Background: an optimization exercise with open tools, aiming at small area. Do not read the settings as production practice.
RTL that was checked went through simulation tests only; none was proved equivalent to the original.
Not every run is shown, and edits may drop behaviour that the tests do not exercise.
The RTL of runs 2 and 3 was laid out without a check of its function.
Power figures rest on the tool's default switching activity, not on a simulated workload.

==> flow/design.v <==
module edfic_gateway #(
  parameter int unsigned NrInputs = 32
)(
  input  logic                clk_i,
  input  logic                rst_ni,
  input  logic [NrInputs-1:0] trig_type_i,
  input  logic [NrInputs-1:0] trig_polarity_i,
  input  logic [NrInputs-1:0] irqs_i,
  input  logic [NrInputs-1:0] ip_i,
  output logic [NrInputs-1:0] irqs_o
);
logic [NrInputs-1:0] irqs_d, irqs_q;
assign irqs_d = irqs_i;
always @(posedge clk_i) begin
  if (~rst_ni) begin
    irqs_q <= '0;
  end else begin
    irqs_q <= irqs_d;
  end
end
for (genvar i=0; i<NrInputs; i++) begin : g_lines
  always_comb begin : output_assign
    irqs_o[i] = 1'b0;
    unique case ({trig_polarity_i[i], trig_type_i[i]})
      2'b00: begin  
        irqs_o[i] = irqs_i[i] & ~irqs_q[i];
      end
      2'b01: begin  
        irqs_o[i] = irqs_i[i] & irqs_q[i] & ~ip_i[i];
      end
      2'b10: begin  
        irqs_o[i] = ~irqs_i[i] & irqs_q[i];
      end
      2'b11: begin  
        irqs_o[i] = ~irqs_i[i] & ~irqs_q[i] & ~ip_i[i];
      end
      default:;
    endcase
  end : output_assign
end : g_lines
endmodule
module edfic_arbiter #(
  parameter  int unsigned NrInputs  = 32,
  parameter  int unsigned PrioWidth = 8,
  localparam int unsigned IdxWidth  = $clog2(NrInputs)
)(
  input  logic [NrInputs-1:0]                valid_i,
  output logic                               valid_o,
  input  logic [NrInputs-1:0][PrioWidth-1:0] prio_i,
  output logic               [PrioWidth-1:0] prio_o,
  output logic                [IdxWidth-1:0] idx_o
);
localparam int unsigned NrNodes = NrInputs-1;
typedef enum logic {SEL_A, SEL_B} sel_e;
/*verilator lint_off UNOPTFLAT*/
logic [NrNodes-1:0][PrioWidth-1:0] nodes_prio;
logic [NrNodes-1:0][IdxWidth-1:0]  nodes_idx;
logic [NrNodes-1:0]                nodes_valid;
/*verilator lint_on UNOPTFLAT*/
assign valid_o = nodes_valid[NrNodes-1];
assign idx_o   = nodes_idx[NrNodes-1];
assign prio_o  = nodes_prio[NrNodes-1];
for (genvar i=0; i<IdxWidth; i++) begin : g_levels
 if (i == IdxWidth-1) begin : g_input
    for (genvar k=0; k<NrInputs/2; k++) begin : g_result
      localparam int unsigned IdxA = 2*k;
      localparam int unsigned IdxB = 2*k+1;
      sel_e sel;
      assign sel = arbitrate( valid_i[IdxA], valid_i[IdxB],
                    prio_i[IdxA], prio_i[IdxB]);
      assign nodes_prio[k]  = (sel == SEL_A) ? prio_i[IdxA]    : prio_i[IdxB];
      assign nodes_valid[k] = (sel == SEL_A) ? valid_i[IdxA]   : valid_i[IdxB];
      assign nodes_idx[k]   = (sel == SEL_A) ? IdxWidth'(IdxA) : IdxWidth'(IdxB);
    end : g_result
  end : g_input
  else begin : g_sort_nodes
    localparam int unsigned LayerBaseIdx  = NrInputs-(2**(i+2));
    localparam int unsigned OutputBaseIdx = NrInputs-(2**(i+1));
    localparam int unsigned LayerSizeOut  = 2**i;
    for (genvar k=0; k<LayerSizeOut; k++) begin : g_result
      localparam int unsigned IdxA = LayerBaseIdx  + 2*k;
      localparam int unsigned IdxB = LayerBaseIdx  + 2*k+1;
      localparam int unsigned IdxO = OutputBaseIdx + k;
/*verilator lint_off UNOPTFLAT*/
      sel_e sel;
/*verilator lint_on UNOPTFLAT*/
      assign sel = arbitrate( nodes_valid[IdxA], nodes_valid[IdxB],
                    nodes_prio[IdxA], nodes_prio[IdxB]);
      assign nodes_prio[IdxO]  = (sel == SEL_A) ? nodes_prio[IdxA]  : nodes_prio[IdxB];
      assign nodes_idx[IdxO]   = (sel == SEL_A) ? nodes_idx[IdxA]   : nodes_idx[IdxB];
      assign nodes_valid[IdxO] = (sel == SEL_A) ? nodes_valid[IdxA] : nodes_valid[IdxB];
    end : g_result
  end : g_sort_nodes
end : g_levels
function automatic sel_e arbitrate(
  input logic valid_a,
  input logic valid_b,
  input logic [PrioWidth-1:0] prio_a,
  input logic [PrioWidth-1:0] prio_b
);
  sel_e sel;
  sel = SEL_A;
  if(valid_b) begin
    if (~valid_a) sel = SEL_B;
    else if ($signed(prio_a) > $signed(prio_b)) sel = SEL_B;
  end
  arbitrate = sel;
endfunction
endmodule
module edfic_top #(
    parameter  int unsigned NrIrqs     = 16,
    parameter  int unsigned TsWidth    = 24,
    parameter  int unsigned TsClip     = 0,
    parameter  int unsigned BaseAddr   = 0,
    localparam int unsigned OutTsWidth = TsWidth + TsClip,
    localparam int unsigned IdWidth    = $clog2(NrIrqs)
) (
    input logic clk_i,
    input logic rst_ni,
    input  logic        cfg_req_i,
    input  logic        cfg_we_i,
    input  logic [31:0] cfg_addr_i,
    input  logic [31:0] cfg_wdata_i,
    output logic [31:0] cfg_rdata_o,
    input  logic [63:0] mtime_i,
    input  logic [NrIrqs-1:0] irq_i,
    output logic [IdWidth-1:0] irq_id_o,
    input  logic [IdWidth-1:0] irq_id_i,
    output logic [OutTsWidth-1:0] irq_dl_o,
    output logic irq_valid_o,
    input  logic irq_ack_i
);
logic [NrIrqs-1:0]                ip_d, ip_q;
logic [NrIrqs-1:0]                ie_d, ie_q;
logic [NrIrqs-1:0]                type_d, type_q;
logic [NrIrqs-1:0]                pol_d, pol_q;
logic [NrIrqs-1:0][TsWidth-2:0]   dl_d, dl_q;  
logic [NrIrqs-1:0][TsWidth-1:0]   ts_d, ts_q;
logic [IdWidth-1:0] local_addr;
assign local_addr = cfg_addr_i[(IdWidth+2)-1:2];
logic [TsWidth-1:0] irq_dl_arb;
logic read_event, write_event;
assign read_event  = cfg_req_i & ~cfg_we_i;
assign write_event = cfg_req_i &  cfg_we_i;
logic [NrIrqs-1:0]              trig_type;
logic [NrIrqs-1:0]              trig_polarity;
logic [NrIrqs-1:0]              valid;
logic [NrIrqs-1:0]              ip;
logic [NrIrqs-1:0]              gated;
logic [NrIrqs-1:0][TsWidth-1:0] ts;
for (genvar i=0;i<NrIrqs;i++) begin : g_line
  assign ip[i]            = ip_q[i];
  assign valid[i]         = ie_q[i] & ip_q[i];
  assign ts[i]            = ts_q[i] - mtime_i[(TsWidth-1)+TsClip:TsClip];  
  assign trig_type[i]     = type_q[i];
  assign trig_polarity[i] = pol_q[i];
end
always_ff @(posedge clk_i or negedge rst_ni) begin
  if (~rst_ni) begin
    ip_q   <= '0;
    ie_q   <= '0;
    type_q <= '0;
    pol_q  <= '0;
    dl_q   <= '0;
    ts_q   <= '0;
  end else begin
    ip_q   <= ip_d;
    ie_q   <= ie_d;
    type_q <= type_d;
    pol_q  <= pol_d;
    dl_q   <= dl_d;
    ts_q   <= ts_d;
  end
end
always_comb begin : main_comb
  ip_d   = ip_q;
  ie_d   = ie_q;
  type_d = type_q;
  pol_d  = pol_q;
  dl_d   = dl_q;
  ts_d   = ts_q;
  cfg_rdata_o = 32'h0;
  if (write_event) begin
    dl_d[local_addr]   = cfg_wdata_i[(TsWidth+8-1)-1:8];
    pol_d[local_addr]  = cfg_wdata_i[3];
    type_d[local_addr] = cfg_wdata_i[2];
    ip_d[local_addr]   = cfg_wdata_i[1];
    ie_d[local_addr]   = cfg_wdata_i[0];
    if (cfg_wdata_i[1]) begin
      ts_d[local_addr] = {1'b0, dl_q[local_addr]} + mtime_i[(TsWidth-1)+TsClip:TsClip];
    end
  end
  else if (read_event) begin
    cfg_rdata_o = 32'({
      1'b0,
      dl_q[local_addr],
      4'b0,
      pol_q[local_addr],
      type_q[local_addr],
      ip_q[local_addr],
      ie_q[local_addr]
      });
  end
  if (|gated) begin
    for(int i=0; i<NrIrqs; i++) begin
      if(gated[i]) begin
        ip_d[i] = 1'b1;
        ts_d[i] = {1'b0, dl_q[i]} + mtime_i[(TsWidth-1)+TsClip:TsClip];
      end
    end
  end
  if (irq_ack_i) begin
    ip_d[irq_id_i] = 1'b0;
  end
end : main_comb
edfic_arbiter #(
  .NrInputs (NrIrqs),
  .PrioWidth(TsWidth)
) i_arb (
  .valid_i (valid),
  .valid_o (irq_valid_o),
  .prio_i  (ts),
  .prio_o  (irq_dl_arb),
  .idx_o   (irq_id_o)
);
edfic_gateway #(
  .NrInputs (NrIrqs)
) i_gw (
  .clk_i,
  .rst_ni,
  .trig_polarity_i (trig_polarity),
  .trig_type_i     (trig_type),
  .ip_i            (ip),
  .irqs_i          (irq_i),
  .irqs_o          (gated)
);
if (TsClip == 0) begin
  assign irq_dl_o = irq_dl_arb;
end else begin
  assign irq_dl_o = {irq_dl_arb, (TsClip'(0))};
end
endmodule
==> flow/run.sh <==
#!/bin/bash
# synth_recipe.tcl (not shown) runs the flow's synth.tcl, then flattens the netlist and writes it again
# the make line also repeats each setting of config.mk as NAME=value (left out here)
make -C /OpenROAD-flow-scripts/flow DESIGN_CONFIG=/design/flow/config.mk WORK_HOME=/design/flow/orfs CLKGATE_MAP_FILE= SYNTH_SCRIPT=/design/flow/synth_recipe.tcl finish
==> flow/config.mk <==
export PLATFORM = sky130hd
export DESIGN_NAME = edfic_top
export DESIGN_NICKNAME = edfic_top
export VERILOG_FILES = /design/flow/design.v
export SDC_FILE = /design/flow/constraint.sdc
export NUM_CORES = 4
export LEC_CHECK = 0
export CAP_MARGIN = 20
export CORE_MARGIN = 2
export CORE_UTILIZATION = 40
export SLEW_MARGIN = 20
==> flow/constraint.sdc <==
create_clock -name core_clock -period 40.0 [get_ports {clk_i}]
set_input_delay 8.0000 -clock core_clock [delete_from_list [all_inputs] [get_ports {clk_i}]]
set_output_delay 8.0000 -clock core_clock [all_outputs]
set_load 0.01 [all_outputs]
==> out/qor.txt, run 1 <==
PWR
------------------------------------------------------------------------------------
Leakage power summed over all cells ...................................    0.0431 µW
Combinational share of power ..........................................        77.5%
Clock share of power ..................................................         8.4%
Power consumed by the clock network ...................................       925 µW
Maximum VDD drop ......................................................     0.123 mV
Power density relative to cell area ...................................   116 mW/mm²
Group with the largest share of power ................................. combinational logic
Power Combinational ...................................................      8570 µW
Sequential Power Share ................................................        14.2%
Seq. pwr ..............................................................      1570 µW
Switching share of total power ........................................        56.2%
Design internal power .................................................      4850 µW

LOGIC SYNTHESIS
------------------------------------------------------------------------------------
Sequential cell area fraction in the yosys report .....................        23.9%
Proportion of synthesized flip-flops having asynchronous set or reset .        98.1%
Most area-hungry cell type in the Yosys netlist .......................      dfrtp_1
Warning count from the yosys run ......................................            3
Register bit total from synthesis .....................................          832
Most common flop cell mapped by yosys .................................      dfrtp_1
Area of the mapped netlist ............................................   0.0866 mm²
Cell with the most instances after synthesis ..........................         ha_1
Number of enable flip-flop cells after synthesis ......................            0
Unique masters post-synth .............................................          110
Post-synth top cells .................................................. ha_1 (1120), a21oi_1 (949), dfrtp_1 (816), nor2_1 (702), nand2_1 (586)
Fraction of synthesized cell area taken by the top area cell type .....        23.6%
Ranking of synthesized cells by area .................................. dfrtp_1 (24%), ha_1 (16%), a21oi_1 (5.5%)
Syn_area_per_cell .....................................................     8.70 µm²

TIMING
------------------------------------------------------------------------------------
Unrepaired setup endpoints after global routing .......................           no
Shortest clock period the worst path allows after layout ..............     36.76 ns
Number of pins exceeding their max-slew limit in the final report .....            0
Final worst-path cycle share ..........................................        91.9%
Final setup skew ......................................................    0.0506 ns
Worst-Margin Slew .....................................................      1.35 ns
Setup-failing EPs final ...............................................            0
Slew headroom .........................................................        10.1%
Setup tns final .......................................................         0 ns
Maximum clock rate ....................................................     27.2 MHz
Number of failing hold endpoints at the final stage ...................            0

DRT
------------------------------------------------------------------------------------
Drc violations ........................................................            0
Number of DRC markers after the initial detailed-route iteration ......        11900
Total via count after detailed routing ................................        86800
DRT antenna net count .................................................            0
First-pass DRT Iterations .............................................            9
Final wirelength ......................................................    471000 µm
Vias/cell .............................................................         6.69

GRT
------------------------------------------------------------------------------------
Number of global-route vias before repair .............................        78700
Global routing usage summed across all routing layers .................        41.0%
Wire length of the first global-routing pass ..........................    634000 µm
Maximum number of pins on one net before global-route repair ..........          153
Antenna violations before repair ......................................           32
Congestion Overflow GR ................................................            0

FINAL LAYOUT
------------------------------------------------------------------------------------
Antenna fix cells .....................................................           18
Multi-input gate area in the final layout .............................   0.0629 mm²
Filler cell count .....................................................        21000
Data buffer area share ................................................        3.30%
Top cell class by occupied area ....................................... multi-input gates
Count of clock buffers in the final design ............................          122
Most common cell after layout, fill and taps aside ....................         ha_1
Registers with the most flip-flops .................................... ts_q x384, dl_q x368
Count of inverters other than clock inverters in the layout ...........          551
Combined flip-flop and latch cell area ................................   0.0207 mm²
Fin nets ..............................................................        11400
Max reg flops .........................................................          384
ClkCell Share .........................................................        3.23%
Largest register by flop count ........................................         ts_q
Most used cells in the layout excluding fill and tap cells ............ ha_1 (1120), a21oi_1 (943), dfrtp_1 (816), nor2_1 (690), nand2_1 (584)
Share of post-route cells with drive strength above 1 .................        8.97%
FFs & Latches .........................................................          832
Proportion of cell area occupied by multi-input gates .................        65.8%

CLOCKING
------------------------------------------------------------------------------------
Number of buffers between clock root and the deepest sink .............            3
CTS buffer count ......................................................           91
Clk sinks .............................................................          832
Root Buffer ...........................................................    clkbuf_16
Hold buffers post-CTS .................................................            0
Clock latency of the later-clocked register in the worst-skew pair ....      0.78 ns
Clock tree from TritonCTS .............................................          yes
Cts repair resizes ....................................................            0

PLACE
------------------------------------------------------------------------------------
Post-DP HPWL ..........................................................    382000 µm
Worst slack, placed ...................................................      3.76 ns
Number of port buffers ................................................          135
Gpl congestion ........................................................         1.06

CRITICAL PATH
------------------------------------------------------------------------------------
Worst path depth ......................................................           67
CP max FO .............................................................           34
Worst Path Arrival ....................................................     28.76 ns
CP required ...........................................................     32.00 ns
Kind of launch point of the worst setup path ..........................   input port
Reg2reg setup slack ...................................................     33.29 ns
Crit path capture ..................................................... irq_dl_o[22]
Number of buffer and inverter stages on the critical path .............           11
Worst path top cell family by delay ................................... compound AO/OA/AOI/OAI gates
Max incr delay on CP ..................................................      0.89 ns
CP Class .............................................................. input port to primary output
R2R Path Start ........................................................ dl_q[162]$_DFFE_PN0P_
Most frequent cell on the critical path ...............................       o21a_1
Reg-to-reg critical path endpoint ..................................... ts_q[287]$_DFF_PN0_

DIE
------------------------------------------------------------------------------------
Height of the die .....................................................       469 µm
Number of tap cells inserted ..........................................         2838
Die area ..............................................................    0.220 mm²
Effective utilization at floorplan ....................................        40.3%
Overall die width .....................................................       469 µm

FLOW RUN
------------------------------------------------------------------------------------
Max_cap viols .........................................................            0

WORST HOLD PATH
------------------------------------------------------------------------------------
Type of the most critical hold path ................................... flip-flop to flip-flop
Hold-critical path endpoint ........................................... ie_q[8]$_DFFE_PN0P_
Start point of the worst hold path .................................... ie_q[8]$_DFFE_PN0P_

STATUS
------------------------------------------------------------------------------------
Outcome ...............................................................  no timing/DRC/antenna violations

## run 1: metrics by stage
| step | power [µW] | util, % | hold slack (ns) | cells | cell area, µm² |
|---|---|---|---|---|---|
| after global placement | 9700 | 42.9 | 0.506 | 12800 | 92300 |
| after CTS | 10800 | 44.4 | 0.531 | 13000 | 95400 |
| final | 11100 | 44.5 | 0.530 | 13000 | 95600 |
| after floorplan | 6490 | - | 0.471 | 9964 | 86700 |
| after detailed placement | 9800 | 42.9 | 0.517 | 12800 | 92300 |
| after global routing | 11700 | 44.4 | 0.549 | 13000 | 95600 |
## run 1: logic make-up (layout without fill, tap and decap cells)
logic type               after synthesis  after routing  synth area share, %
AND/OR/NAND/NOR                     2537           2537                 14.3
multiplexers                         452            452                 7.42
AO/OA/AOI/OAI                       3405           3405                 26.6
adder cells (fa/ha/maj)             1159           1159                 17.0
buffers and inverters                922           1083                 4.09
flip-flops                           832            832                 23.9
XOR/XNOR                             652            652                 6.62
other                                  1             23              0.00433
## run 1: layer usage
layer	wire (µm)	global-route usage [%]	vias up
met5	265	0	-
li1	-	-	37800
met2	182000	55.5	5255
met3	59000	13.5	891
met4	33200	24.6	8
met1	197000	56.0	42900
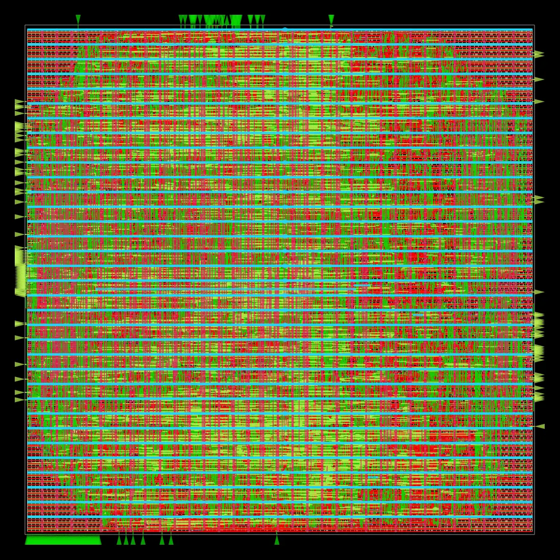
run_1/final_all.png
Layout Utilization: 44.5%
ports placed on the boundary: 214
Non-Filler Cell Area, Final: 0.0956 mm²
Final Instance Count excl. Fillers: 13000

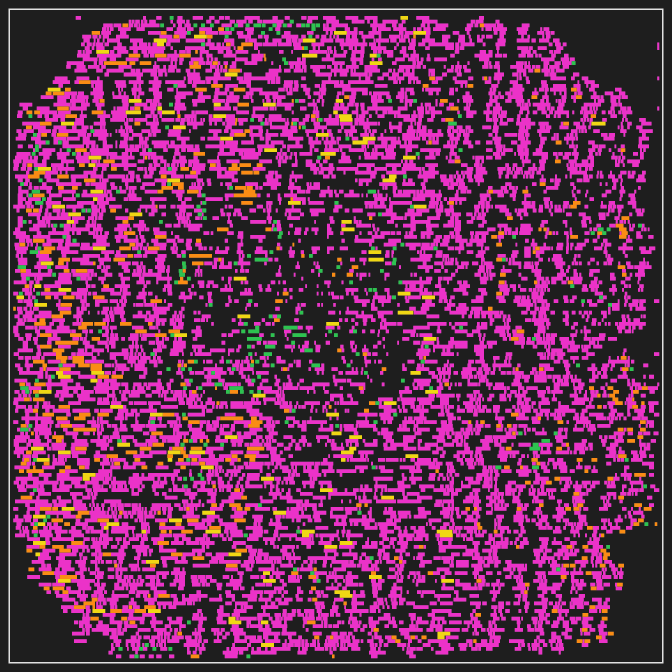
run_1/drive_strength.png
Orange is drive 2, cells 510, share 5.0%, most used mux2_2. Yellow is drive 6 and up, cells 133, share 1.3%, most used clkbuf_16. Magenta is drive 1 or less, cells 9217, share 91%, most used ha_1. Green is drive 3 to 4, cells 265, share 2.6%, most used buf_4.
layout overhead on the synthesized area: 10.3%
bufs w/o clock: 369
setup ws final: 3.24 ns

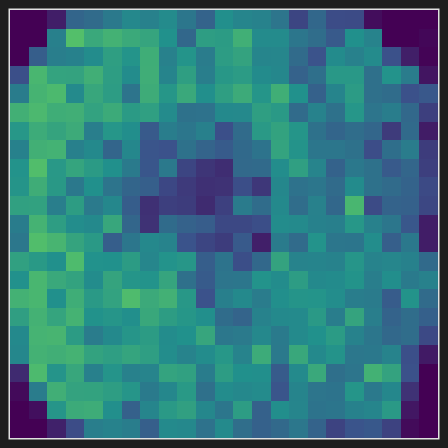
run_1/density.png
23 x 23 tiles, from dark purple (low) to yellow (high), 0 to 100% covered.
The mean over all tiles is 42%. 3.6% of the tiles are nearly empty. The fullest tile reaches 70%.

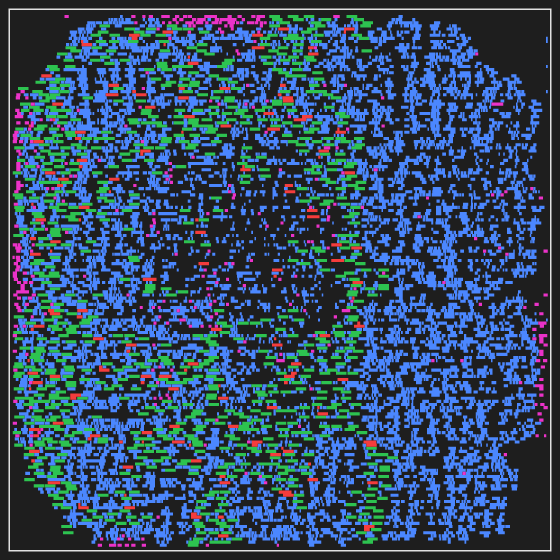
run_1/cell_classes.png
Blue is all other logic, cells 8761, share of their area 71%. Red is clock drivers and dummy loads, cells 163, share of their area 3.4%. Magenta is other buffers and delay cells, cells 369, share of their area 3.4%. Green is flip-flops, cells 832, share of their area 23%.
flip-flop and latch share of the layout cell area: 21.7%
number of placement rows: 170
standard cell core area: 0.215 mm²

==> run 2: a larger rewrite; changed files in full <==
removed: flow/run.sh
==> flow/design.v <==
module edfic_gateway (
  input  logic irq_i,
  input  logic prev_i,
  input  logic pol_i,
  input  logic type_i,
  input  logic ip_i,
  output logic trig_o
);
logic x, p;
assign x = irq_i  ^ pol_i;
assign p = prev_i ^ pol_i;
assign trig_o = x & (type_i ? (p & ~ip_i) : ~p);
endmodule
module edfic_arbiter #(
  parameter int unsigned W = 25
)(
  input  logic [15:0]        valid_i,
  input  logic [15:0][W-1:0] key_i,
  output logic               valid_o,
  output logic [W-1:0]       key_o,
  output logic [3:0]         idx_o
);
function automatic logic lt(input logic [W-1:0] a, input logic [W-1:0] b);
  logic nc;
  nc = 1'b1;
  for (int k = 0; k < W; k++) nc = (a[k] & ~b[k]) | (a[k] & nc) | (~b[k] & nc);
  lt = ~nc;
endfunction
logic [7:0]        v1;
logic [7:0][W-1:0] k1;
logic [7:0][0:0]   i1;
for (genvar n = 0; n < 8; n++) begin : g_l1
  logic selb;
  assign selb  = valid_i[2*n+1] & (~valid_i[2*n] | lt(key_i[2*n+1], key_i[2*n]));
  assign v1[n] = valid_i[2*n] | valid_i[2*n+1];
  assign k1[n] = selb ? key_i[2*n+1] : key_i[2*n];
  assign i1[n] = selb;
end
logic [3:0]        v2;
logic [3:0][W-1:0] k2;
logic [3:0][1:0]   i2;
for (genvar n = 0; n < 4; n++) begin : g_l2
  logic selb;
  assign selb  = v1[2*n+1] & (~v1[2*n] | lt(k1[2*n+1], k1[2*n]));
  assign v2[n] = v1[2*n] | v1[2*n+1];
  assign k2[n] = selb ? k1[2*n+1] : k1[2*n];
  assign i2[n] = selb ? {1'b1, i1[2*n+1]} : {1'b0, i1[2*n]};
end
logic [1:0]        v3;
logic [1:0][W-1:0] k3;
logic [1:0][2:0]   i3;
for (genvar n = 0; n < 2; n++) begin : g_l3
  logic selb;
  assign selb  = v2[2*n+1] & (~v2[2*n] | lt(k2[2*n+1], k2[2*n]));
  assign v3[n] = v2[2*n] | v2[2*n+1];
  assign k3[n] = selb ? k2[2*n+1] : k2[2*n];
  assign i3[n] = selb ? {1'b1, i2[2*n+1]} : {1'b0, i2[2*n]};
end
logic sel4;
assign sel4    = v3[1] & (~v3[0] | lt(k3[1], k3[0]));
assign valid_o = v3[0] | v3[1];
assign key_o   = sel4 ? k3[1] : k3[0];
assign idx_o   = sel4 ? {1'b1, i3[1]} : {1'b0, i3[0]};
endmodule
module edfic_top #(
    parameter  int unsigned NrIrqs     = 16,
    parameter  int unsigned TsWidth    = 24,
    parameter  int unsigned TsClip     = 0,
    parameter  int unsigned BaseAddr   = 0,
    localparam int unsigned OutTsWidth = TsWidth + TsClip,
    localparam int unsigned IdWidth    = $clog2(NrIrqs)
) (
    input logic clk_i,
    input logic rst_ni,
    input  logic        cfg_req_i,
    input  logic        cfg_we_i,
    input  logic [31:0] cfg_addr_i,
    input  logic [31:0] cfg_wdata_i,
    output logic [31:0] cfg_rdata_o,
    input  logic [63:0] mtime_i,
    input  logic [NrIrqs-1:0] irq_i,
    output logic [IdWidth-1:0] irq_id_o,
    input  logic [IdWidth-1:0] irq_id_i,
    output logic [OutTsWidth-1:0] irq_dl_o,
    output logic irq_valid_o,
    input  logic irq_ack_i
);
localparam int unsigned N = 16;
logic [23:0] mt;
assign mt = mtime_i[23:0];
logic [3:0] addr;
assign addr = cfg_addr_i[5:2];
logic write_event;
assign write_event = cfg_req_i & cfg_we_i;
logic [N-1:0]         ip_q, ie_q, type_q, pol_q, prev_q;
logic [N-1:0][22:0]   dl_q;
logic [N-1:0][23:0]   ts_q;
logic [N-1:0]         trig, wsel, ack, ld;
logic [N-1:0][23:0]   stamp;
logic [N-1:0]         flag;
logic [N-1:0][24:0]   key;
logic [N-1:0]         valid;
logic [23:0] mthr;
assign mthr = {~mt[23], mt[22:0]};
function automatic logic [23:0] add_dl(input logic [22:0] a, input logic [23:0] b);
  logic c;
  c = 1'b0;
  for (int k = 0; k < 23; k++) begin
    add_dl[k] = a[k] ^ b[k] ^ c;
    c = (a[k] & b[k]) | (a[k] & c) | (b[k] & c);
  end
  add_dl[23] = b[23] ^ c;
endfunction
function automatic logic lt24(input logic [23:0] a, input logic [23:0] b);
  logic nc;
  nc = 1'b1;
  for (int k = 0; k < 24; k++) nc = (a[k] & ~b[k]) | (a[k] & nc) | (~b[k] & nc);
  lt24 = ~nc;
endfunction
for (genvar i = 0; i < N; i++) begin : g_line
  assign wsel[i]  = write_event & (addr == 4'(i));
  assign ack[i]   = irq_ack_i & (irq_id_i == 4'(i));
  assign ld[i]    = trig[i] | (wsel[i] & cfg_wdata_i[1]);
  assign stamp[i] = add_dl(dl_q[i], mt);
  assign valid[i] = ie_q[i] & ip_q[i];
  assign flag[i]  = lt24(ts_q[i], mthr);
  assign key[i]   = {flag[i], ts_q[i]};
  edfic_gateway i_gw (
    .irq_i  (irq_i[i]),
    .prev_i (prev_q[i]),
    .pol_i  (pol_q[i]),
    .type_i (type_q[i]),
    .ip_i   (ip_q[i]),
    .trig_o (trig[i])
  );
  always_ff @(posedge clk_i or negedge rst_ni) begin
    if (~rst_ni) begin
      ip_q[i]   <= 1'b0;
      ie_q[i]   <= 1'b0;
      type_q[i] <= 1'b0;
      pol_q[i]  <= 1'b0;
      dl_q[i]   <= '0;
    end else begin
      if (wsel[i]) begin
        ie_q[i]   <= cfg_wdata_i[0];
        type_q[i] <= cfg_wdata_i[2];
        pol_q[i]  <= cfg_wdata_i[3];
        dl_q[i]   <= cfg_wdata_i[30:8];
      end
      ip_q[i] <= ~ack[i] & (trig[i] | (wsel[i] ? cfg_wdata_i[1] : ip_q[i]));
    end
  end
  always_ff @(posedge clk_i) begin
    if (ld[i]) ts_q[i] <= stamp[i];
    prev_q[i] <= rst_ni & irq_i[i];
  end
end
always_comb begin
  cfg_rdata_o = '0;
  for (int i = 0; i < N; i++)
    if (addr == 4'(i))
      cfg_rdata_o = {1'b0, dl_q[i], 4'b0, pol_q[i], type_q[i], ip_q[i], ie_q[i]};
end
logic [24:0] win_key;
edfic_arbiter #(.W(25)) i_arb (
  .valid_i (valid),
  .key_i   (key),
  .valid_o (irq_valid_o),
  .key_o   (win_key),
  .idx_o   (irq_id_o)
);
assign irq_dl_o = win_key[23:0] - mt;
endmodule
==> flow/flow/run.sh <==
#!/bin/bash
# Layout flow: the standard flow (standard.sh), with one change in
# synthesis: ABC maps the logic with an area-oriented script (area.abc)
# instead of ORFS's speed script. Everything else, including the
# synthesis steps before and after ABC and the register mapping, is
# synth_recipe.tcl unchanged.
set -euo pipefail
WORK=$(cd "$(dirname "${BASH_SOURCE[0]}")/.." && pwd)
cd "$WORK"

# synth_recipe.tcl, preceded by a wrapper that swaps abc's -script
{
  cat <<TCL
proc abc {args} {
  set i [lsearch -exact \$args -script]
  if {\$i >= 0} { set args [lreplace \$args [expr {\$i + 1}] [expr {\$i + 1}] {$WORK/flow/area.abc}] }
  yosys abc {*}\$args
}
TCL
  cat synth_recipe.tcl
} > area_synth.tcl

grep -q 'SYNTH_SCRIPT=' standard.sh
sed "s|SYNTH_SCRIPT=[^ ]*|SYNTH_SCRIPT=$WORK/area_synth.tcl|" standard.sh > area_standard.sh

# the whole ORFS run's output; each step's own log is under orfs/logs/
bash area_standard.sh > "$WORK/flow_make.log" 2>&1
==> flow/flow/area.abc <==
strash
&get -n
&st
&dch
&nf -a
&put
topo
==> flow/standard.sh <==
#!/bin/bash
# synth_recipe.tcl (not shown) runs the flow's synth.tcl, then flattens the netlist and writes it again
# the make line also repeats each setting of config.mk as NAME=value (left out here)
make -C /OpenROAD-flow-scripts/flow DESIGN_CONFIG=/design/flow/config.mk WORK_HOME=/design/flow/orfs CLKGATE_MAP_FILE= SYNTH_SCRIPT=/design/flow/synth_recipe.tcl "${@:-finish}"
==> flow/config.mk <==
export PLATFORM = sky130hd
export DESIGN_NAME = edfic_top
export DESIGN_NICKNAME = edfic_top
export VERILOG_FILES = /design/flow/design.v
export SDC_FILE = /design/flow/constraint.sdc
export NUM_CORES = 4
export LEC_CHECK = 0
export CAP_MARGIN = 0
export CORE_MARGIN = 2
export CORE_UTILIZATION = 65
export CTS_CLUSTER_DIAMETER = 80
export CTS_CLUSTER_SIZE = 30
export PLACE_DENSITY = 0.75
export SLEW_MARGIN = 0
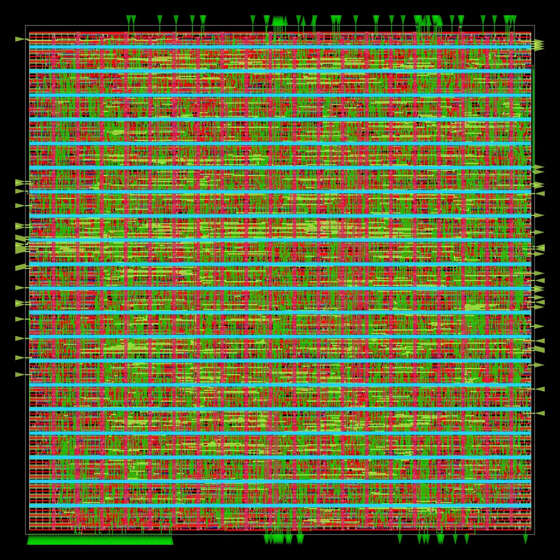
run_2/final_all.png
Layout Utilization: 72.1%
height of the die: 287 µm

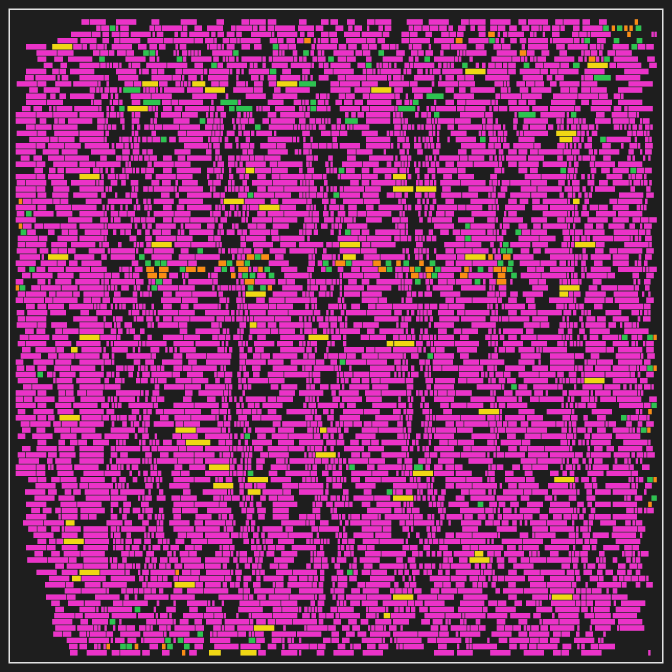
run_2/drive_strength.png
Yellow is drive 6 and up, cells 61, share 1.3%, most used clkbuf_16. Orange is drive 2, cells 56, share 1.2%, most used buf_2. Magenta is drive 1 or less, cells 4552, share 95%, most used dfrtp_1. Green is drive 3 to 4, cells 128, share 2.7%, most used buf_4.
setup ws final: 2.26 ns
layout overhead on the synthesized area: 9.76%

==> run 2 against run 1 <==
  * Sequential power fell by 14%
  * Synthesized area shrank 40%
  * Register-to-register slack lost 3.2 ns
  * Non-clock buffer count is 122 lower
  * Clock skew decreased by 0.028 ns
  * Worst setup slack got worse by 0.98 ns
  * Largest power group unchanged
==> out/qor.txt, run 2 <==
CRITICAL PATH
------------------------------------------------------------------------------------
Reg2reg setup slack ...................................................     30.07 ns
R2R Path Start ........................................................ dl_q[276]$_DFFE_PN0P_
CP max FO .............................................................           33
CP Class .............................................................. input port to primary output
Worst path top cell family by delay ................................... compound AO/OA/AOI/OAI gates
Slowest-stage cell, CP ................................................     clkinv_1
Reg-to-reg critical path endpoint ..................................... ts_q[311]$_DFFE_PP_
Most frequent cell on the critical path ...............................      a21oi_1
Max incr delay on CP ..................................................      0.93 ns
Number of buffer and inverter stages on the critical path .............            7

DRT
------------------------------------------------------------------------------------
Final wirelength ......................................................    145000 µm
Total via count after detailed routing ................................        39600
Met1 routed wirelength after detailed routing .........................     58800 µm
Vias/cell .............................................................         6.76
Highest metal layer with signal wires .................................         met4
First-pass DRT Iterations .............................................            9
Drc violations ........................................................            0
Metal3 WL .............................................................     12300 µm
DRT antenna net count .................................................            0

DIE
------------------------------------------------------------------------------------
Overall die width .....................................................       287 µm
Number of placement rows ..............................................          103
Standard cell core area ...............................................   0.0791 mm²
Die area ..............................................................   0.0823 mm²
Ports placed on the boundary ..........................................          214
Number of tap cells inserted ..........................................         1050
Effective utilization at floorplan ....................................        65.7%

FINAL LAYOUT
------------------------------------------------------------------------------------
Top cell class by occupied area ....................................... multi-input gates
Combined flip-flop and latch cell area ................................   0.0227 mm²
Max reg flops .........................................................          384
Non-Filler Cell Area, Final ...........................................   0.0571 mm²
Count of inverters other than clock inverters in the layout ...........          391
Final Instance Count excl. Fillers ....................................         5853
Largest register by flop count ........................................         ts_q
Bufs w/o clock ........................................................          247
Antenna fix cells .....................................................            6
Data buffer area share ................................................        3.71%
FFs & Latches .........................................................          832
Filler cell count .....................................................         5739
Flip-flop and latch share of the layout cell area .....................        39.7%
Share of post-route cells with drive strength above 1 .................        5.11%
Multi-input gate area in the final layout .............................   0.0281 mm²
Proportion of cell area occupied by multi-input gates .................        49.3%
Count of clock buffers in the final design ............................           45

LOGIC SYNTHESIS
------------------------------------------------------------------------------------
Syn_area_per_cell .....................................................     11.6 µm²
Most common flop cell mapped by yosys .................................      dfrtp_1
Fraction of synthesized cell area taken by the top area cell type .....        22.2%
Area of the mapped netlist ............................................   0.0520 mm²
Warning count from the yosys run ......................................            2
Number of enable flip-flop cells after synthesis ......................          384
Share of synthesized cell area in and, or, nand and nor gates .........        7.88%
Post-synthesis adder-cell area fraction ...............................        14.8%
Ranking of synthesized cells by area .................................. edfxtp_1 (22%), dfrtp_1 (21%), fa_1 (14%)
Proportion of synthesized flip-flops having asynchronous set or reset .        51.9%
Cell with the most instances after synthesis ..........................      dfrtp_1
Unique masters post-synth .............................................           49
Register bit total from synthesis .....................................          832
Fraction of the mapped netlist area in compound gates .................        19.0%
Post-synth top cells .................................................. dfrtp_1 (432), mux2_1 (425), clkinv_1 (391), edfxtp_1 (384), nand2_1 (383)

GRT
------------------------------------------------------------------------------------
Wire length of the first global-routing pass ..........................    222000 µm
Peak-usage layer in the global routing report .........................         met2
Maximum number of pins on one net before global-route repair ..........          150
Antenna violations before repair ......................................            3
Number of global-route vias before repair .............................        39600
Congestion Overflow GR ................................................            0
Met1 demand-to-capacity share in global routing .......................        49.7%
Met3 Usage GRT ........................................................        4.72%
Global-route met2 utilization .........................................        58.7%

CLOCKING
------------------------------------------------------------------------------------
Root Buffer ...........................................................    clkbuf_16
Clk sinks .............................................................          832
Clock latency of the later-clocked register in the worst-skew pair ....      0.62 ns
Hold buffers post-CTS .................................................            0
CTS buffer count ......................................................           40
Clock tree from TritonCTS .............................................          yes
Cts repair resizes ....................................................            0

PWR
------------------------------------------------------------------------------------
Leakage power summed over all cells ...................................    0.0223 µW
Maximum VDD drop ......................................................    0.0760 mV
Power density relative to cell area ...................................  71.3 mW/mm²

PLACE
------------------------------------------------------------------------------------
Number of port buffers ................................................          135
Standard cell area after detailed placement ...........................   0.0557 mm²
Gpl congestion ........................................................        0.921
Post-DP HPWL ..........................................................    112000 µm
Worst slack, placed ...................................................      2.41 ns

TIMING
------------------------------------------------------------------------------------
Setup-failing EPs final ...............................................            0
Worst slack on hold paths .............................................     0.525 ns
Unrepaired setup endpoints after global routing .......................           no
Setup tns final .......................................................         0 ns
Number of failing hold endpoints at the final stage ...................            0
Slew headroom .........................................................        29.0%
Final setup skew ......................................................    0.0221 ns
Maximum clock rate ....................................................     26.5 MHz
Worst-Margin Slew .....................................................      1.06 ns
Final worst-path cycle share ..........................................        94.4%
Number of pins exceeding their max-slew limit in the final report .....            0

WORST HOLD PATH
------------------------------------------------------------------------------------
Start point of the worst hold path .................................... ie_q[5]$_DFFE_PN0P_
Hold-critical path endpoint ........................................... ie_q[5]$_DFFE_PN0P_
Type of the most critical hold path ................................... flip-flop to flip-flop

STATUS
------------------------------------------------------------------------------------
Outcome ...............................................................  no timing/DRC/antenna violations

FLOW RUN
------------------------------------------------------------------------------------
Max_cap viols .........................................................            0

run 2: where the power goes:
part / leakage (µW) / switching [µW] / internal [µW]
clock network: 0.000655 / 300 / 209
logic: 0.0125 / 1290 / 923
registers: 0.00917 / 191 / 1160
total: 0.0223 / 1780 / 2290
run 2: cell families (layout without fill, tap and decap cells):
group,Yosys count,in the layout
AO/OA/AOI/OAI,1346,1346
AND/OR/NAND/NOR,926,926
flip-flops,832,832
multiplexers,501,501
adder cells (fa/ha/maj),406,406
buffers and inverters,397,710
XOR/XNOR,71,71
other,1,11
run 2: worst max path at each step:
| stage | slack (ns) | endpoint | cells after the start | from |
|---|---|---|---|---|
| 2_1_floorplan | 1.79 | irq_dl_o[22] | 89 | mtime_i[3] |
| 3_3_place_gp | 2.49 | irq_dl_o[22] | 94 | mtime_i[0] |
| 3_5_place_dp | 2.41 | irq_dl_o[22] | 94 | mtime_i[0] |
| 4_1_cts | 2.32 | irq_dl_o[22] | 94 | mtime_i[0] |
| 5_1_grt | 0.45 | irq_dl_o[22] | 93 | mtime_i[0] |
| 6_report | 2.26 | irq_dl_o[22] | 92 | mtime_i[4] |
==> run 3: changes to the inputs <==
--- a/flow/design.v
+++ b/flow/design.v
@@ -21,10 +21,10 @@
   output logic [3:0]         idx_o
 );
 function automatic logic lt(input logic [W-1:0] a, input logic [W-1:0] b);
-  logic nc;
-  nc = 1'b1;
-  for (int k = 0; k < W; k++) nc = (a[k] & ~b[k]) | (a[k] & nc) | (~b[k] & nc);
-  lt = ~nc;
+  logic c;
+  c = 1'b0;
+  for (int k = 0; k < W; k++) c = (~a[k] & b[k]) | (~a[k] & c) | (b[k] & c);
+  lt = c;
 endfunction
 logic [7:0]        v1;
 logic [7:0][W-1:0] k1;
@@ -112,10 +112,10 @@
   add_dl[23] = b[23] ^ c;
 endfunction
 function automatic logic lt24(input logic [23:0] a, input logic [23:0] b);
-  logic nc;
-  nc = 1'b1;
-  for (int k = 0; k < 24; k++) nc = (a[k] & ~b[k]) | (a[k] & nc) | (~b[k] & nc);
-  lt24 = ~nc;
+  logic c;
+  c = 1'b0;
+  for (int k = 0; k < 24; k++) c = (~a[k] & b[k]) | (~a[k] & c) | (b[k] & c);
+  lt24 = c;
 endfunction
 for (genvar i = 0; i < N; i++) begin : g_line
   assign wsel[i]  = write_event & (addr == 4'(i));
==> flow/run.sh (new file) <==
#!/bin/bash
# synth_recipe.tcl (not shown) runs the flow's synth.tcl, then flattens the netlist and writes it again
# the make line also repeats each setting of config.mk as NAME=value (left out here)
make -C /OpenROAD-flow-scripts/flow DESIGN_CONFIG=/design/flow/config.mk WORK_HOME=/design/flow/orfs CLKGATE_MAP_FILE= SYNTH_SCRIPT=/design/flow/synth_recipe.tcl finish
==> flow/config.mk (replaced) <==
export PLATFORM = sky130hd
export DESIGN_NAME = edfic_top
export DESIGN_NICKNAME = edfic_top
export VERILOG_FILES = /design/flow/design.v
export SDC_FILE = /design/flow/constraint.sdc
export NUM_CORES = 4
export LEC_CHECK = 0
export CAP_MARGIN = 20
export CORE_MARGIN = 2
export CORE_UTILIZATION = 40
export SLEW_MARGIN = 20
removed: flow/flow/run.sh
removed: flow/flow/area.abc
removed: flow/standard.sh
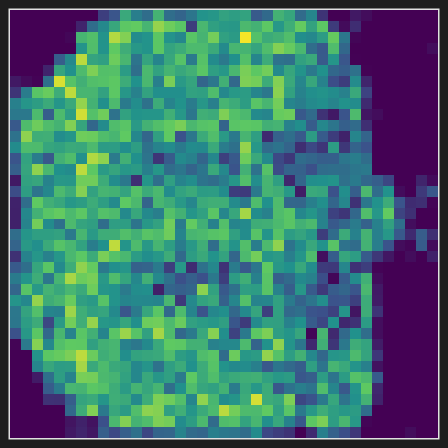
run_3/density.png
39 x 39 tiles, from dark purple (low) to yellow (high), 0 to 100% covered.
7.0% of the tiles are over 75% full. The mean over all tiles is 42%. 17% of the tiles are nearly empty. The emptiest ninth of the die: top right.

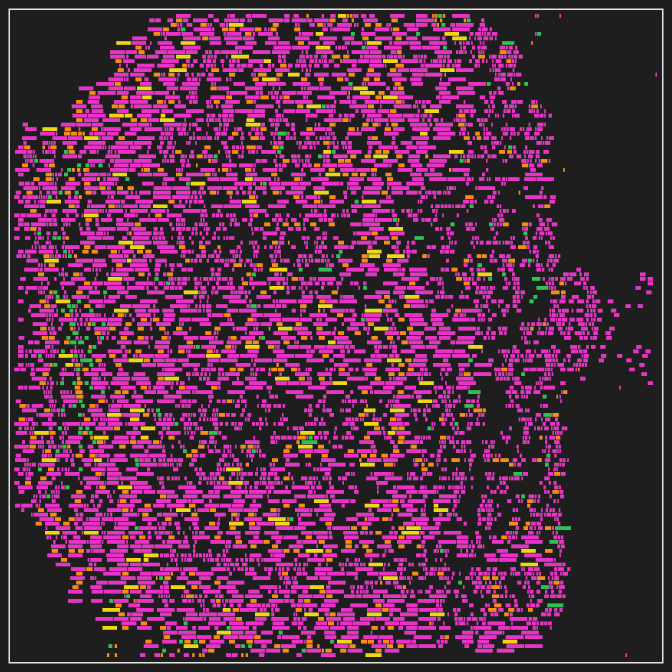
run_3/drive_strength.png
Green is drive 3 to 4, cells 161, share 2.8%, most used buf_4. Orange is drive 2, cells 625, share 11%, most used mux2_2. Magenta is drive 1 or less, cells 4912, share 84%, most used dfrtp_1. Yellow is drive 6 and up, cells 133, share 2.3%, most used clkbuf_16.
layout overhead on the synthesized area: 11.1%
Non-Filler Cell Area, Final: 0.0666 mm²
bufs w/o clock: 272
setup ws final: 5.55 ns

==> run 3 against run 2 <==
  * Still clean
  * Highest routed layer is now met5
  * Critical path depth is 28 lower
  * Synthesized cell count up 26%
  * Clock skew is 0.015 ns higher
==> out/qor.txt, run 3 <==
STATUS
---------------------------------------------------------------------------------
Outcome ............................................................  no timing/DRC/antenna violations

DIE
---------------------------------------------------------------------------------
Die area ...........................................................    0.153 mm²
Number of placement rows ...........................................          142
Overall die width ..................................................       391 µm
Standard cell core area ............................................    0.149 mm²
Ports placed on the boundary .......................................          214
Number of tap cells inserted .......................................         1944
Effective utilization at floorplan .................................        40.2%

DRT
---------------------------------------------------------------------------------
Metal3 WL ..........................................................     31000 µm
Number of DRC markers after the initial detailed-route iteration ...         6813
Highest metal layer with signal wires ..............................         met5
Drc violations .....................................................            0
Total via count after detailed routing .............................        49800
Met2 wire length ...................................................    105000 µm
Final wirelength ...................................................    253000 µm
DRT antenna net count ..............................................            0
Met1 routed wirelength after detailed routing ......................    106000 µm

CRITICAL PATH
---------------------------------------------------------------------------------
Kind of launch point of the worst setup path .......................   input port
Worst path top cell family by delay ................................ compound AO/OA/AOI/OAI gates
Worst Path Arrival .................................................     26.45 ns
Most frequent cell on the critical path ............................      a21oi_1
CP required ........................................................     32.00 ns
Reg2reg setup slack ................................................     29.87 ns
Number of buffer and inverter stages on the critical path ..........            8
Max incr delay on CP ...............................................      1.05 ns
CP max FO ..........................................................           30
Reg-to-reg critical path endpoint .................................. ts_q[71]$_DFFE_PP_
R2R Path Start ..................................................... dl_q[46]$_DFFE_PN0P_
CP Launch Point ....................................................   mtime_i[1]
Slowest-stage cell, CP ............................................. clkdlybuf4s50_1
Worst path depth ...................................................           64
CP Class ........................................................... input port to primary output

CLOCKING
---------------------------------------------------------------------------------
Clock latency of the later-clocked register in the worst-skew pair .      0.74 ns
Hold buffers post-CTS ..............................................            0
CTS buffer count ...................................................           94
Number of buffers between clock root and the deepest sink ..........            3
Clk sinks ..........................................................          832
Root Buffer ........................................................    clkbuf_16
Cts repair resizes .................................................            0
Clock tree from TritonCTS ..........................................          yes

GRT
---------------------------------------------------------------------------------
Wire length of the first global-routing pass .......................    356000 µm
Peak-usage layer in the global routing report ......................         met2
Number of global-route vias before repair ..........................        47400
Antenna violations before repair ...................................           21
Global-route met2 utilization ......................................        46.7%
Congestion Overflow GR .............................................            0
Met1 demand-to-capacity share in global routing ....................        45.5%
Maximum number of pins on one net before global-route repair .......          140

PWR
---------------------------------------------------------------------------------
Sequential Power Share .............................................        27.8%
Power consumed by the clock network ................................       937 µW
Switching component of the power ...................................      2170 µW
Seq. pwr ...........................................................      1360 µW
Clock share of power ...............................................        19.2%
Design internal power ..............................................      2710 µW
Leakage power summed over all cells ................................    0.0266 µW
Power Combinational ................................................      2590 µW
Group with the largest share of power .............................. combinational logic
Combinational share of power .......................................        53.0%
Total chip power ...................................................      4890 µW

TIMING
---------------------------------------------------------------------------------
Shortest clock period the worst path allows after layout ...........     34.45 ns
Final worst-path cycle share .......................................        86.1%
Number of pins exceeding their max-slew limit in the final report ..            0
Worst slack on hold paths ..........................................     0.532 ns
Setup-failing EPs final ............................................            0
Worst-Margin Slew ..................................................      1.22 ns
Maximum clock rate .................................................     29.0 MHz
Unrepaired setup endpoints after global routing ....................           no
Setup tns final ....................................................         0 ns
Number of failing hold endpoints at the final stage ................            0
Final setup skew ...................................................    0.0367 ns

PLACE
---------------------------------------------------------------------------------
Worst slack, placed ................................................      6.33 ns
Post-DP HPWL .......................................................    198000 µm
Gpl congestion .....................................................         1.03
Cell total after placement .........................................         7596
Number of port buffers .............................................          135
Standard cell area after detailed placement ........................   0.0633 mm²

FLOW RUN
---------------------------------------------------------------------------------
Max_cap viols ......................................................            0

LOGIC SYNTHESIS
---------------------------------------------------------------------------------
Fraction of synthesized cell area taken by the top area cell type ..        19.2%
Warning count from the yosys run ...................................            2
Area of the mapped netlist .........................................   0.0599 mm²
Sequential cell area fraction in the yosys report ..................        37.8%
Post-synth top cells ............................................... mux2_2 (441), dfrtp_1 (432), edfxtp_1 (384), inv_1 (382), fa_1 (353)
Most common flop cell mapped by yosys ..............................      dfrtp_1
Cell with the most instances after synthesis .......................       mux2_2
Most area-hungry cell type in the Yosys netlist ....................     edfxtp_1
Syn_area_per_cell ..................................................     10.6 µm²
Ranking of synthesized cells by area ............................... edfxtp_1 (19%), dfrtp_1 (18%), fa_1 (12%)
Register bit total from synthesis ..................................          832
Number of enable flip-flop cells after synthesis ...................          384

FINAL LAYOUT
---------------------------------------------------------------------------------
Fin nets ...........................................................         6294
Largest register by flop count .....................................         ts_q
ClkCell Share ......................................................        4.92%
Count of inverters other than clock inverters in the layout ........          407
Most used cells in the layout excluding fill and tap cells ......... mux2_2 (441), dfrtp_1 (432), edfxtp_1 (384), inv_1 (381), fa_1 (353)
Data buffer area share .............................................        3.46%
Antenna fix cells ..................................................            6
Proportion of cell area occupied by multi-input gates ..............        51.6%
Final Instance Count excl. Fillers .................................         7781
FFs & Latches ......................................................          832
Combined flip-flop and latch cell area .............................   0.0227 mm²
Multi-input gate area in the final layout ..........................   0.0344 mm²
Top cell class by occupied area .................................... multi-input gates
Layout Utilization .................................................        44.6%

WORST HOLD PATH
---------------------------------------------------------------------------------
Type of the most critical hold path ................................ flip-flop to flip-flop
Hold-critical path endpoint ........................................ ie_q[12]$_DFFE_PN0P_

[run 3: changes by cell type after synthesis, sizes merged, moves of 93 or more]
cell	delta
inv	+406
o21ai	+96
clkinv	-390
clkbuf	+143
maj3	+141
buf	+121
a221o	-129
mux2i	+105
a22oi	+93
[run 3: worst register-to-register path: stages (launching register included)]
cell and delay, ns:
dfrtp_1 0.40, ha_1 0.19, inv_1 0.06, fa_1 0.16, inv_1 0.06, fa_1 0.38
fa_1 0.42, fa_1 0.42, fa_1 0.42, fa_1 0.44, fa_1 0.43, fa_1 0.41
fa_1 0.42, fa_1 0.41, fa_1 0.44, fa_1 0.43, fa_1 0.40, fa_1 0.41
fa_1 0.48, fa_1 0.48, fa_1 0.41, fa_1 0.40, fa_1 0.40, fa_1 0.47
fa_1 0.42, fa_1 0.38, xor2_1 0.15
[run 3: kinds of logic (layout without fill, tap and decap cells)]
family,Yosys count,in the layout,share of synthesized area (%)
AOI/OAI and AO/OA,1593,1593,18.7
and+or+nand+nor,1326,1326,10.9
DFF,832,832,37.8
buffers and inverters,677,857,5.13
muxes,633,633,11.6
adders and majority gates,547,547,15.2
xor gates and xnor gates,38,38,0.555
other,1,11,0.00626
--- run 4 (changed files replaced; the others as in run 3) ---
==> flow/design.v <==
module edfic_gateway (
  input  logic irq_i,
  input  logic prev_i,
  input  logic pol_i,
  input  logic type_i,
  input  logic ip_i,
  output logic trig_o
);
logic x, p;
assign x = irq_i  ^ pol_i;
assign p = prev_i ^ pol_i;
assign trig_o = x & (type_i ? (p & ~ip_i) : ~p);
endmodule
module edfic_arbiter #(
  parameter int unsigned W = 25
)(
  input  logic [15:0]        valid_i,
  input  logic [15:0][W-1:0] key_i,
  output logic               valid_o,
  output logic [W-1:0]       key_o,
  output logic [3:0]         idx_o
);
logic [7:0]        v1;
logic [7:0][W-1:0] k1;
logic [7:0][0:0]   i1;
for (genvar n = 0; n < 8; n++) begin : g_l1
  logic selb;
  logic blt;
  edfic_lt #(.W(W)) i_lt (.a_i(key_i[2*n+1]), .b_i(key_i[2*n]), .lt_o(blt));
  assign selb  = valid_i[2*n+1] & (~valid_i[2*n] | blt);
  assign v1[n] = valid_i[2*n] | valid_i[2*n+1];
  assign k1[n] = selb ? key_i[2*n+1] : key_i[2*n];
  assign i1[n] = selb;
end
logic [3:0]        v2;
logic [3:0][W-1:0] k2;
logic [3:0][1:0]   i2;
for (genvar n = 0; n < 4; n++) begin : g_l2
  logic selb;
  logic blt;
  edfic_lt #(.W(W)) i_lt (.a_i(k1[2*n+1]), .b_i(k1[2*n]), .lt_o(blt));
  assign selb  = v1[2*n+1] & (~v1[2*n] | blt);
  assign v2[n] = v1[2*n] | v1[2*n+1];
  assign k2[n] = selb ? k1[2*n+1] : k1[2*n];
  assign i2[n] = selb ? {1'b1, i1[2*n+1]} : {1'b0, i1[2*n]};
end
logic [1:0]        v3;
logic [1:0][W-1:0] k3;
logic [1:0][2:0]   i3;
for (genvar n = 0; n < 2; n++) begin : g_l3
  logic selb;
  logic blt;
  edfic_lt #(.W(W)) i_lt (.a_i(k2[2*n+1]), .b_i(k2[2*n]), .lt_o(blt));
  assign selb  = v2[2*n+1] & (~v2[2*n] | blt);
  assign v3[n] = v2[2*n] | v2[2*n+1];
  assign k3[n] = selb ? k2[2*n+1] : k2[2*n];
  assign i3[n] = selb ? {1'b1, i2[2*n+1]} : {1'b0, i2[2*n]};
end
logic sel4;
logic lt4;
edfic_lt #(.W(W)) i_lt4 (.a_i(k3[1]), .b_i(k3[0]), .lt_o(lt4));
assign sel4    = v3[1] & (~v3[0] | lt4);
assign valid_o = v3[0] | v3[1];
assign key_o   = sel4 ? k3[1] : k3[0];
assign idx_o   = sel4 ? {1'b1, i3[1]} : {1'b0, i3[0]};
endmodule
module edfic_lt #(
  parameter int unsigned W = 24
)(
  input  logic [W-1:0] a_i,
  input  logic [W-1:0] b_i,
  output logic         lt_o
);
logic [W-1:0] bn_i;
logic [W:0]   nc;
assign bn_i = ~b_i;
assign nc   = {(a_i & bn_i) | (a_i & nc[W-1:0]) | (bn_i & nc[W-1:0]), 1'b1};
assign lt_o = ~nc[W];
endmodule
module edfic_add_dl (
  input  logic [22:0] a_i,
  input  logic [23:0] b_i,
  output logic [23:0] s_o
);
logic [23:0] a, c;
assign a   = {1'b0, a_i};
assign c   = {(a[22:0] & b_i[22:0]) | (a[22:0] & c[22:0]) | (b_i[22:0] & c[22:0]), 1'b0};
assign s_o = a ^ b_i ^ c;
endmodule
module edfic_top #(
    parameter  int unsigned NrIrqs     = 16,
    parameter  int unsigned TsWidth    = 24,
    parameter  int unsigned TsClip     = 0,
    parameter  int unsigned BaseAddr   = 0,
    localparam int unsigned OutTsWidth = TsWidth + TsClip,
    localparam int unsigned IdWidth    = $clog2(NrIrqs)
) (
    input logic clk_i,
    input logic rst_ni,
    input  logic        cfg_req_i,
    input  logic        cfg_we_i,
    input  logic [31:0] cfg_addr_i,
    input  logic [31:0] cfg_wdata_i,
    output logic [31:0] cfg_rdata_o,
    input  logic [63:0] mtime_i,
    input  logic [NrIrqs-1:0] irq_i,
    output logic [IdWidth-1:0] irq_id_o,
    input  logic [IdWidth-1:0] irq_id_i,
    output logic [OutTsWidth-1:0] irq_dl_o,
    output logic irq_valid_o,
    input  logic irq_ack_i
);
localparam int unsigned N = 16;
logic [23:0] mt;
assign mt = mtime_i[23:0];
logic [3:0] addr;
assign addr = cfg_addr_i[5:2];
logic write_event;
assign write_event = cfg_req_i & cfg_we_i;
logic [N-1:0]         ip_q, ie_q, type_q, pol_q, prev_q;
logic [N-1:0][22:0]   dl_q;
logic [N-1:0][23:0]   ts_q;
logic [N-1:0]         trig, wsel, ack, ld;
logic [N-1:0][23:0]   stamp;
logic [N-1:0]         flag;
logic [N-1:0][24:0]   key;
logic [N-1:0]         valid;
logic [23:0] mthr;
assign mthr = {~mt[23], mt[22:0]};
for (genvar i = 0; i < N; i++) begin : g_line
  assign wsel[i]  = write_event & (addr == 4'(i));
  assign ack[i]   = irq_ack_i & (irq_id_i == 4'(i));
  assign ld[i]    = trig[i] | (wsel[i] & cfg_wdata_i[1]);
  edfic_add_dl i_add (.a_i(dl_q[i]), .b_i(mt), .s_o(stamp[i]));
  assign valid[i] = ie_q[i] & ip_q[i];
  edfic_lt #(.W(24)) i_lt (.a_i(ts_q[i]), .b_i(mthr), .lt_o(flag[i]));
  assign key[i]   = {flag[i], ts_q[i]};
  edfic_gateway i_gw (
    .irq_i  (irq_i[i]),
    .prev_i (prev_q[i]),
    .pol_i  (pol_q[i]),
    .type_i (type_q[i]),
    .ip_i   (ip_q[i]),
    .trig_o (trig[i])
  );
  always_ff @(posedge clk_i or negedge rst_ni) begin
    if (~rst_ni) begin
      ip_q[i]   <= 1'b0;
      ie_q[i]   <= 1'b0;
      type_q[i] <= 1'b0;
      pol_q[i]  <= 1'b0;
      dl_q[i]   <= '0;
    end else begin
      if (wsel[i]) begin
        ie_q[i]   <= cfg_wdata_i[0];
        type_q[i] <= cfg_wdata_i[2];
        pol_q[i]  <= cfg_wdata_i[3];
        dl_q[i]   <= cfg_wdata_i[30:8];
      end
      ip_q[i] <= ~ack[i] & (trig[i] | (wsel[i] ? cfg_wdata_i[1] : ip_q[i]));
    end
  end
  always_ff @(posedge clk_i) begin
    if (ld[i]) ts_q[i] <= stamp[i];
    prev_q[i] <= rst_ni & irq_i[i];
  end
end
always_comb begin
  cfg_rdata_o = '0;
  for (int i = 0; i < N; i++)
    if (addr == 4'(i))
      cfg_rdata_o = {1'b0, dl_q[i], 4'b0, pol_q[i], type_q[i], ip_q[i], ie_q[i]};
end
logic [24:0] win_key;
edfic_arbiter #(.W(25)) i_arb (
  .valid_i (valid),
  .key_i   (key),
  .valid_o (irq_valid_o),
  .key_o   (win_key),
  .idx_o   (irq_id_o)
);
assign irq_dl_o = win_key[23:0] - mt;
endmodule
==> flow/config.mk <==
export PLATFORM = sky130hd
export DESIGN_NAME = edfic_top
export DESIGN_NICKNAME = edfic_top
export VERILOG_FILES = /design/flow/design.v
export SDC_FILE = /design/flow/constraint.sdc
export NUM_CORES = 4
export LEC_CHECK = 0
export CAP_MARGIN = 0
export CORE_MARGIN = 2
export CORE_UTILIZATION = 65
export CTS_CLUSTER_DIAMETER = 80
export CTS_CLUSTER_SIZE = 30
export PLACE_DENSITY = 0.75
export SLEW_MARGIN = 0
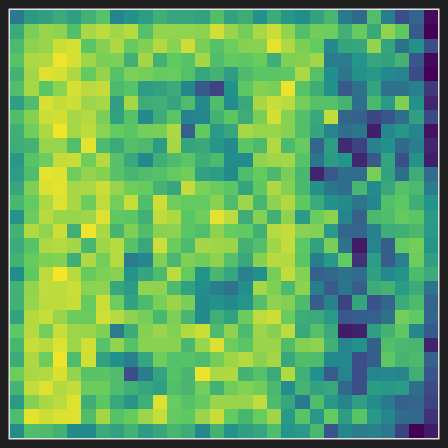
run_4/density.png
30 x 30 tiles, from dark purple (low) to yellow (high), 0 to 100% covered.
The fullest tile reaches 99%. 0.30% of the tiles are nearly empty. 41% of the tiles are over 75% full.

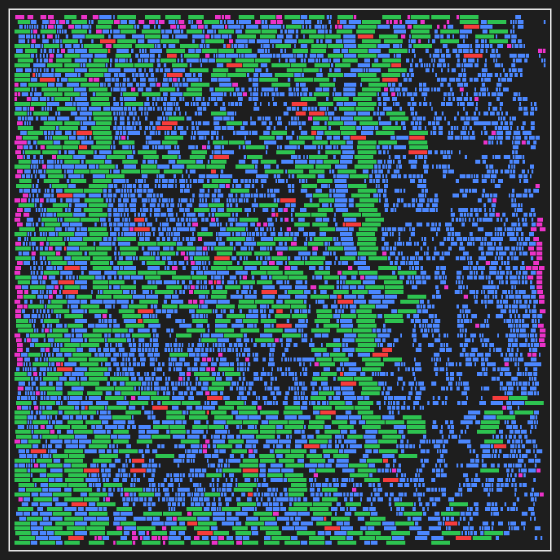
run_4/cell_classes.png
Green is flip-flops, cells 832, share of their area 37%. Red is clock drivers and dummy loads, cells 77, share of their area 2.4%. Magenta is other buffers and delay cells, cells 263, share of their area 3.6%. Blue is all other logic, cells 4505, share of their area 57%.
flip-flop and latch share of the layout cell area: 36.1%
number of placement rows: 110
Layout Utilization: 70.0%

==> run 4 against run 3 <==
  * The layout now fails its checks (max-capacitance violations, max-slew violations)
  * Clock skew rose by 0.023 ns
  * First-iteration DRC count rose by 10%
  * Sequential share of layout area rose by 2.1 points
  * Cell area fell by 5.7%
  * Worst setup slack got worse by 0.25 ns
  * Critical endpoint unchanged
==> out/qor.txt, run 4 <==
FINAL LAYOUT
-------------------------------------------------------------------------------------
Largest register by flop count .........................................         ts_q
Count of clock buffers in the final design .............................           54
FFs & Latches ..........................................................          832
Share of post-route cells with drive strength above 1 ..................        14.1%
Multi-input combinational gate total ...................................         4125
Proportion of cell area occupied by multi-input gates ..................        53.4%
Combined flip-flop and latch cell area .................................   0.0227 mm²
Non-Filler Cell Area, Final ............................................   0.0628 mm²
Most common cell after layout, fill and taps aside .....................      a21oi_1
Bufs w/o clock .........................................................          263
Filler cell count ......................................................         6626
Registers with the most flip-flops ..................................... ts_q x384, dl_q x368
Data buffer area share .................................................        3.52%
Top cell class by occupied area ........................................ multi-input gates
ClkCell Share ..........................................................        2.35%
Antenna fix cells ......................................................           13
Count of inverters other than clock inverters in the layout ............          380
Max reg flops ..........................................................          384
Layout overhead on the synthesized area ................................        6.95%
Fin nets ...............................................................         6189
Multi-input gate area in the final layout ..............................   0.0335 mm²
Final Instance Count excl. Fillers .....................................         6866
Most used cells in the layout excluding fill and tap cells ............. a21oi_1 (483), mux2_2 (451), dfrtp_1 (432), nor2_1 (423), edfxtp_1 (384)

LOGIC SYNTHESIS
-------------------------------------------------------------------------------------
Register bit total from synthesis ......................................          832
Most common flop cell mapped by yosys ..................................      dfrtp_1
Area of the mapped netlist .............................................   0.0587 mm²
Post-synth top cells ................................................... a21oi_1 (484), mux2_2 (451), nor2_1 (438), dfrtp_1 (432), edfxtp_1 (384)
Proportion of synthesized flip-flops having asynchronous set or reset ..        51.9%
Fraction of synthesized cell area taken by the top area cell type ......        19.6%
Number of enable flip-flop cells after synthesis .......................          384
Most area-hungry cell type in the Yosys netlist ........................     edfxtp_1
Sequential cell area fraction in the yosys report ......................        38.6%
Ranking of synthesized cells by area ................................... edfxtp_1 (20%), dfrtp_1 (18%), fa_1 (12%)
Unique masters post-synth ..............................................          117
Syn_area_per_cell ......................................................     10.5 µm²
Post-synthesis instance total ..........................................         5598
Warning count from the yosys run .......................................            1
Cell with the most instances after synthesis ...........................      a21oi_1

PLACE
-------------------------------------------------------------------------------------
Standard cell area after detailed placement ............................   0.0613 mm²
Post-DP HPWL ...........................................................    169000 µm
Number of port buffers .................................................          135
Gpl congestion .........................................................         1.07
Worst slack, placed ....................................................      6.56 ns
Cell total after placement .............................................         6776

CRITICAL PATH
-------------------------------------------------------------------------------------
CP required ............................................................     32.00 ns
Slowest-stage cell, CP .................................................      a41oi_1
CP Class ............................................................... input port to primary output
Max incr delay on CP ...................................................      1.16 ns
Worst path top cell family by delay .................................... compound AO/OA/AOI/OAI gates
Worst path depth .......................................................           65
Most frequent cell on the critical path ................................      a21oi_1
Sort of element at the end of the critical path ........................ primary output
Kind of launch point of the worst setup path ...........................   input port
Worst Path Arrival .....................................................     26.70 ns
CP max FO ..............................................................           37
Number of cell instances on the worst register-to-register path ........           24
Number of buffer and inverter stages on the critical path ..............           10

TIMING
-------------------------------------------------------------------------------------
Setup tns final ........................................................         0 ns
Number of pins exceeding their max-slew limit in the final report ......            3
Setup ws final .........................................................      5.30 ns
Setup-failing EPs final ................................................            0
Unrepaired setup endpoints after global routing ........................           no
Final setup skew .......................................................    0.0601 ns
Worst-Margin Slew ......................................................      1.58 ns
Maximum clock rate .....................................................     28.8 MHz
Number of failing hold endpoints at the final stage ....................            0
Worst slack on hold paths ..............................................     0.554 ns
Final worst-path cycle share ...........................................        86.7%
Shortest clock period the worst path allows after layout ...............     34.70 ns
Slew headroom ..........................................................       -5.88%

DIE
-------------------------------------------------------------------------------------
Height of the die ......................................................       305 µm
Number of tap cells inserted ...........................................         1176
Die area ...............................................................   0.0928 mm²
Overall die width ......................................................       305 µm
Ports placed on the boundary ...........................................          214
Standard cell core area ................................................   0.0897 mm²
Effective utilization at floorplan .....................................        65.4%

GRT
-------------------------------------------------------------------------------------
Met1 demand-to-capacity share in global routing ........................        63.0%
Global routing usage summed across all routing layers ..................        46.7%
Peak-usage layer in the global routing report ..........................         met2
Number of global-route vias before repair ..............................        46800
Wire length of the first global-routing pass ...........................    316000 µm
Global-route met2 utilization ..........................................        63.8%
Maximum number of pins on one net before global-route repair ...........          149
Antenna violations before repair .......................................           14
Congestion Overflow GR .................................................            0
Met3 Usage GRT .........................................................        23.1%

CLOCKING
-------------------------------------------------------------------------------------
Clock tree from TritonCTS ..............................................          yes
Clock-pin slew of the registers on the worst-case setup and hold paths .      0.12 ns
Number of buffers between clock root and the deepest sink ..............            3
H-Tree Level Count .....................................................            2
Clock latency of the later-clocked register in the worst-skew pair .....      0.65 ns
Hold buffers post-CTS ..................................................            0
Buffers inserted by post-CTS timing repair .............................            0
Root Buffer ............................................................    clkbuf_16
CTS buffer count .......................................................           42
Clk sinks ..............................................................          832
Cts repair resizes .....................................................            0

PWR
-------------------------------------------------------------------------------------
Maximum VDD drop .......................................................    0.0978 mV
Power density relative to cell area ....................................  69.5 mW/mm²
Leakage power summed over all cells ....................................    0.0254 µW
Total chip power .......................................................      4360 µW

STATUS
-------------------------------------------------------------------------------------
Layout violations ...................................................... max-capacitance violations, max-slew violations
Outcome ................................................................ finished with violations

DRT
-------------------------------------------------------------------------------------
Drc violations .........................................................            0
Total via count after detailed routing .................................        49400
Vias/cell ..............................................................         7.20
First-pass DRT Iterations ..............................................           10
Final wirelength .......................................................    219000 µm
Average wire per cell in the routed design .............................      31.9 µm
DRT antenna net count ..................................................            0
Highest metal layer with signal wires ..................................         met5
Met1 routed wirelength after detailed routing ..........................     81700 µm
Number of DRC markers after the initial detailed-route iteration .......         7524
Metal3 WL ..............................................................     38600 µm
Met2 wire length .......................................................     87400 µm

FLOW RUN
-------------------------------------------------------------------------------------
Max_cap viols ..........................................................            1

WORST HOLD PATH
-------------------------------------------------------------------------------------
Type of the most critical hold path .................................... flip-flop to flip-flop
Hold path cells ........................................................            1

[run 4: report_power, final]
group	total (µW)	internal [µW]	switching [µW]
clock	546	224	321
sequential	1350	1130	223
combinational	2470	1020	1440
[run 4: path summary, 6_finish.rpt]
| check | start | to | slack (ns) |
|---|---|---|---|
| hold / removal | ie_q[0]$_DFFE_PN0P_ | ie_q[0]$_DFFE_PN0P_ | 0.55 |
| setup / recovery | mtime_i[9] | irq_dl_o[23] | 5.30 |
| setup reg to reg | dl_q[69]$_DFFE_PN0P_ | ts_q[95]$_DFFE_PP_ | 29.65 |
| min in group asynchronous | rst_ni | pol_q[15]$_DFFE_PN0P_ | 7.37 |
| hold reg to reg | ie_q[0]$_DFFE_PN0P_ | ie_q[0]$_DFFE_PN0P_ | 0.55 |
| max in group asynchronous | rst_ni | dl_q[37]$_DFFE_PN0P_ | 29.71 |
[run 4: cells by family after synthesis]
logic type / count (synthesis) / share of synthesized area (%)
AOI/OAI and AO/OA: 1578 / 18.1
and+or+nand+nor: 1316 / 10.7
DFF: 832 / 38.6
buffers and inverters: 645 / 4.59
other: 1 / 0.00639
muxes: 644 / 12.0
adders and majority gates: 543 / 15.5
xor gates and xnor gates: 39 / 0.582
==> run 5: changes to the inputs <==
--- a/flow/config.mk
+++ b/flow/config.mk
@@ -5,10 +5,10 @@
 export SDC_FILE = /design/flow/constraint.sdc
 export NUM_CORES = 4
 export LEC_CHECK = 0
-export CAP_MARGIN = 0
+export CAP_MARGIN = 20
 export CORE_MARGIN = 2
 export CORE_UTILIZATION = 65
 export CTS_CLUSTER_DIAMETER = 80
 export CTS_CLUSTER_SIZE = 30
 export PLACE_DENSITY = 0.75
-export SLEW_MARGIN = 0
+export SLEW_MARGIN = 20
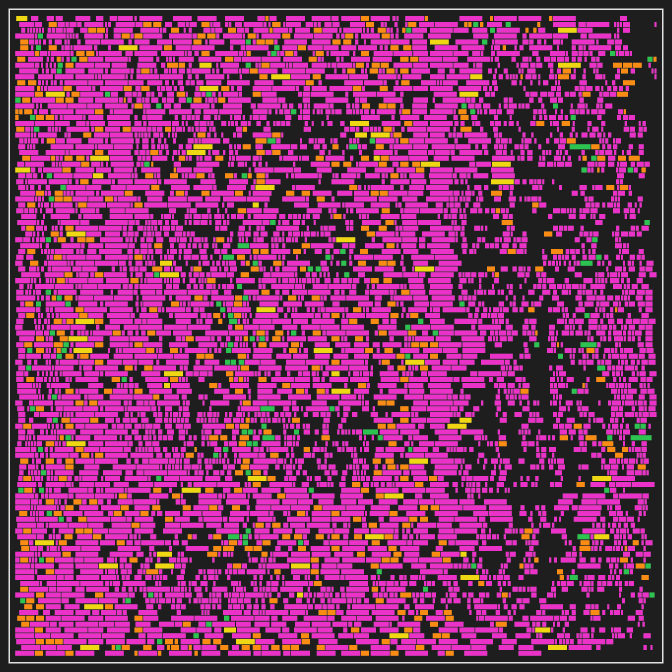
run_5/drive_strength.png
Green is drive 3 to 4, cells 146, share 2.6%, most used buf_4. Magenta is drive 1 or less, cells 4873, share 86%, most used a21oi_1. Orange is drive 2, cells 593, share 10%, most used mux2_2. Yellow is drive 6 and up, cells 65, share 1.1%, most used clkbuf_16.
bufs w/o clock: 263
layout overhead on the synthesized area: 7.02%
Non-Filler Cell Area, Final: 0.0628 mm²
setup ws final: 5.67 ns

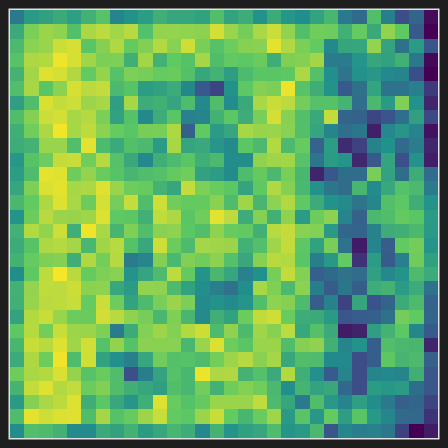
run_5/density.png
30 x 30 tiles, from dark purple (low) to yellow (high), 0 to 100% covered.
0.30% of the tiles are nearly empty. The mean over all tiles is 66%. The fullest tile reaches 99%. 41% of the tiles are over 75% full.

==> run 5 against run 4 <==
  * The run now finishes clean
  * Clock power about the same
  * Final cell count about the same
  * Sequential share of layout area about the same
  * Register-to-register slack better by 0.02 ns
  * Global-route usage unchanged
  * Worst hold slack better by 0.0051 ns
  * Sequential cell count unchanged
==> out/qor.txt, run 5 <==
DIE
-------------------------------------------------------------------------------------
Height of the die ......................................................       305 µm
Number of tap cells inserted ...........................................         1176
Overall die width ......................................................       305 µm
Die area ...............................................................   0.0928 mm²
Standard cell core area ................................................   0.0897 mm²
Effective utilization at floorplan .....................................        65.4%
Number of placement rows ...............................................          110
Ports placed on the boundary ...........................................          214

DRT
-------------------------------------------------------------------------------------
Final wirelength .......................................................    219000 µm
Vias/cell ..............................................................         7.16
Drc violations .........................................................            0
First-pass DRT Iterations ..............................................           10
Average wire per cell in the routed design .............................      31.9 µm
Total via count after detailed routing .................................        49200
Number of DRC markers after the initial detailed-route iteration .......         7747

FINAL LAYOUT
-------------------------------------------------------------------------------------
FFs & Latches ..........................................................          832
Count of clock buffers in the final design .............................           54
Flip-flop and latch share of the layout cell area ......................        36.1%
Max reg flops ..........................................................          384
Multi-input gate area in the final layout ..............................   0.0336 mm²
Antenna fix cells ......................................................           14
Data buffer area share .................................................        3.52%
Layout Utilization .....................................................        70.0%
Proportion of cell area occupied by multi-input gates ..................        53.4%
Fin nets ...............................................................         6189
Registers with the most flip-flops ..................................... ts_q x384, dl_q x368
Count of inverters other than clock inverters in the layout ............          380
Most used cells in the layout excluding fill and tap cells ............. a21oi_1 (483), mux2_2 (451), dfrtp_1 (432), nor2_1 (423), edfxtp_1 (384)
ClkCell Share ..........................................................        2.35%
Top cell class by occupied area ........................................ multi-input gates
Final Instance Count excl. Fillers .....................................         6867
Share of post-route cells with drive strength above 1 ..................        14.2%

GRT
-------------------------------------------------------------------------------------
Global routing usage summed across all routing layers ..................        46.7%
Antenna violations before repair .......................................           15
Number of global-route vias before repair ..............................        46800
Maximum number of pins on one net before global-route repair ...........          149
Congestion Overflow GR .................................................            0

LOGIC SYNTHESIS
-------------------------------------------------------------------------------------
Cell with the most instances after synthesis ...........................      a21oi_1
Sequential cell area fraction in the yosys report ......................        38.6%
Post-synthesis adder-cell area fraction ................................        15.5%
Area of the mapped netlist .............................................   0.0587 mm²
Warning count from the yosys run .......................................            1
Fraction of synthesized cell area taken by the top area cell type ......        19.6%
Ranking of synthesized cells by area ................................... edfxtp_1 (20%), dfrtp_1 (18%), fa_1 (12%)
Parity-gate share of the synthesized area counting xor and xnor cells ..       0.582%
Proportion of synthesized flip-flops having asynchronous set or reset ..        51.9%
Syn_area_per_cell ......................................................     10.5 µm²
Share of synthesized cell area in and, or, nand and nor gates ..........        10.7%
Most area-hungry cell type in the Yosys netlist ........................     edfxtp_1
Register bit total from synthesis ......................................          832
Largest family of logic cells by synthesized area ...................... compound AO/OA/AOI/OAI gates
Post-synthesis instance total ..........................................         5598
Post-synth top cells ................................................... a21oi_1 (484), mux2_2 (451), nor2_1 (438), dfrtp_1 (432), edfxtp_1 (384)
Number of enable flip-flop cells after synthesis .......................          384

PWR
-------------------------------------------------------------------------------------
Seq. pwr ...............................................................      1350 µW
Combinational share of power ...........................................        56.5%
Group with the largest share of power .................................. combinational logic
Power consumed by the clock network ....................................       545 µW
Design internal power ..................................................      2370 µW
Sequential Power Share .................................................        31.0%
Power Combinational ....................................................      2470 µW
Maximum VDD drop .......................................................    0.0979 mV
Power density relative to cell area ....................................  69.4 mW/mm²
Switching share of total power .........................................        45.6%
Leakage power summed over all cells ....................................    0.0254 µW
Total chip power .......................................................      4360 µW
Switching component of the power .......................................      1990 µW

CLOCKING
-------------------------------------------------------------------------------------
CTS buffer count .......................................................           42
Root Buffer ............................................................    clkbuf_16
Hold buffers post-CTS ..................................................            0
Clock latency of the later-clocked register in the worst-skew pair .....      0.65 ns
H-Tree Level Count .....................................................            2
Clock-pin slew of the registers on the worst-case setup and hold paths .      0.12 ns
Cts repair resizes .....................................................            0
Number of buffers between clock root and the deepest sink ..............            3
Buffers inserted by post-CTS timing repair .............................            0

PLACE
-------------------------------------------------------------------------------------
Gpl congestion .........................................................         1.07
Number of port buffers .................................................          135
Cell total after placement .............................................         6776
Post-DP HPWL ...........................................................    169000 µm

TIMING
-------------------------------------------------------------------------------------
Number of pins exceeding their max-slew limit in the final report ......            0
Worst-Margin Slew ......................................................      1.27 ns
Final setup skew .......................................................    0.0567 ns
Unrepaired setup endpoints after global routing ........................           no
Setup tns final ........................................................         0 ns
Shortest clock period the worst path allows after layout ...............     34.33 ns
Setup-failing EPs final ................................................            0
Slew headroom ..........................................................        12.9%
Final worst-path cycle share ...........................................        85.8%
Maximum clock rate .....................................................     29.1 MHz
Number of failing hold endpoints at the final stage ....................            0

CRITICAL PATH
-------------------------------------------------------------------------------------
Kind of launch point of the worst setup path ...........................   input port
Number of buffer and inverter stages on the critical path ..............           10
CP Class ............................................................... input port to primary output
CP required ............................................................     32.00 ns
Sort of element at the end of the critical path ........................ primary output
Worst path top cell family by delay .................................... compound AO/OA/AOI/OAI gates
Slowest-stage cell, CP .................................................      mux2i_1
R2R Path Start ......................................................... dl_q[69]$_DFFE_PN0P_
Number of cell instances on the worst register-to-register path ........           24
Max incr delay on CP ...................................................      0.97 ns
CP max FO ..............................................................           37
Reg2reg setup slack ....................................................     29.67 ns

FLOW RUN
-------------------------------------------------------------------------------------
Max_cap viols ..........................................................            0

STATUS
-------------------------------------------------------------------------------------
Outcome ................................................................  no timing/DRC/antenna violations

WORST HOLD PATH
-------------------------------------------------------------------------------------
Hold-critical path endpoint ............................................ ie_q[0]$_DFFE_PN0P_
Start point of the worst hold path ..................................... ie_q[0]$_DFFE_PN0P_
Hold path cells ........................................................            1

==> run 5: cell counts after synthesis <==
No cell type changed its count.
==> run 5: how the worst max path moves through the flow <==
stage / start / end / slack (ns) / cells after the start
finish: mtime_i[9] / irq_dl_o[23] / 5.67 / 65
global route: mtime_i[7] / irq_dl_o[23] / 4.97 / 64
CTS: mtime_i[9] / irq_dl_o[23] / 6.50 / 65
detailed placement: mtime_i[9] / irq_dl_o[23] / 6.56 / 65
global placement: mtime_i[9] / irq_dl_o[23] / 6.90 / 65
floorplan: mtime_i[11] / irq_dl_o[23] / 13.06 / 62
==> run 5: cell families after synthesis <==
group,count (synthesis)
compound gates,1578
simple gates,1316
flops,832
buf+inv,645
mux,644
fa+ha+maj,543
xor+xnor,39
other cells,1
==> run 5: metrics by stage <==
step,worst slack [ns],cell area (µm²)
floorplan,13.06,58700
global placement,6.90,61300
detailed placement,6.56,61300
CTS,6.50,62800
global route,4.97,62800
finish,5.67,62800
==> run 5: routing by layer <==
layer,up-vias,GRT usage [%],wire [µm]
met5,-,1.45,330
li1,20700,-,-
met4,22,19.7,11200
met3,664,23.1,38300
met2,3807,63.8,87400
met1,24000,63.0,81800
==> run 6: changes to the inputs <==
==> flow/flow/run.sh (new file) <==
#!/bin/bash
# Layout flow: the standard flow (standard.sh), with one change in
# synthesis: ABC maps the logic with an area-oriented script (area.abc)
# instead of ORFS's speed script. Everything else, including the
# synthesis steps before and after ABC and the register mapping, is
# synth_recipe.tcl unchanged.
set -euo pipefail
WORK=$(cd "$(dirname "${BASH_SOURCE[0]}")/.." && pwd)
cd "$WORK"

# synth_recipe.tcl, preceded by a wrapper that swaps abc's -script
{
  cat <<TCL
proc abc {args} {
  set i [lsearch -exact \$args -script]
  if {\$i >= 0} { set args [lreplace \$args [expr {\$i + 1}] [expr {\$i + 1}] {$WORK/flow/area.abc}] }
  yosys abc {*}\$args
}
TCL
  cat synth_recipe.tcl
} > area_synth.tcl

grep -q 'SYNTH_SCRIPT=' standard.sh
sed "s|SYNTH_SCRIPT=[^ ]*|SYNTH_SCRIPT=$WORK/area_synth.tcl|" standard.sh > area_standard.sh

# the whole ORFS run's output; each step's own log is under orfs/logs/
bash area_standard.sh > "$WORK/flow_make.log" 2>&1
==> flow/flow/area.abc (new file) <==
strash
&get -n
&st
&dch
&nf -a
&put
topo
stime -c
buffer -c
upsize -c
dnsize -c
==> flow/standard.sh (new file) <==
#!/bin/bash
# synth_recipe.tcl (not shown) runs the flow's synth.tcl, then flattens the netlist and writes it again
# the make line also repeats each setting of config.mk as NAME=value (left out here)
make -C /OpenROAD-flow-scripts/flow DESIGN_CONFIG=/design/flow/config.mk WORK_HOME=/design/flow/orfs CLKGATE_MAP_FILE= SYNTH_SCRIPT=/design/flow/synth_recipe.tcl "${@:-finish}"
--- a/flow/config.mk
+++ b/flow/config.mk
@@ -5,10 +5,10 @@
 export SDC_FILE = /design/flow/constraint.sdc
 export NUM_CORES = 4
 export LEC_CHECK = 0
-export CAP_MARGIN = 20
+export CAP_MARGIN = 0
 export CORE_MARGIN = 2
 export CORE_UTILIZATION = 65
 export CTS_CLUSTER_DIAMETER = 80
 export CTS_CLUSTER_SIZE = 30
 export PLACE_DENSITY = 0.75
-export SLEW_MARGIN = 20
+export SLEW_MARGIN = 0
removed: flow/run.sh
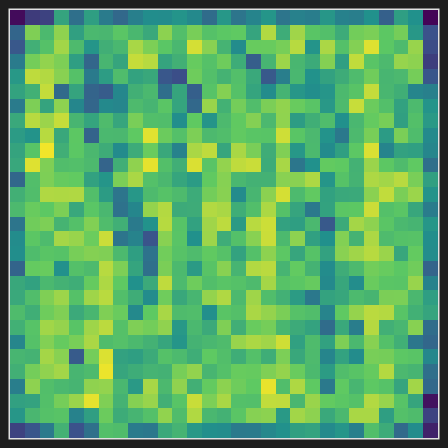
run_6/density.png
29 x 29 tiles, from dark purple (low) to yellow (high), 0 to 100% covered.
The fullest tile reaches 98%. The mean over all tiles is 67%. 33% of the tiles are over 75% full. 0.10% of the tiles are nearly empty.
effective utilization at floorplan: 65.6%
Layout Utilization: 70.9%
standard cell core area: 0.0805 mm²

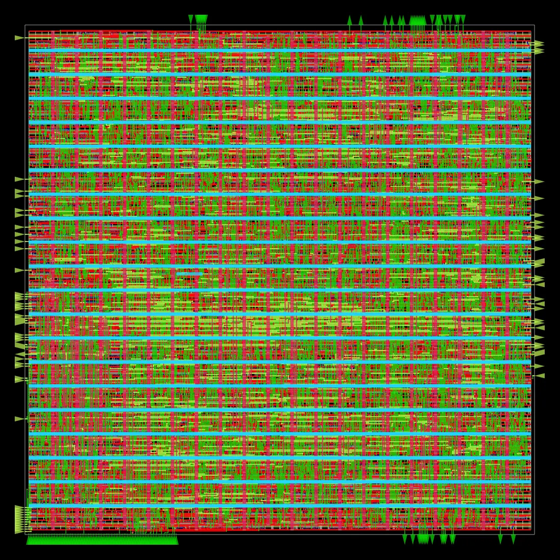
run_6/final_all.png
number of placement rows: 104
overall die width: 289 µm
final wirelength: 159000 µm

==> run 6 against run 5 <==
  * Core utilization grew 0.84 points
  * Register-to-register slack better by 0.26 ns
  * Cell area down 9.2%
  * Power fell by 3.2%
  * Die area down 9.9%
  * First-iteration DRC count fell by 36%
  * Critical path type unchanged
==> out/qor.txt, run 6 <==
DRT
-------------------------------------------------------------------------------------
First-pass DRT Iterations ..............................................           10
Metal3 WL ..............................................................     16400 µm
Average wire per cell in the routed design .............................      27.5 µm
DRT antenna net count ..................................................            0
Drc violations .........................................................            0
Met1 routed wirelength after detailed routing ..........................     60600 µm
Highest metal layer with signal wires ..................................         met5
Total via count after detailed routing .................................        39900
Number of DRC markers after the initial detailed-route iteration .......         4961
Met2 wire length .......................................................     75500 µm
Vias/cell ..............................................................         6.92

PLACE
-------------------------------------------------------------------------------------
Gpl congestion .........................................................        0.946
Cell total after placement .............................................         5690
Number of port buffers .................................................          135
Standard cell area after detailed placement ............................   0.0555 mm²
Worst slack, placed ....................................................      2.09 ns
Post-DP HPWL ...........................................................    120000 µm

CLOCKING
-------------------------------------------------------------------------------------
Clock-pin slew of the registers on the worst-case setup and hold paths .      0.10 ns
H-Tree Level Count .....................................................            2
Clock tree from TritonCTS ..............................................          yes
Clock latency of the later-clocked register in the worst-skew pair .....      0.66 ns
Hold buffers post-CTS ..................................................            0
Cts repair resizes .....................................................            0
Clk sinks ..............................................................          832
CTS buffer count .......................................................           44
Root Buffer ............................................................    clkbuf_16
Buffers inserted by post-CTS timing repair .............................            0
Number of buffers between clock root and the deepest sink ..............            3

GRT
-------------------------------------------------------------------------------------
Global-route met2 utilization ..........................................        62.0%
Met3 Usage GRT .........................................................        7.43%
Met1 demand-to-capacity share in global routing ........................        51.2%
Congestion Overflow GR .................................................            0
Wire length of the first global-routing pass ...........................    234000 µm
Number of global-route vias before repair ..............................        39400
Peak-usage layer in the global routing report ..........................         met2
Maximum number of pins on one net before global-route repair ...........          121
Global routing usage summed across all routing layers ..................        38.1%
Antenna violations before repair .......................................            4

LOGIC SYNTHESIS
-------------------------------------------------------------------------------------
Number of enable flip-flop cells after synthesis .......................          384
Fraction of the mapped netlist area in compound gates ..................        18.8%
Parity-gate share of the synthesized area counting xor and xnor cells ..        1.18%
Ranking of synthesized cells by area ................................... edfxtp_1 (22%), dfrtp_1 (20%), fa_1 (13%)
Warning count from the yosys run .......................................            1
Proportion of synthesized area in mux cells ............................        10.7%
Area of the mapped netlist .............................................   0.0529 mm²
Cell with the most instances after synthesis ...........................       mux2_2
Share of synthesized cell area in and, or, nand and nor gates ..........        7.72%
Post-synth top cells ................................................... mux2_2 (433), dfrtp_1 (432), nand2_1 (389), edfxtp_1 (384), fa_1 (353)
Fraction of synthesized cell area taken by the top area cell type ......        21.8%
Proportion of synthesized flip-flops having asynchronous set or reset ..        51.9%
Most common flop cell mapped by yosys ..................................      dfrtp_1
Register bit total from synthesis ......................................          832
Post-synthesis instance total ..........................................         4637
Unique masters post-synth ..............................................           68
Syn_area_per_cell ......................................................     11.4 µm²
Largest family of logic cells by synthesized area ...................... compound AO/OA/AOI/OAI gates
Post-synthesis adder-cell area fraction ................................        14.5%
Sequential cell area fraction in the yosys report ......................        42.9%
Most area-hungry cell type in the Yosys netlist ........................     edfxtp_1

CRITICAL PATH
-------------------------------------------------------------------------------------
Kind of launch point of the worst setup path ...........................   input port
Sort of element at the end of the critical path ........................ primary output
CP max FO ..............................................................           42
CP required ............................................................     32.00 ns
Slowest-stage cell, CP ................................................. clkdlybuf4s50_1
CP Class ............................................................... input port to primary output
Worst path top cell family by delay .................................... compound AO/OA/AOI/OAI gates
Worst Path Arrival .....................................................     30.22 ns
Number of buffer and inverter stages on the critical path ..............            3
Max incr delay on CP ...................................................      1.08 ns

TIMING
-------------------------------------------------------------------------------------
Slew headroom ..........................................................        13.7%
Setup tns final ........................................................         0 ns
Final worst-path cycle share ...........................................        95.5%
Final setup skew .......................................................    0.0389 ns
Worst slack on hold paths ..............................................     0.550 ns
Number of failing hold endpoints at the final stage ....................            0
Number of pins exceeding their max-slew limit in the final report ......            0
Worst-Margin Slew ......................................................      1.30 ns
Shortest clock period the worst path allows after layout ...............     38.22 ns
Setup-failing EPs final ................................................            0
Unrepaired setup endpoints after global routing ........................           no
Maximum clock rate .....................................................     26.2 MHz
Setup ws final .........................................................      1.78 ns

FLOW RUN
-------------------------------------------------------------------------------------
Max_cap viols ..........................................................            0

FINAL LAYOUT
-------------------------------------------------------------------------------------
Combined flip-flop and latch cell area .................................   0.0227 mm²
Multi-input gate area in the final layout ..............................   0.0283 mm²
FFs & Latches ..........................................................          832
Registers with the most flip-flops ..................................... ts_q x384, dl_q x368
Max reg flops ..........................................................          384
Filler cell count ......................................................         5839
Final Instance Count excl. Fillers .....................................         5773
Bufs w/o clock .........................................................          235
Top cell class by occupied area ........................................ multi-input gates
Data buffer area share .................................................        3.53%
Non-Filler Cell Area, Final ............................................   0.0571 mm²
ClkCell Share ..........................................................        2.81%
Antenna fix cells ......................................................            2
Proportion of cell area occupied by multi-input gates ..................        49.5%
Share of post-route cells with drive strength above 1 ..................        14.9%
Most used cells in the layout excluding fill and tap cells ............. mux2_2 (433), dfrtp_1 (432), nand2_1 (389), edfxtp_1 (384), fa_1 (353)
Most common cell after layout, fill and taps aside .....................       mux2_2
Layout overhead on the synthesized area ................................        8.02%
Count of inverters other than clock inverters in the layout ............          326
Fin nets ...............................................................         5221
Flip-flop and latch share of the layout cell area ......................        39.7%
Largest register by flop count .........................................         ts_q
Count of clock buffers in the final design .............................           50
Multi-input combinational gate total ...................................         3237

PWR
-------------------------------------------------------------------------------------
Design internal power ..................................................      2380 µW
Sequential Power Share .................................................        32.5%
Maximum VDD drop .......................................................    0.0863 mV
Total chip power .......................................................      4230 µW
Clock share of power ...................................................        13.5%
Seq. pwr ...............................................................      1370 µW
Power density relative to cell area ....................................  74.0 mW/mm²
Combinational share of power ...........................................        54.0%
Power consumed by the clock network ....................................       569 µW
Switching share of total power .........................................        43.7%
Leakage power summed over all cells ....................................    0.0233 µW
Power Combinational ....................................................      2280 µW
Group with the largest share of power .................................. combinational logic
Switching component of the power .......................................      1850 µW

STATUS
-------------------------------------------------------------------------------------
Outcome ................................................................  no timing/DRC/antenna violations

WORST HOLD PATH
-------------------------------------------------------------------------------------
Type of the most critical hold path .................................... flip-flop to flip-flop

DIE
-------------------------------------------------------------------------------------
Ports placed on the boundary ...........................................          214
Number of tap cells inserted ...........................................         1060
Die area ...............................................................   0.0836 mm²

-- run 6: changes by cell type after synthesis, moves of 85 or more --
cell and change:
a21oi_1 -223, nor2b_1 -85, nor2_1 -212, mux2i_1 -114, o221ai_1 +87, o21ai_0 -101
a221o_1 +140, maj3_1 -126
-- run 6: worst paths after layout --
| kind | startpoint | end | slack, ns | depth (start not counted) |
|---|---|---|---|---|
| setup / recovery | mtime_i[0] | irq_dl_o[23] | 1.78 | 93 |
| hold / removal | ie_q[3]$_DFFE_PN0P_ | ie_q[3]$_DFFE_PN0P_ | 0.55 | 1 |
| setup reg to reg | dl_q[322]$_DFFE_PN0P_ | ts_q[359]$_DFFE_PP_ | 29.93 | 24 |
| hold reg to reg | ie_q[3]$_DFFE_PN0P_ | ie_q[3]$_DFFE_PN0P_ | 0.55 | 1 |
| max in group asynchronous | rst_ni | dl_q[91]$_DFFE_PN0P_ | 30.32 | 3 |
| min in group asynchronous | rst_ni | dl_q[69]$_DFFE_PN0P_ | 7.44 | 1 |
==> run 7: changes to the inputs <==
--- a/flow/config.mk
+++ b/flow/config.mk
@@ -7,8 +7,8 @@
 export LEC_CHECK = 0
 export CAP_MARGIN = 0
 export CORE_MARGIN = 2
-export CORE_UTILIZATION = 65
+export CORE_UTILIZATION = 78
 export CTS_CLUSTER_DIAMETER = 80
 export CTS_CLUSTER_SIZE = 30
-export PLACE_DENSITY = 0.75
+export PLACE_DENSITY = 0.88
 export SLEW_MARGIN = 0
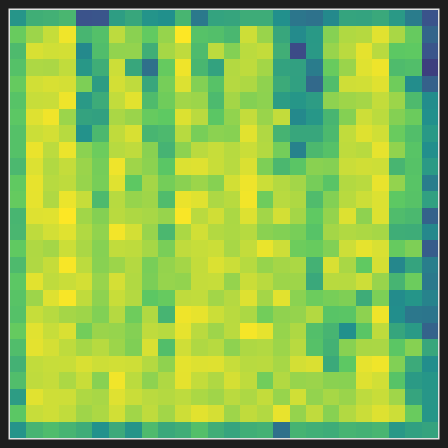
run_7/density.png
26 x 26 tiles, from dark purple (low) to yellow (high), 0 to 100% covered.
The mean over all tiles is 79%. The fullest tile reaches 100%. 69% of the tiles are over 75% full.

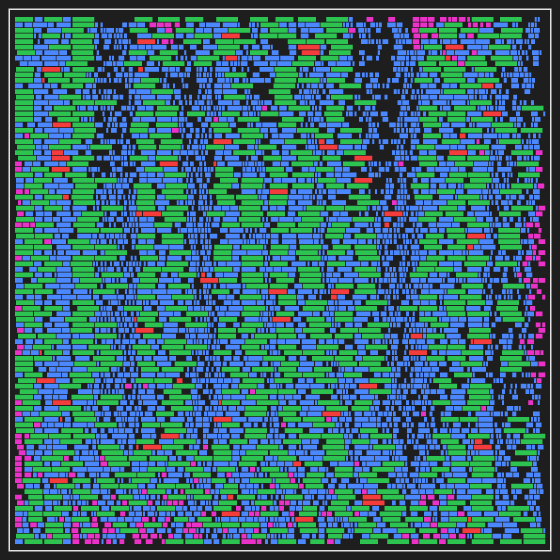
run_7/cell_classes.png
Blue is all other logic, cells 3563, share of their area 53%. Green is flip-flops, cells 832, share of their area 41%. Magenta is other buffers and delay cells, cells 234, share of their area 3.7%. Red is clock drivers and dummy loads, cells 68, share of their area 2.3%.
Layout Utilization: 84.1%
standard cell core area: 0.0672 mm²
number of placement rows: 95
flip-flop and latch share of the layout cell area: 40.1%
Non-Filler Cell Area, Final: 0.0565 mm²

==> run 7 against run 6 <==
  * Final cell count decreased by 3.3%
  * Clock power decreased by 13%
  * Non-clock buffer count decreased by 1
  * First-iteration DRC count increased by 31%
  * Critical path type unchanged
  * Critical path depth increased by 1
  * Synthesized cell count unchanged
  * Register-to-register slack got worse by 0.10 ns
  * Global-route usage increased by 7.6 points
  * Core utilization increased by 13 points
  * Cell area decreased by 1.0%
  * Sequential cell count unchanged
  * Clock-buffer cell count decreased by 4
  * Largest power group unchanged
==> out/qor.txt, run 7 <==
TIMING
-------------------------------------------------------------------------------------
Final worst-path cycle share ...........................................        95.3%
Final setup skew .......................................................    0.0291 ns
Unrepaired setup endpoints after global routing ........................           no
Number of failing hold endpoints at the final stage ....................            0
Setup-failing EPs final ................................................            0
Maximum clock rate .....................................................     26.2 MHz
Slew headroom ..........................................................        16.9%

CRITICAL PATH
-------------------------------------------------------------------------------------
Worst path top cell family by delay .................................... compound AO/OA/AOI/OAI gates
CP max FO ..............................................................           46
Worst path depth .......................................................           94
CP Launch Point ........................................................   mtime_i[0]
Crit path capture ...................................................... irq_dl_o[23]
Reg-to-reg critical path endpoint ...................................... ts_q[23]$_DFFE_PP_
Number of buffer and inverter stages on the critical path ..............            3
Max incr delay on CP ...................................................      1.05 ns
CP required ............................................................     32.00 ns
CP Class ............................................................... input port to primary output
Sort of element at the end of the critical path ........................ primary output
R2R Path Start ......................................................... dl_q[0]$_DFFE_PN0P_
Worst Path Arrival .....................................................     30.13 ns
Slowest-stage cell, CP .................................................      a31oi_4

WORST HOLD PATH
-------------------------------------------------------------------------------------
Hold-critical path endpoint ............................................ ie_q[11]$_DFFE_PN0P_
Hold path cells ........................................................            1
Start point of the worst hold path ..................................... ie_q[11]$_DFFE_PN0P_

DIE
-------------------------------------------------------------------------------------
Effective utilization at floorplan .....................................        78.7%
Height of the die ......................................................       264 µm
Die area ...............................................................   0.0699 mm²

STATUS
-------------------------------------------------------------------------------------
Outcome ................................................................  no timing/DRC/antenna violations

PLACE
-------------------------------------------------------------------------------------
Worst slack, placed ....................................................      2.39 ns
Standard cell area after detailed placement ............................   0.0552 mm²
Post-DP HPWL ...........................................................    119000 µm
Cell total after placement .............................................         5502

FINAL LAYOUT
-------------------------------------------------------------------------------------
Fin nets ...............................................................         5214
Most common cell after layout, fill and taps aside .....................       mux2_2
Registers with the most flip-flops ..................................... ts_q x384, dl_q x368
Layout overhead on the synthesized area ................................        6.92%
Multi-input gate area in the final layout ..............................   0.0282 mm²
Filler cell count ......................................................         3600
Max reg flops ..........................................................          384

GRT
-------------------------------------------------------------------------------------
Number of global-route vias before repair ..............................        41800
Antenna violations before repair .......................................            9
Maximum number of pins on one net before global-route repair ...........          151

LOGIC SYNTHESIS
-------------------------------------------------------------------------------------
Most common flop cell mapped by yosys ..................................      dfrtp_1
Fraction of synthesized cell area taken by the top area cell type ......        21.8%
Unique masters post-synth ..............................................           68
Syn_area_per_cell ......................................................     11.4 µm²
Ranking of synthesized cells by area ................................... edfxtp_1 (22%), dfrtp_1 (20%), fa_1 (13%)
Warning count from the yosys run .......................................            1
Proportion of synthesized flip-flops having asynchronous set or reset ..        51.9%
Area of the mapped netlist .............................................   0.0529 mm²
Sequential cell area fraction in the yosys report ......................        42.9%

FLOW RUN
-------------------------------------------------------------------------------------
Max_cap viols ..........................................................            0

CLOCKING
-------------------------------------------------------------------------------------
Clock tree from TritonCTS ..............................................          yes
Clock latency of the later-clocked register in the worst-skew pair .....      0.63 ns
Buffers inserted by post-CTS timing repair .............................            0
Clock-pin slew of the registers on the worst-case setup and hold paths .      0.10 ns
CTS buffer count .......................................................           38
Hold buffers post-CTS ..................................................            0

DRT
-------------------------------------------------------------------------------------
Average wire per cell in the routed design .............................      28.3 µm
Vias/cell ..............................................................         7.38
Final wirelength .......................................................    158000 µm
Number of DRC markers after the initial detailed-route iteration .......         6491
Total via count after detailed routing .................................        41200
DRT antenna net count ..................................................            0
First-pass DRT Iterations ..............................................            9

PWR
-------------------------------------------------------------------------------------
Clock share of power ...................................................        11.8%
Leakage power summed over all cells ....................................    0.0231 µW
Switching component of the power .......................................      1840 µW
Power Combinational ....................................................      2320 µW
Sequential Power Share .................................................        32.8%
Maximum VDD drop .......................................................    0.0724 mV
Switching share of total power .........................................        44.0%
Seq. pwr ...............................................................      1370 µW
Power density relative to cell area ....................................  74.1 mW/mm²
Design internal power ..................................................      2350 µW

## run 7: cell counts after synthesis
Identical to the previous run, type by type.
## run 7: cell type report
class / count / area share [%]
clock inverter: 22 / 0.454
antenna: 10 / 0.0443
sequential: 832 / 40.1
clock buffer: 46 / 1.77
inverter: 326 / 2.17
tap: 873 / 1.93
multi-input combinational: 3237 / 49.9
timing repair buffer: 234 / 3.58
## run 7: kinds of logic (layout without fill, tap and decap cells)
group / count (synthesis) / in the layout / synth area share [%]
AO/OA/AOI/OAI: 1339 / 1339 / 18.8
AND/OR/NAND/NOR: 906 / 906 / 7.72
flip-flops: 832 / 832 / 42.9
buffers and inverters: 572 / 628 / 4.16
multiplexers: 511 / 511 / 10.7
adder cells (fa/ha/maj): 405 / 405 / 14.5
XOR/XNOR: 71 / 71 / 1.18
other: 1 / 15 / 0.00710
## run 7: through the flow
step	power, µW	util, %
after floorplan	2740	-
after global placement	3520	82.2
after detailed placement	3630	82.2
after CTS	4120	84.1
after global routing	4400	84.1
final	4190	84.1
## run 7: routing by layer
metal	global-route usage, %	up-vias	part of all wire [%]
met2	73.2	2941	47
met1	60.3	20400	35
li1	-	17400	-
met4	23.0	2	5.5
met5	0	-	0.013
met3	9.12	496	12

==> gallery <==
Cells colored by class.
Plate I
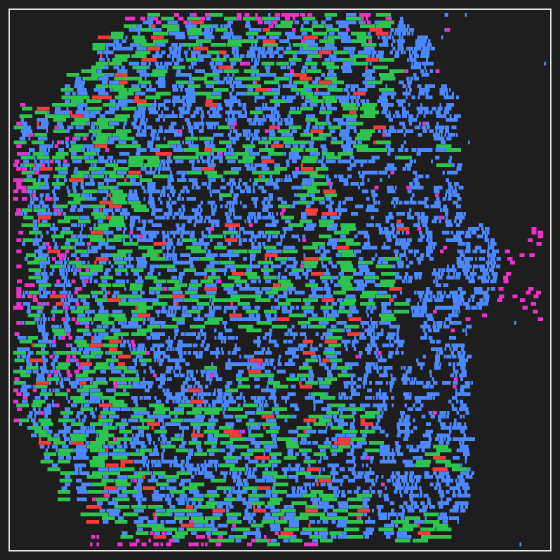
Plate II
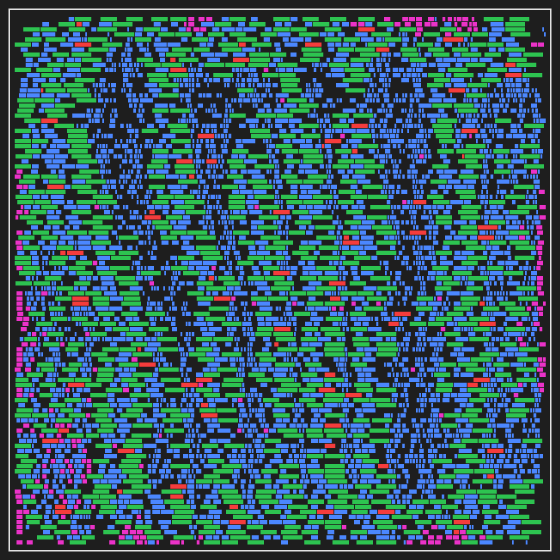
Plate III
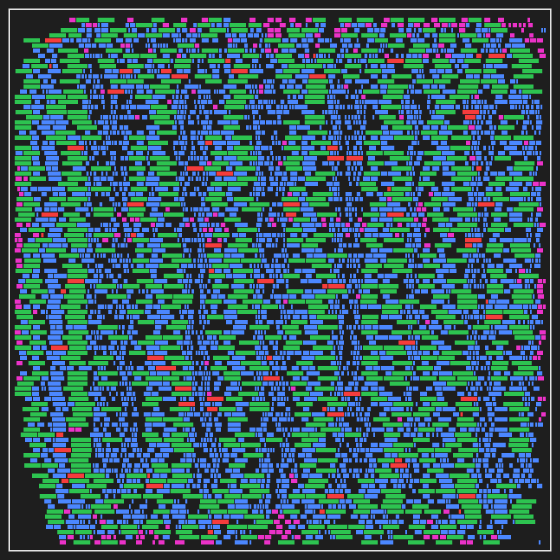
Plate IV
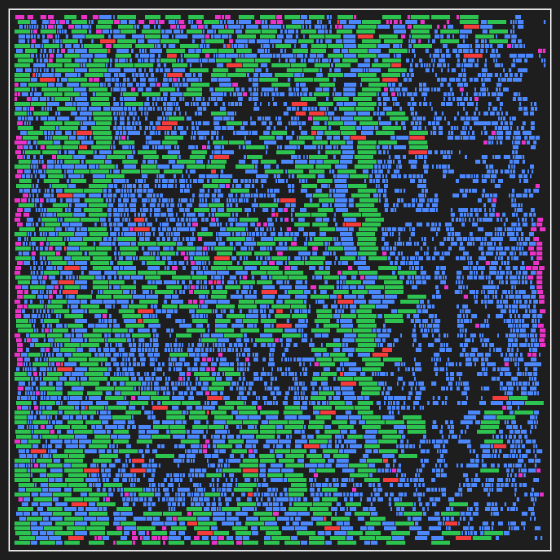
- lowest utilization: Plate I
Plate II is run 6.
Plate III is run 2.
Plate I is run 3.
Plate IV is run 5.


==> screenshots <==
Logic cells by family.
Bar = 100 µm.
(a)
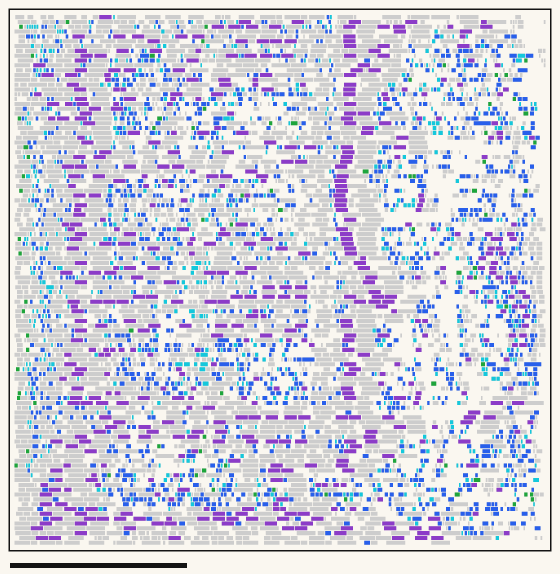
(b)
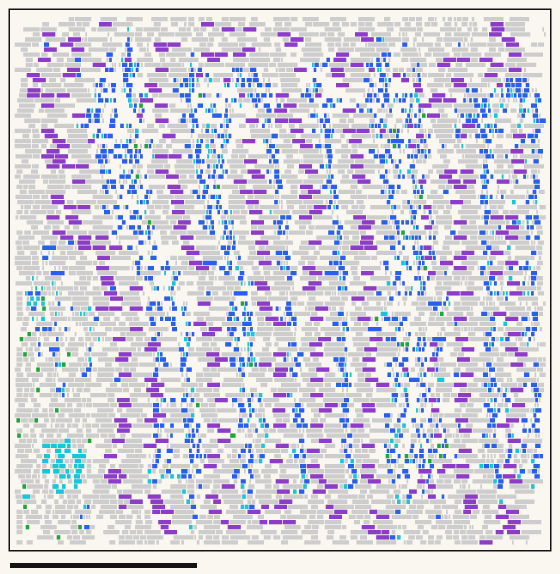
(c)
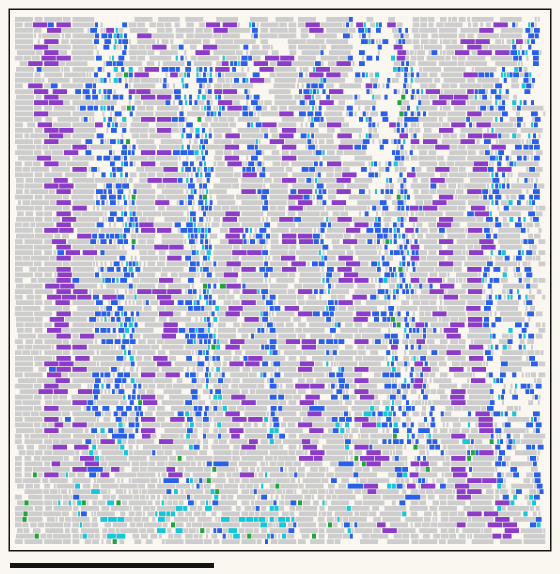
(d)
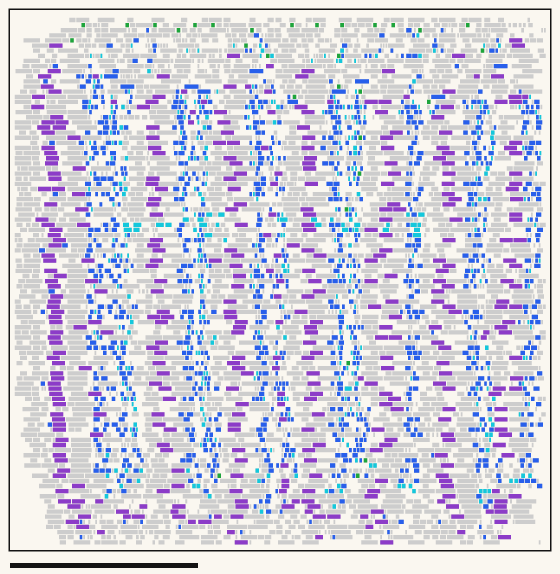
(e)
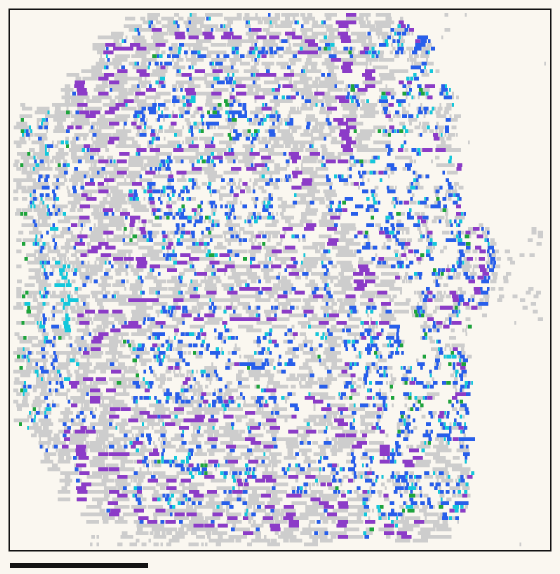
- smallest die: (c)
- largest die: (e)
(d) -> run 2
(b) -> run 6
(e) -> run 3
(c) -> run 7
(a) -> run 5

==> what the ideal ports hide <==
In the flow no input, the clock included, has a driving cell. The finished layouts below were timed again as built, in two steps. Step 1 assumes that a clkbuf_16 drives the clock port and a buf_2 every other input. Step 2, shift: input delay + t, output delay - t, t = (earliest + latest rising clock arrival at the registers) / 2. This alone moves slack from input paths to output paths. Slacks: no drivers / after step 1 / after step 2; pairs: no drivers / after step 1.
run | t, ns | slack for setup (ns) | worst hold slack (ns) | slew at the worst register clock pin (ns)
run 1 | 0.845 | 3.239 / 3.215 / 3.215 | 0.530 / 0.530 / 0.530 | 0.08 / 0.08
run 2 | 0.685 | 2.258 / 2.235 / 2.235 | 0.525 / 0.525 / 0.525 | 0.11 / 0.11
run 3 | 0.799 | 5.555 / 5.529 / 5.529 | 0.532 / 0.532 / 0.532 | 0.07 / 0.07
run 4 | 0.707 | 5.301 / 5.282 / 5.282 | 0.554 / 0.554 / 0.554 | 0.12 / 0.12
run 5 | 0.712 | 5.669 / 5.651 / 5.651 | 0.559 / 0.559 / 0.559 | 0.12 / 0.12
run 6 | 0.708 | 1.781 / 1.754 / 1.754 | 0.550 / 0.550 / 0.550 | 0.11 / 0.11
run 7 | 0.690 | 1.869 / 1.838 / 1.838 | 0.552 / 0.552 / 0.552 | 0.12 / 0.12
For run 7, which loses most, drivers alone change the setup slack by -0.031 ns; drivers and shift together by -0.031 ns.
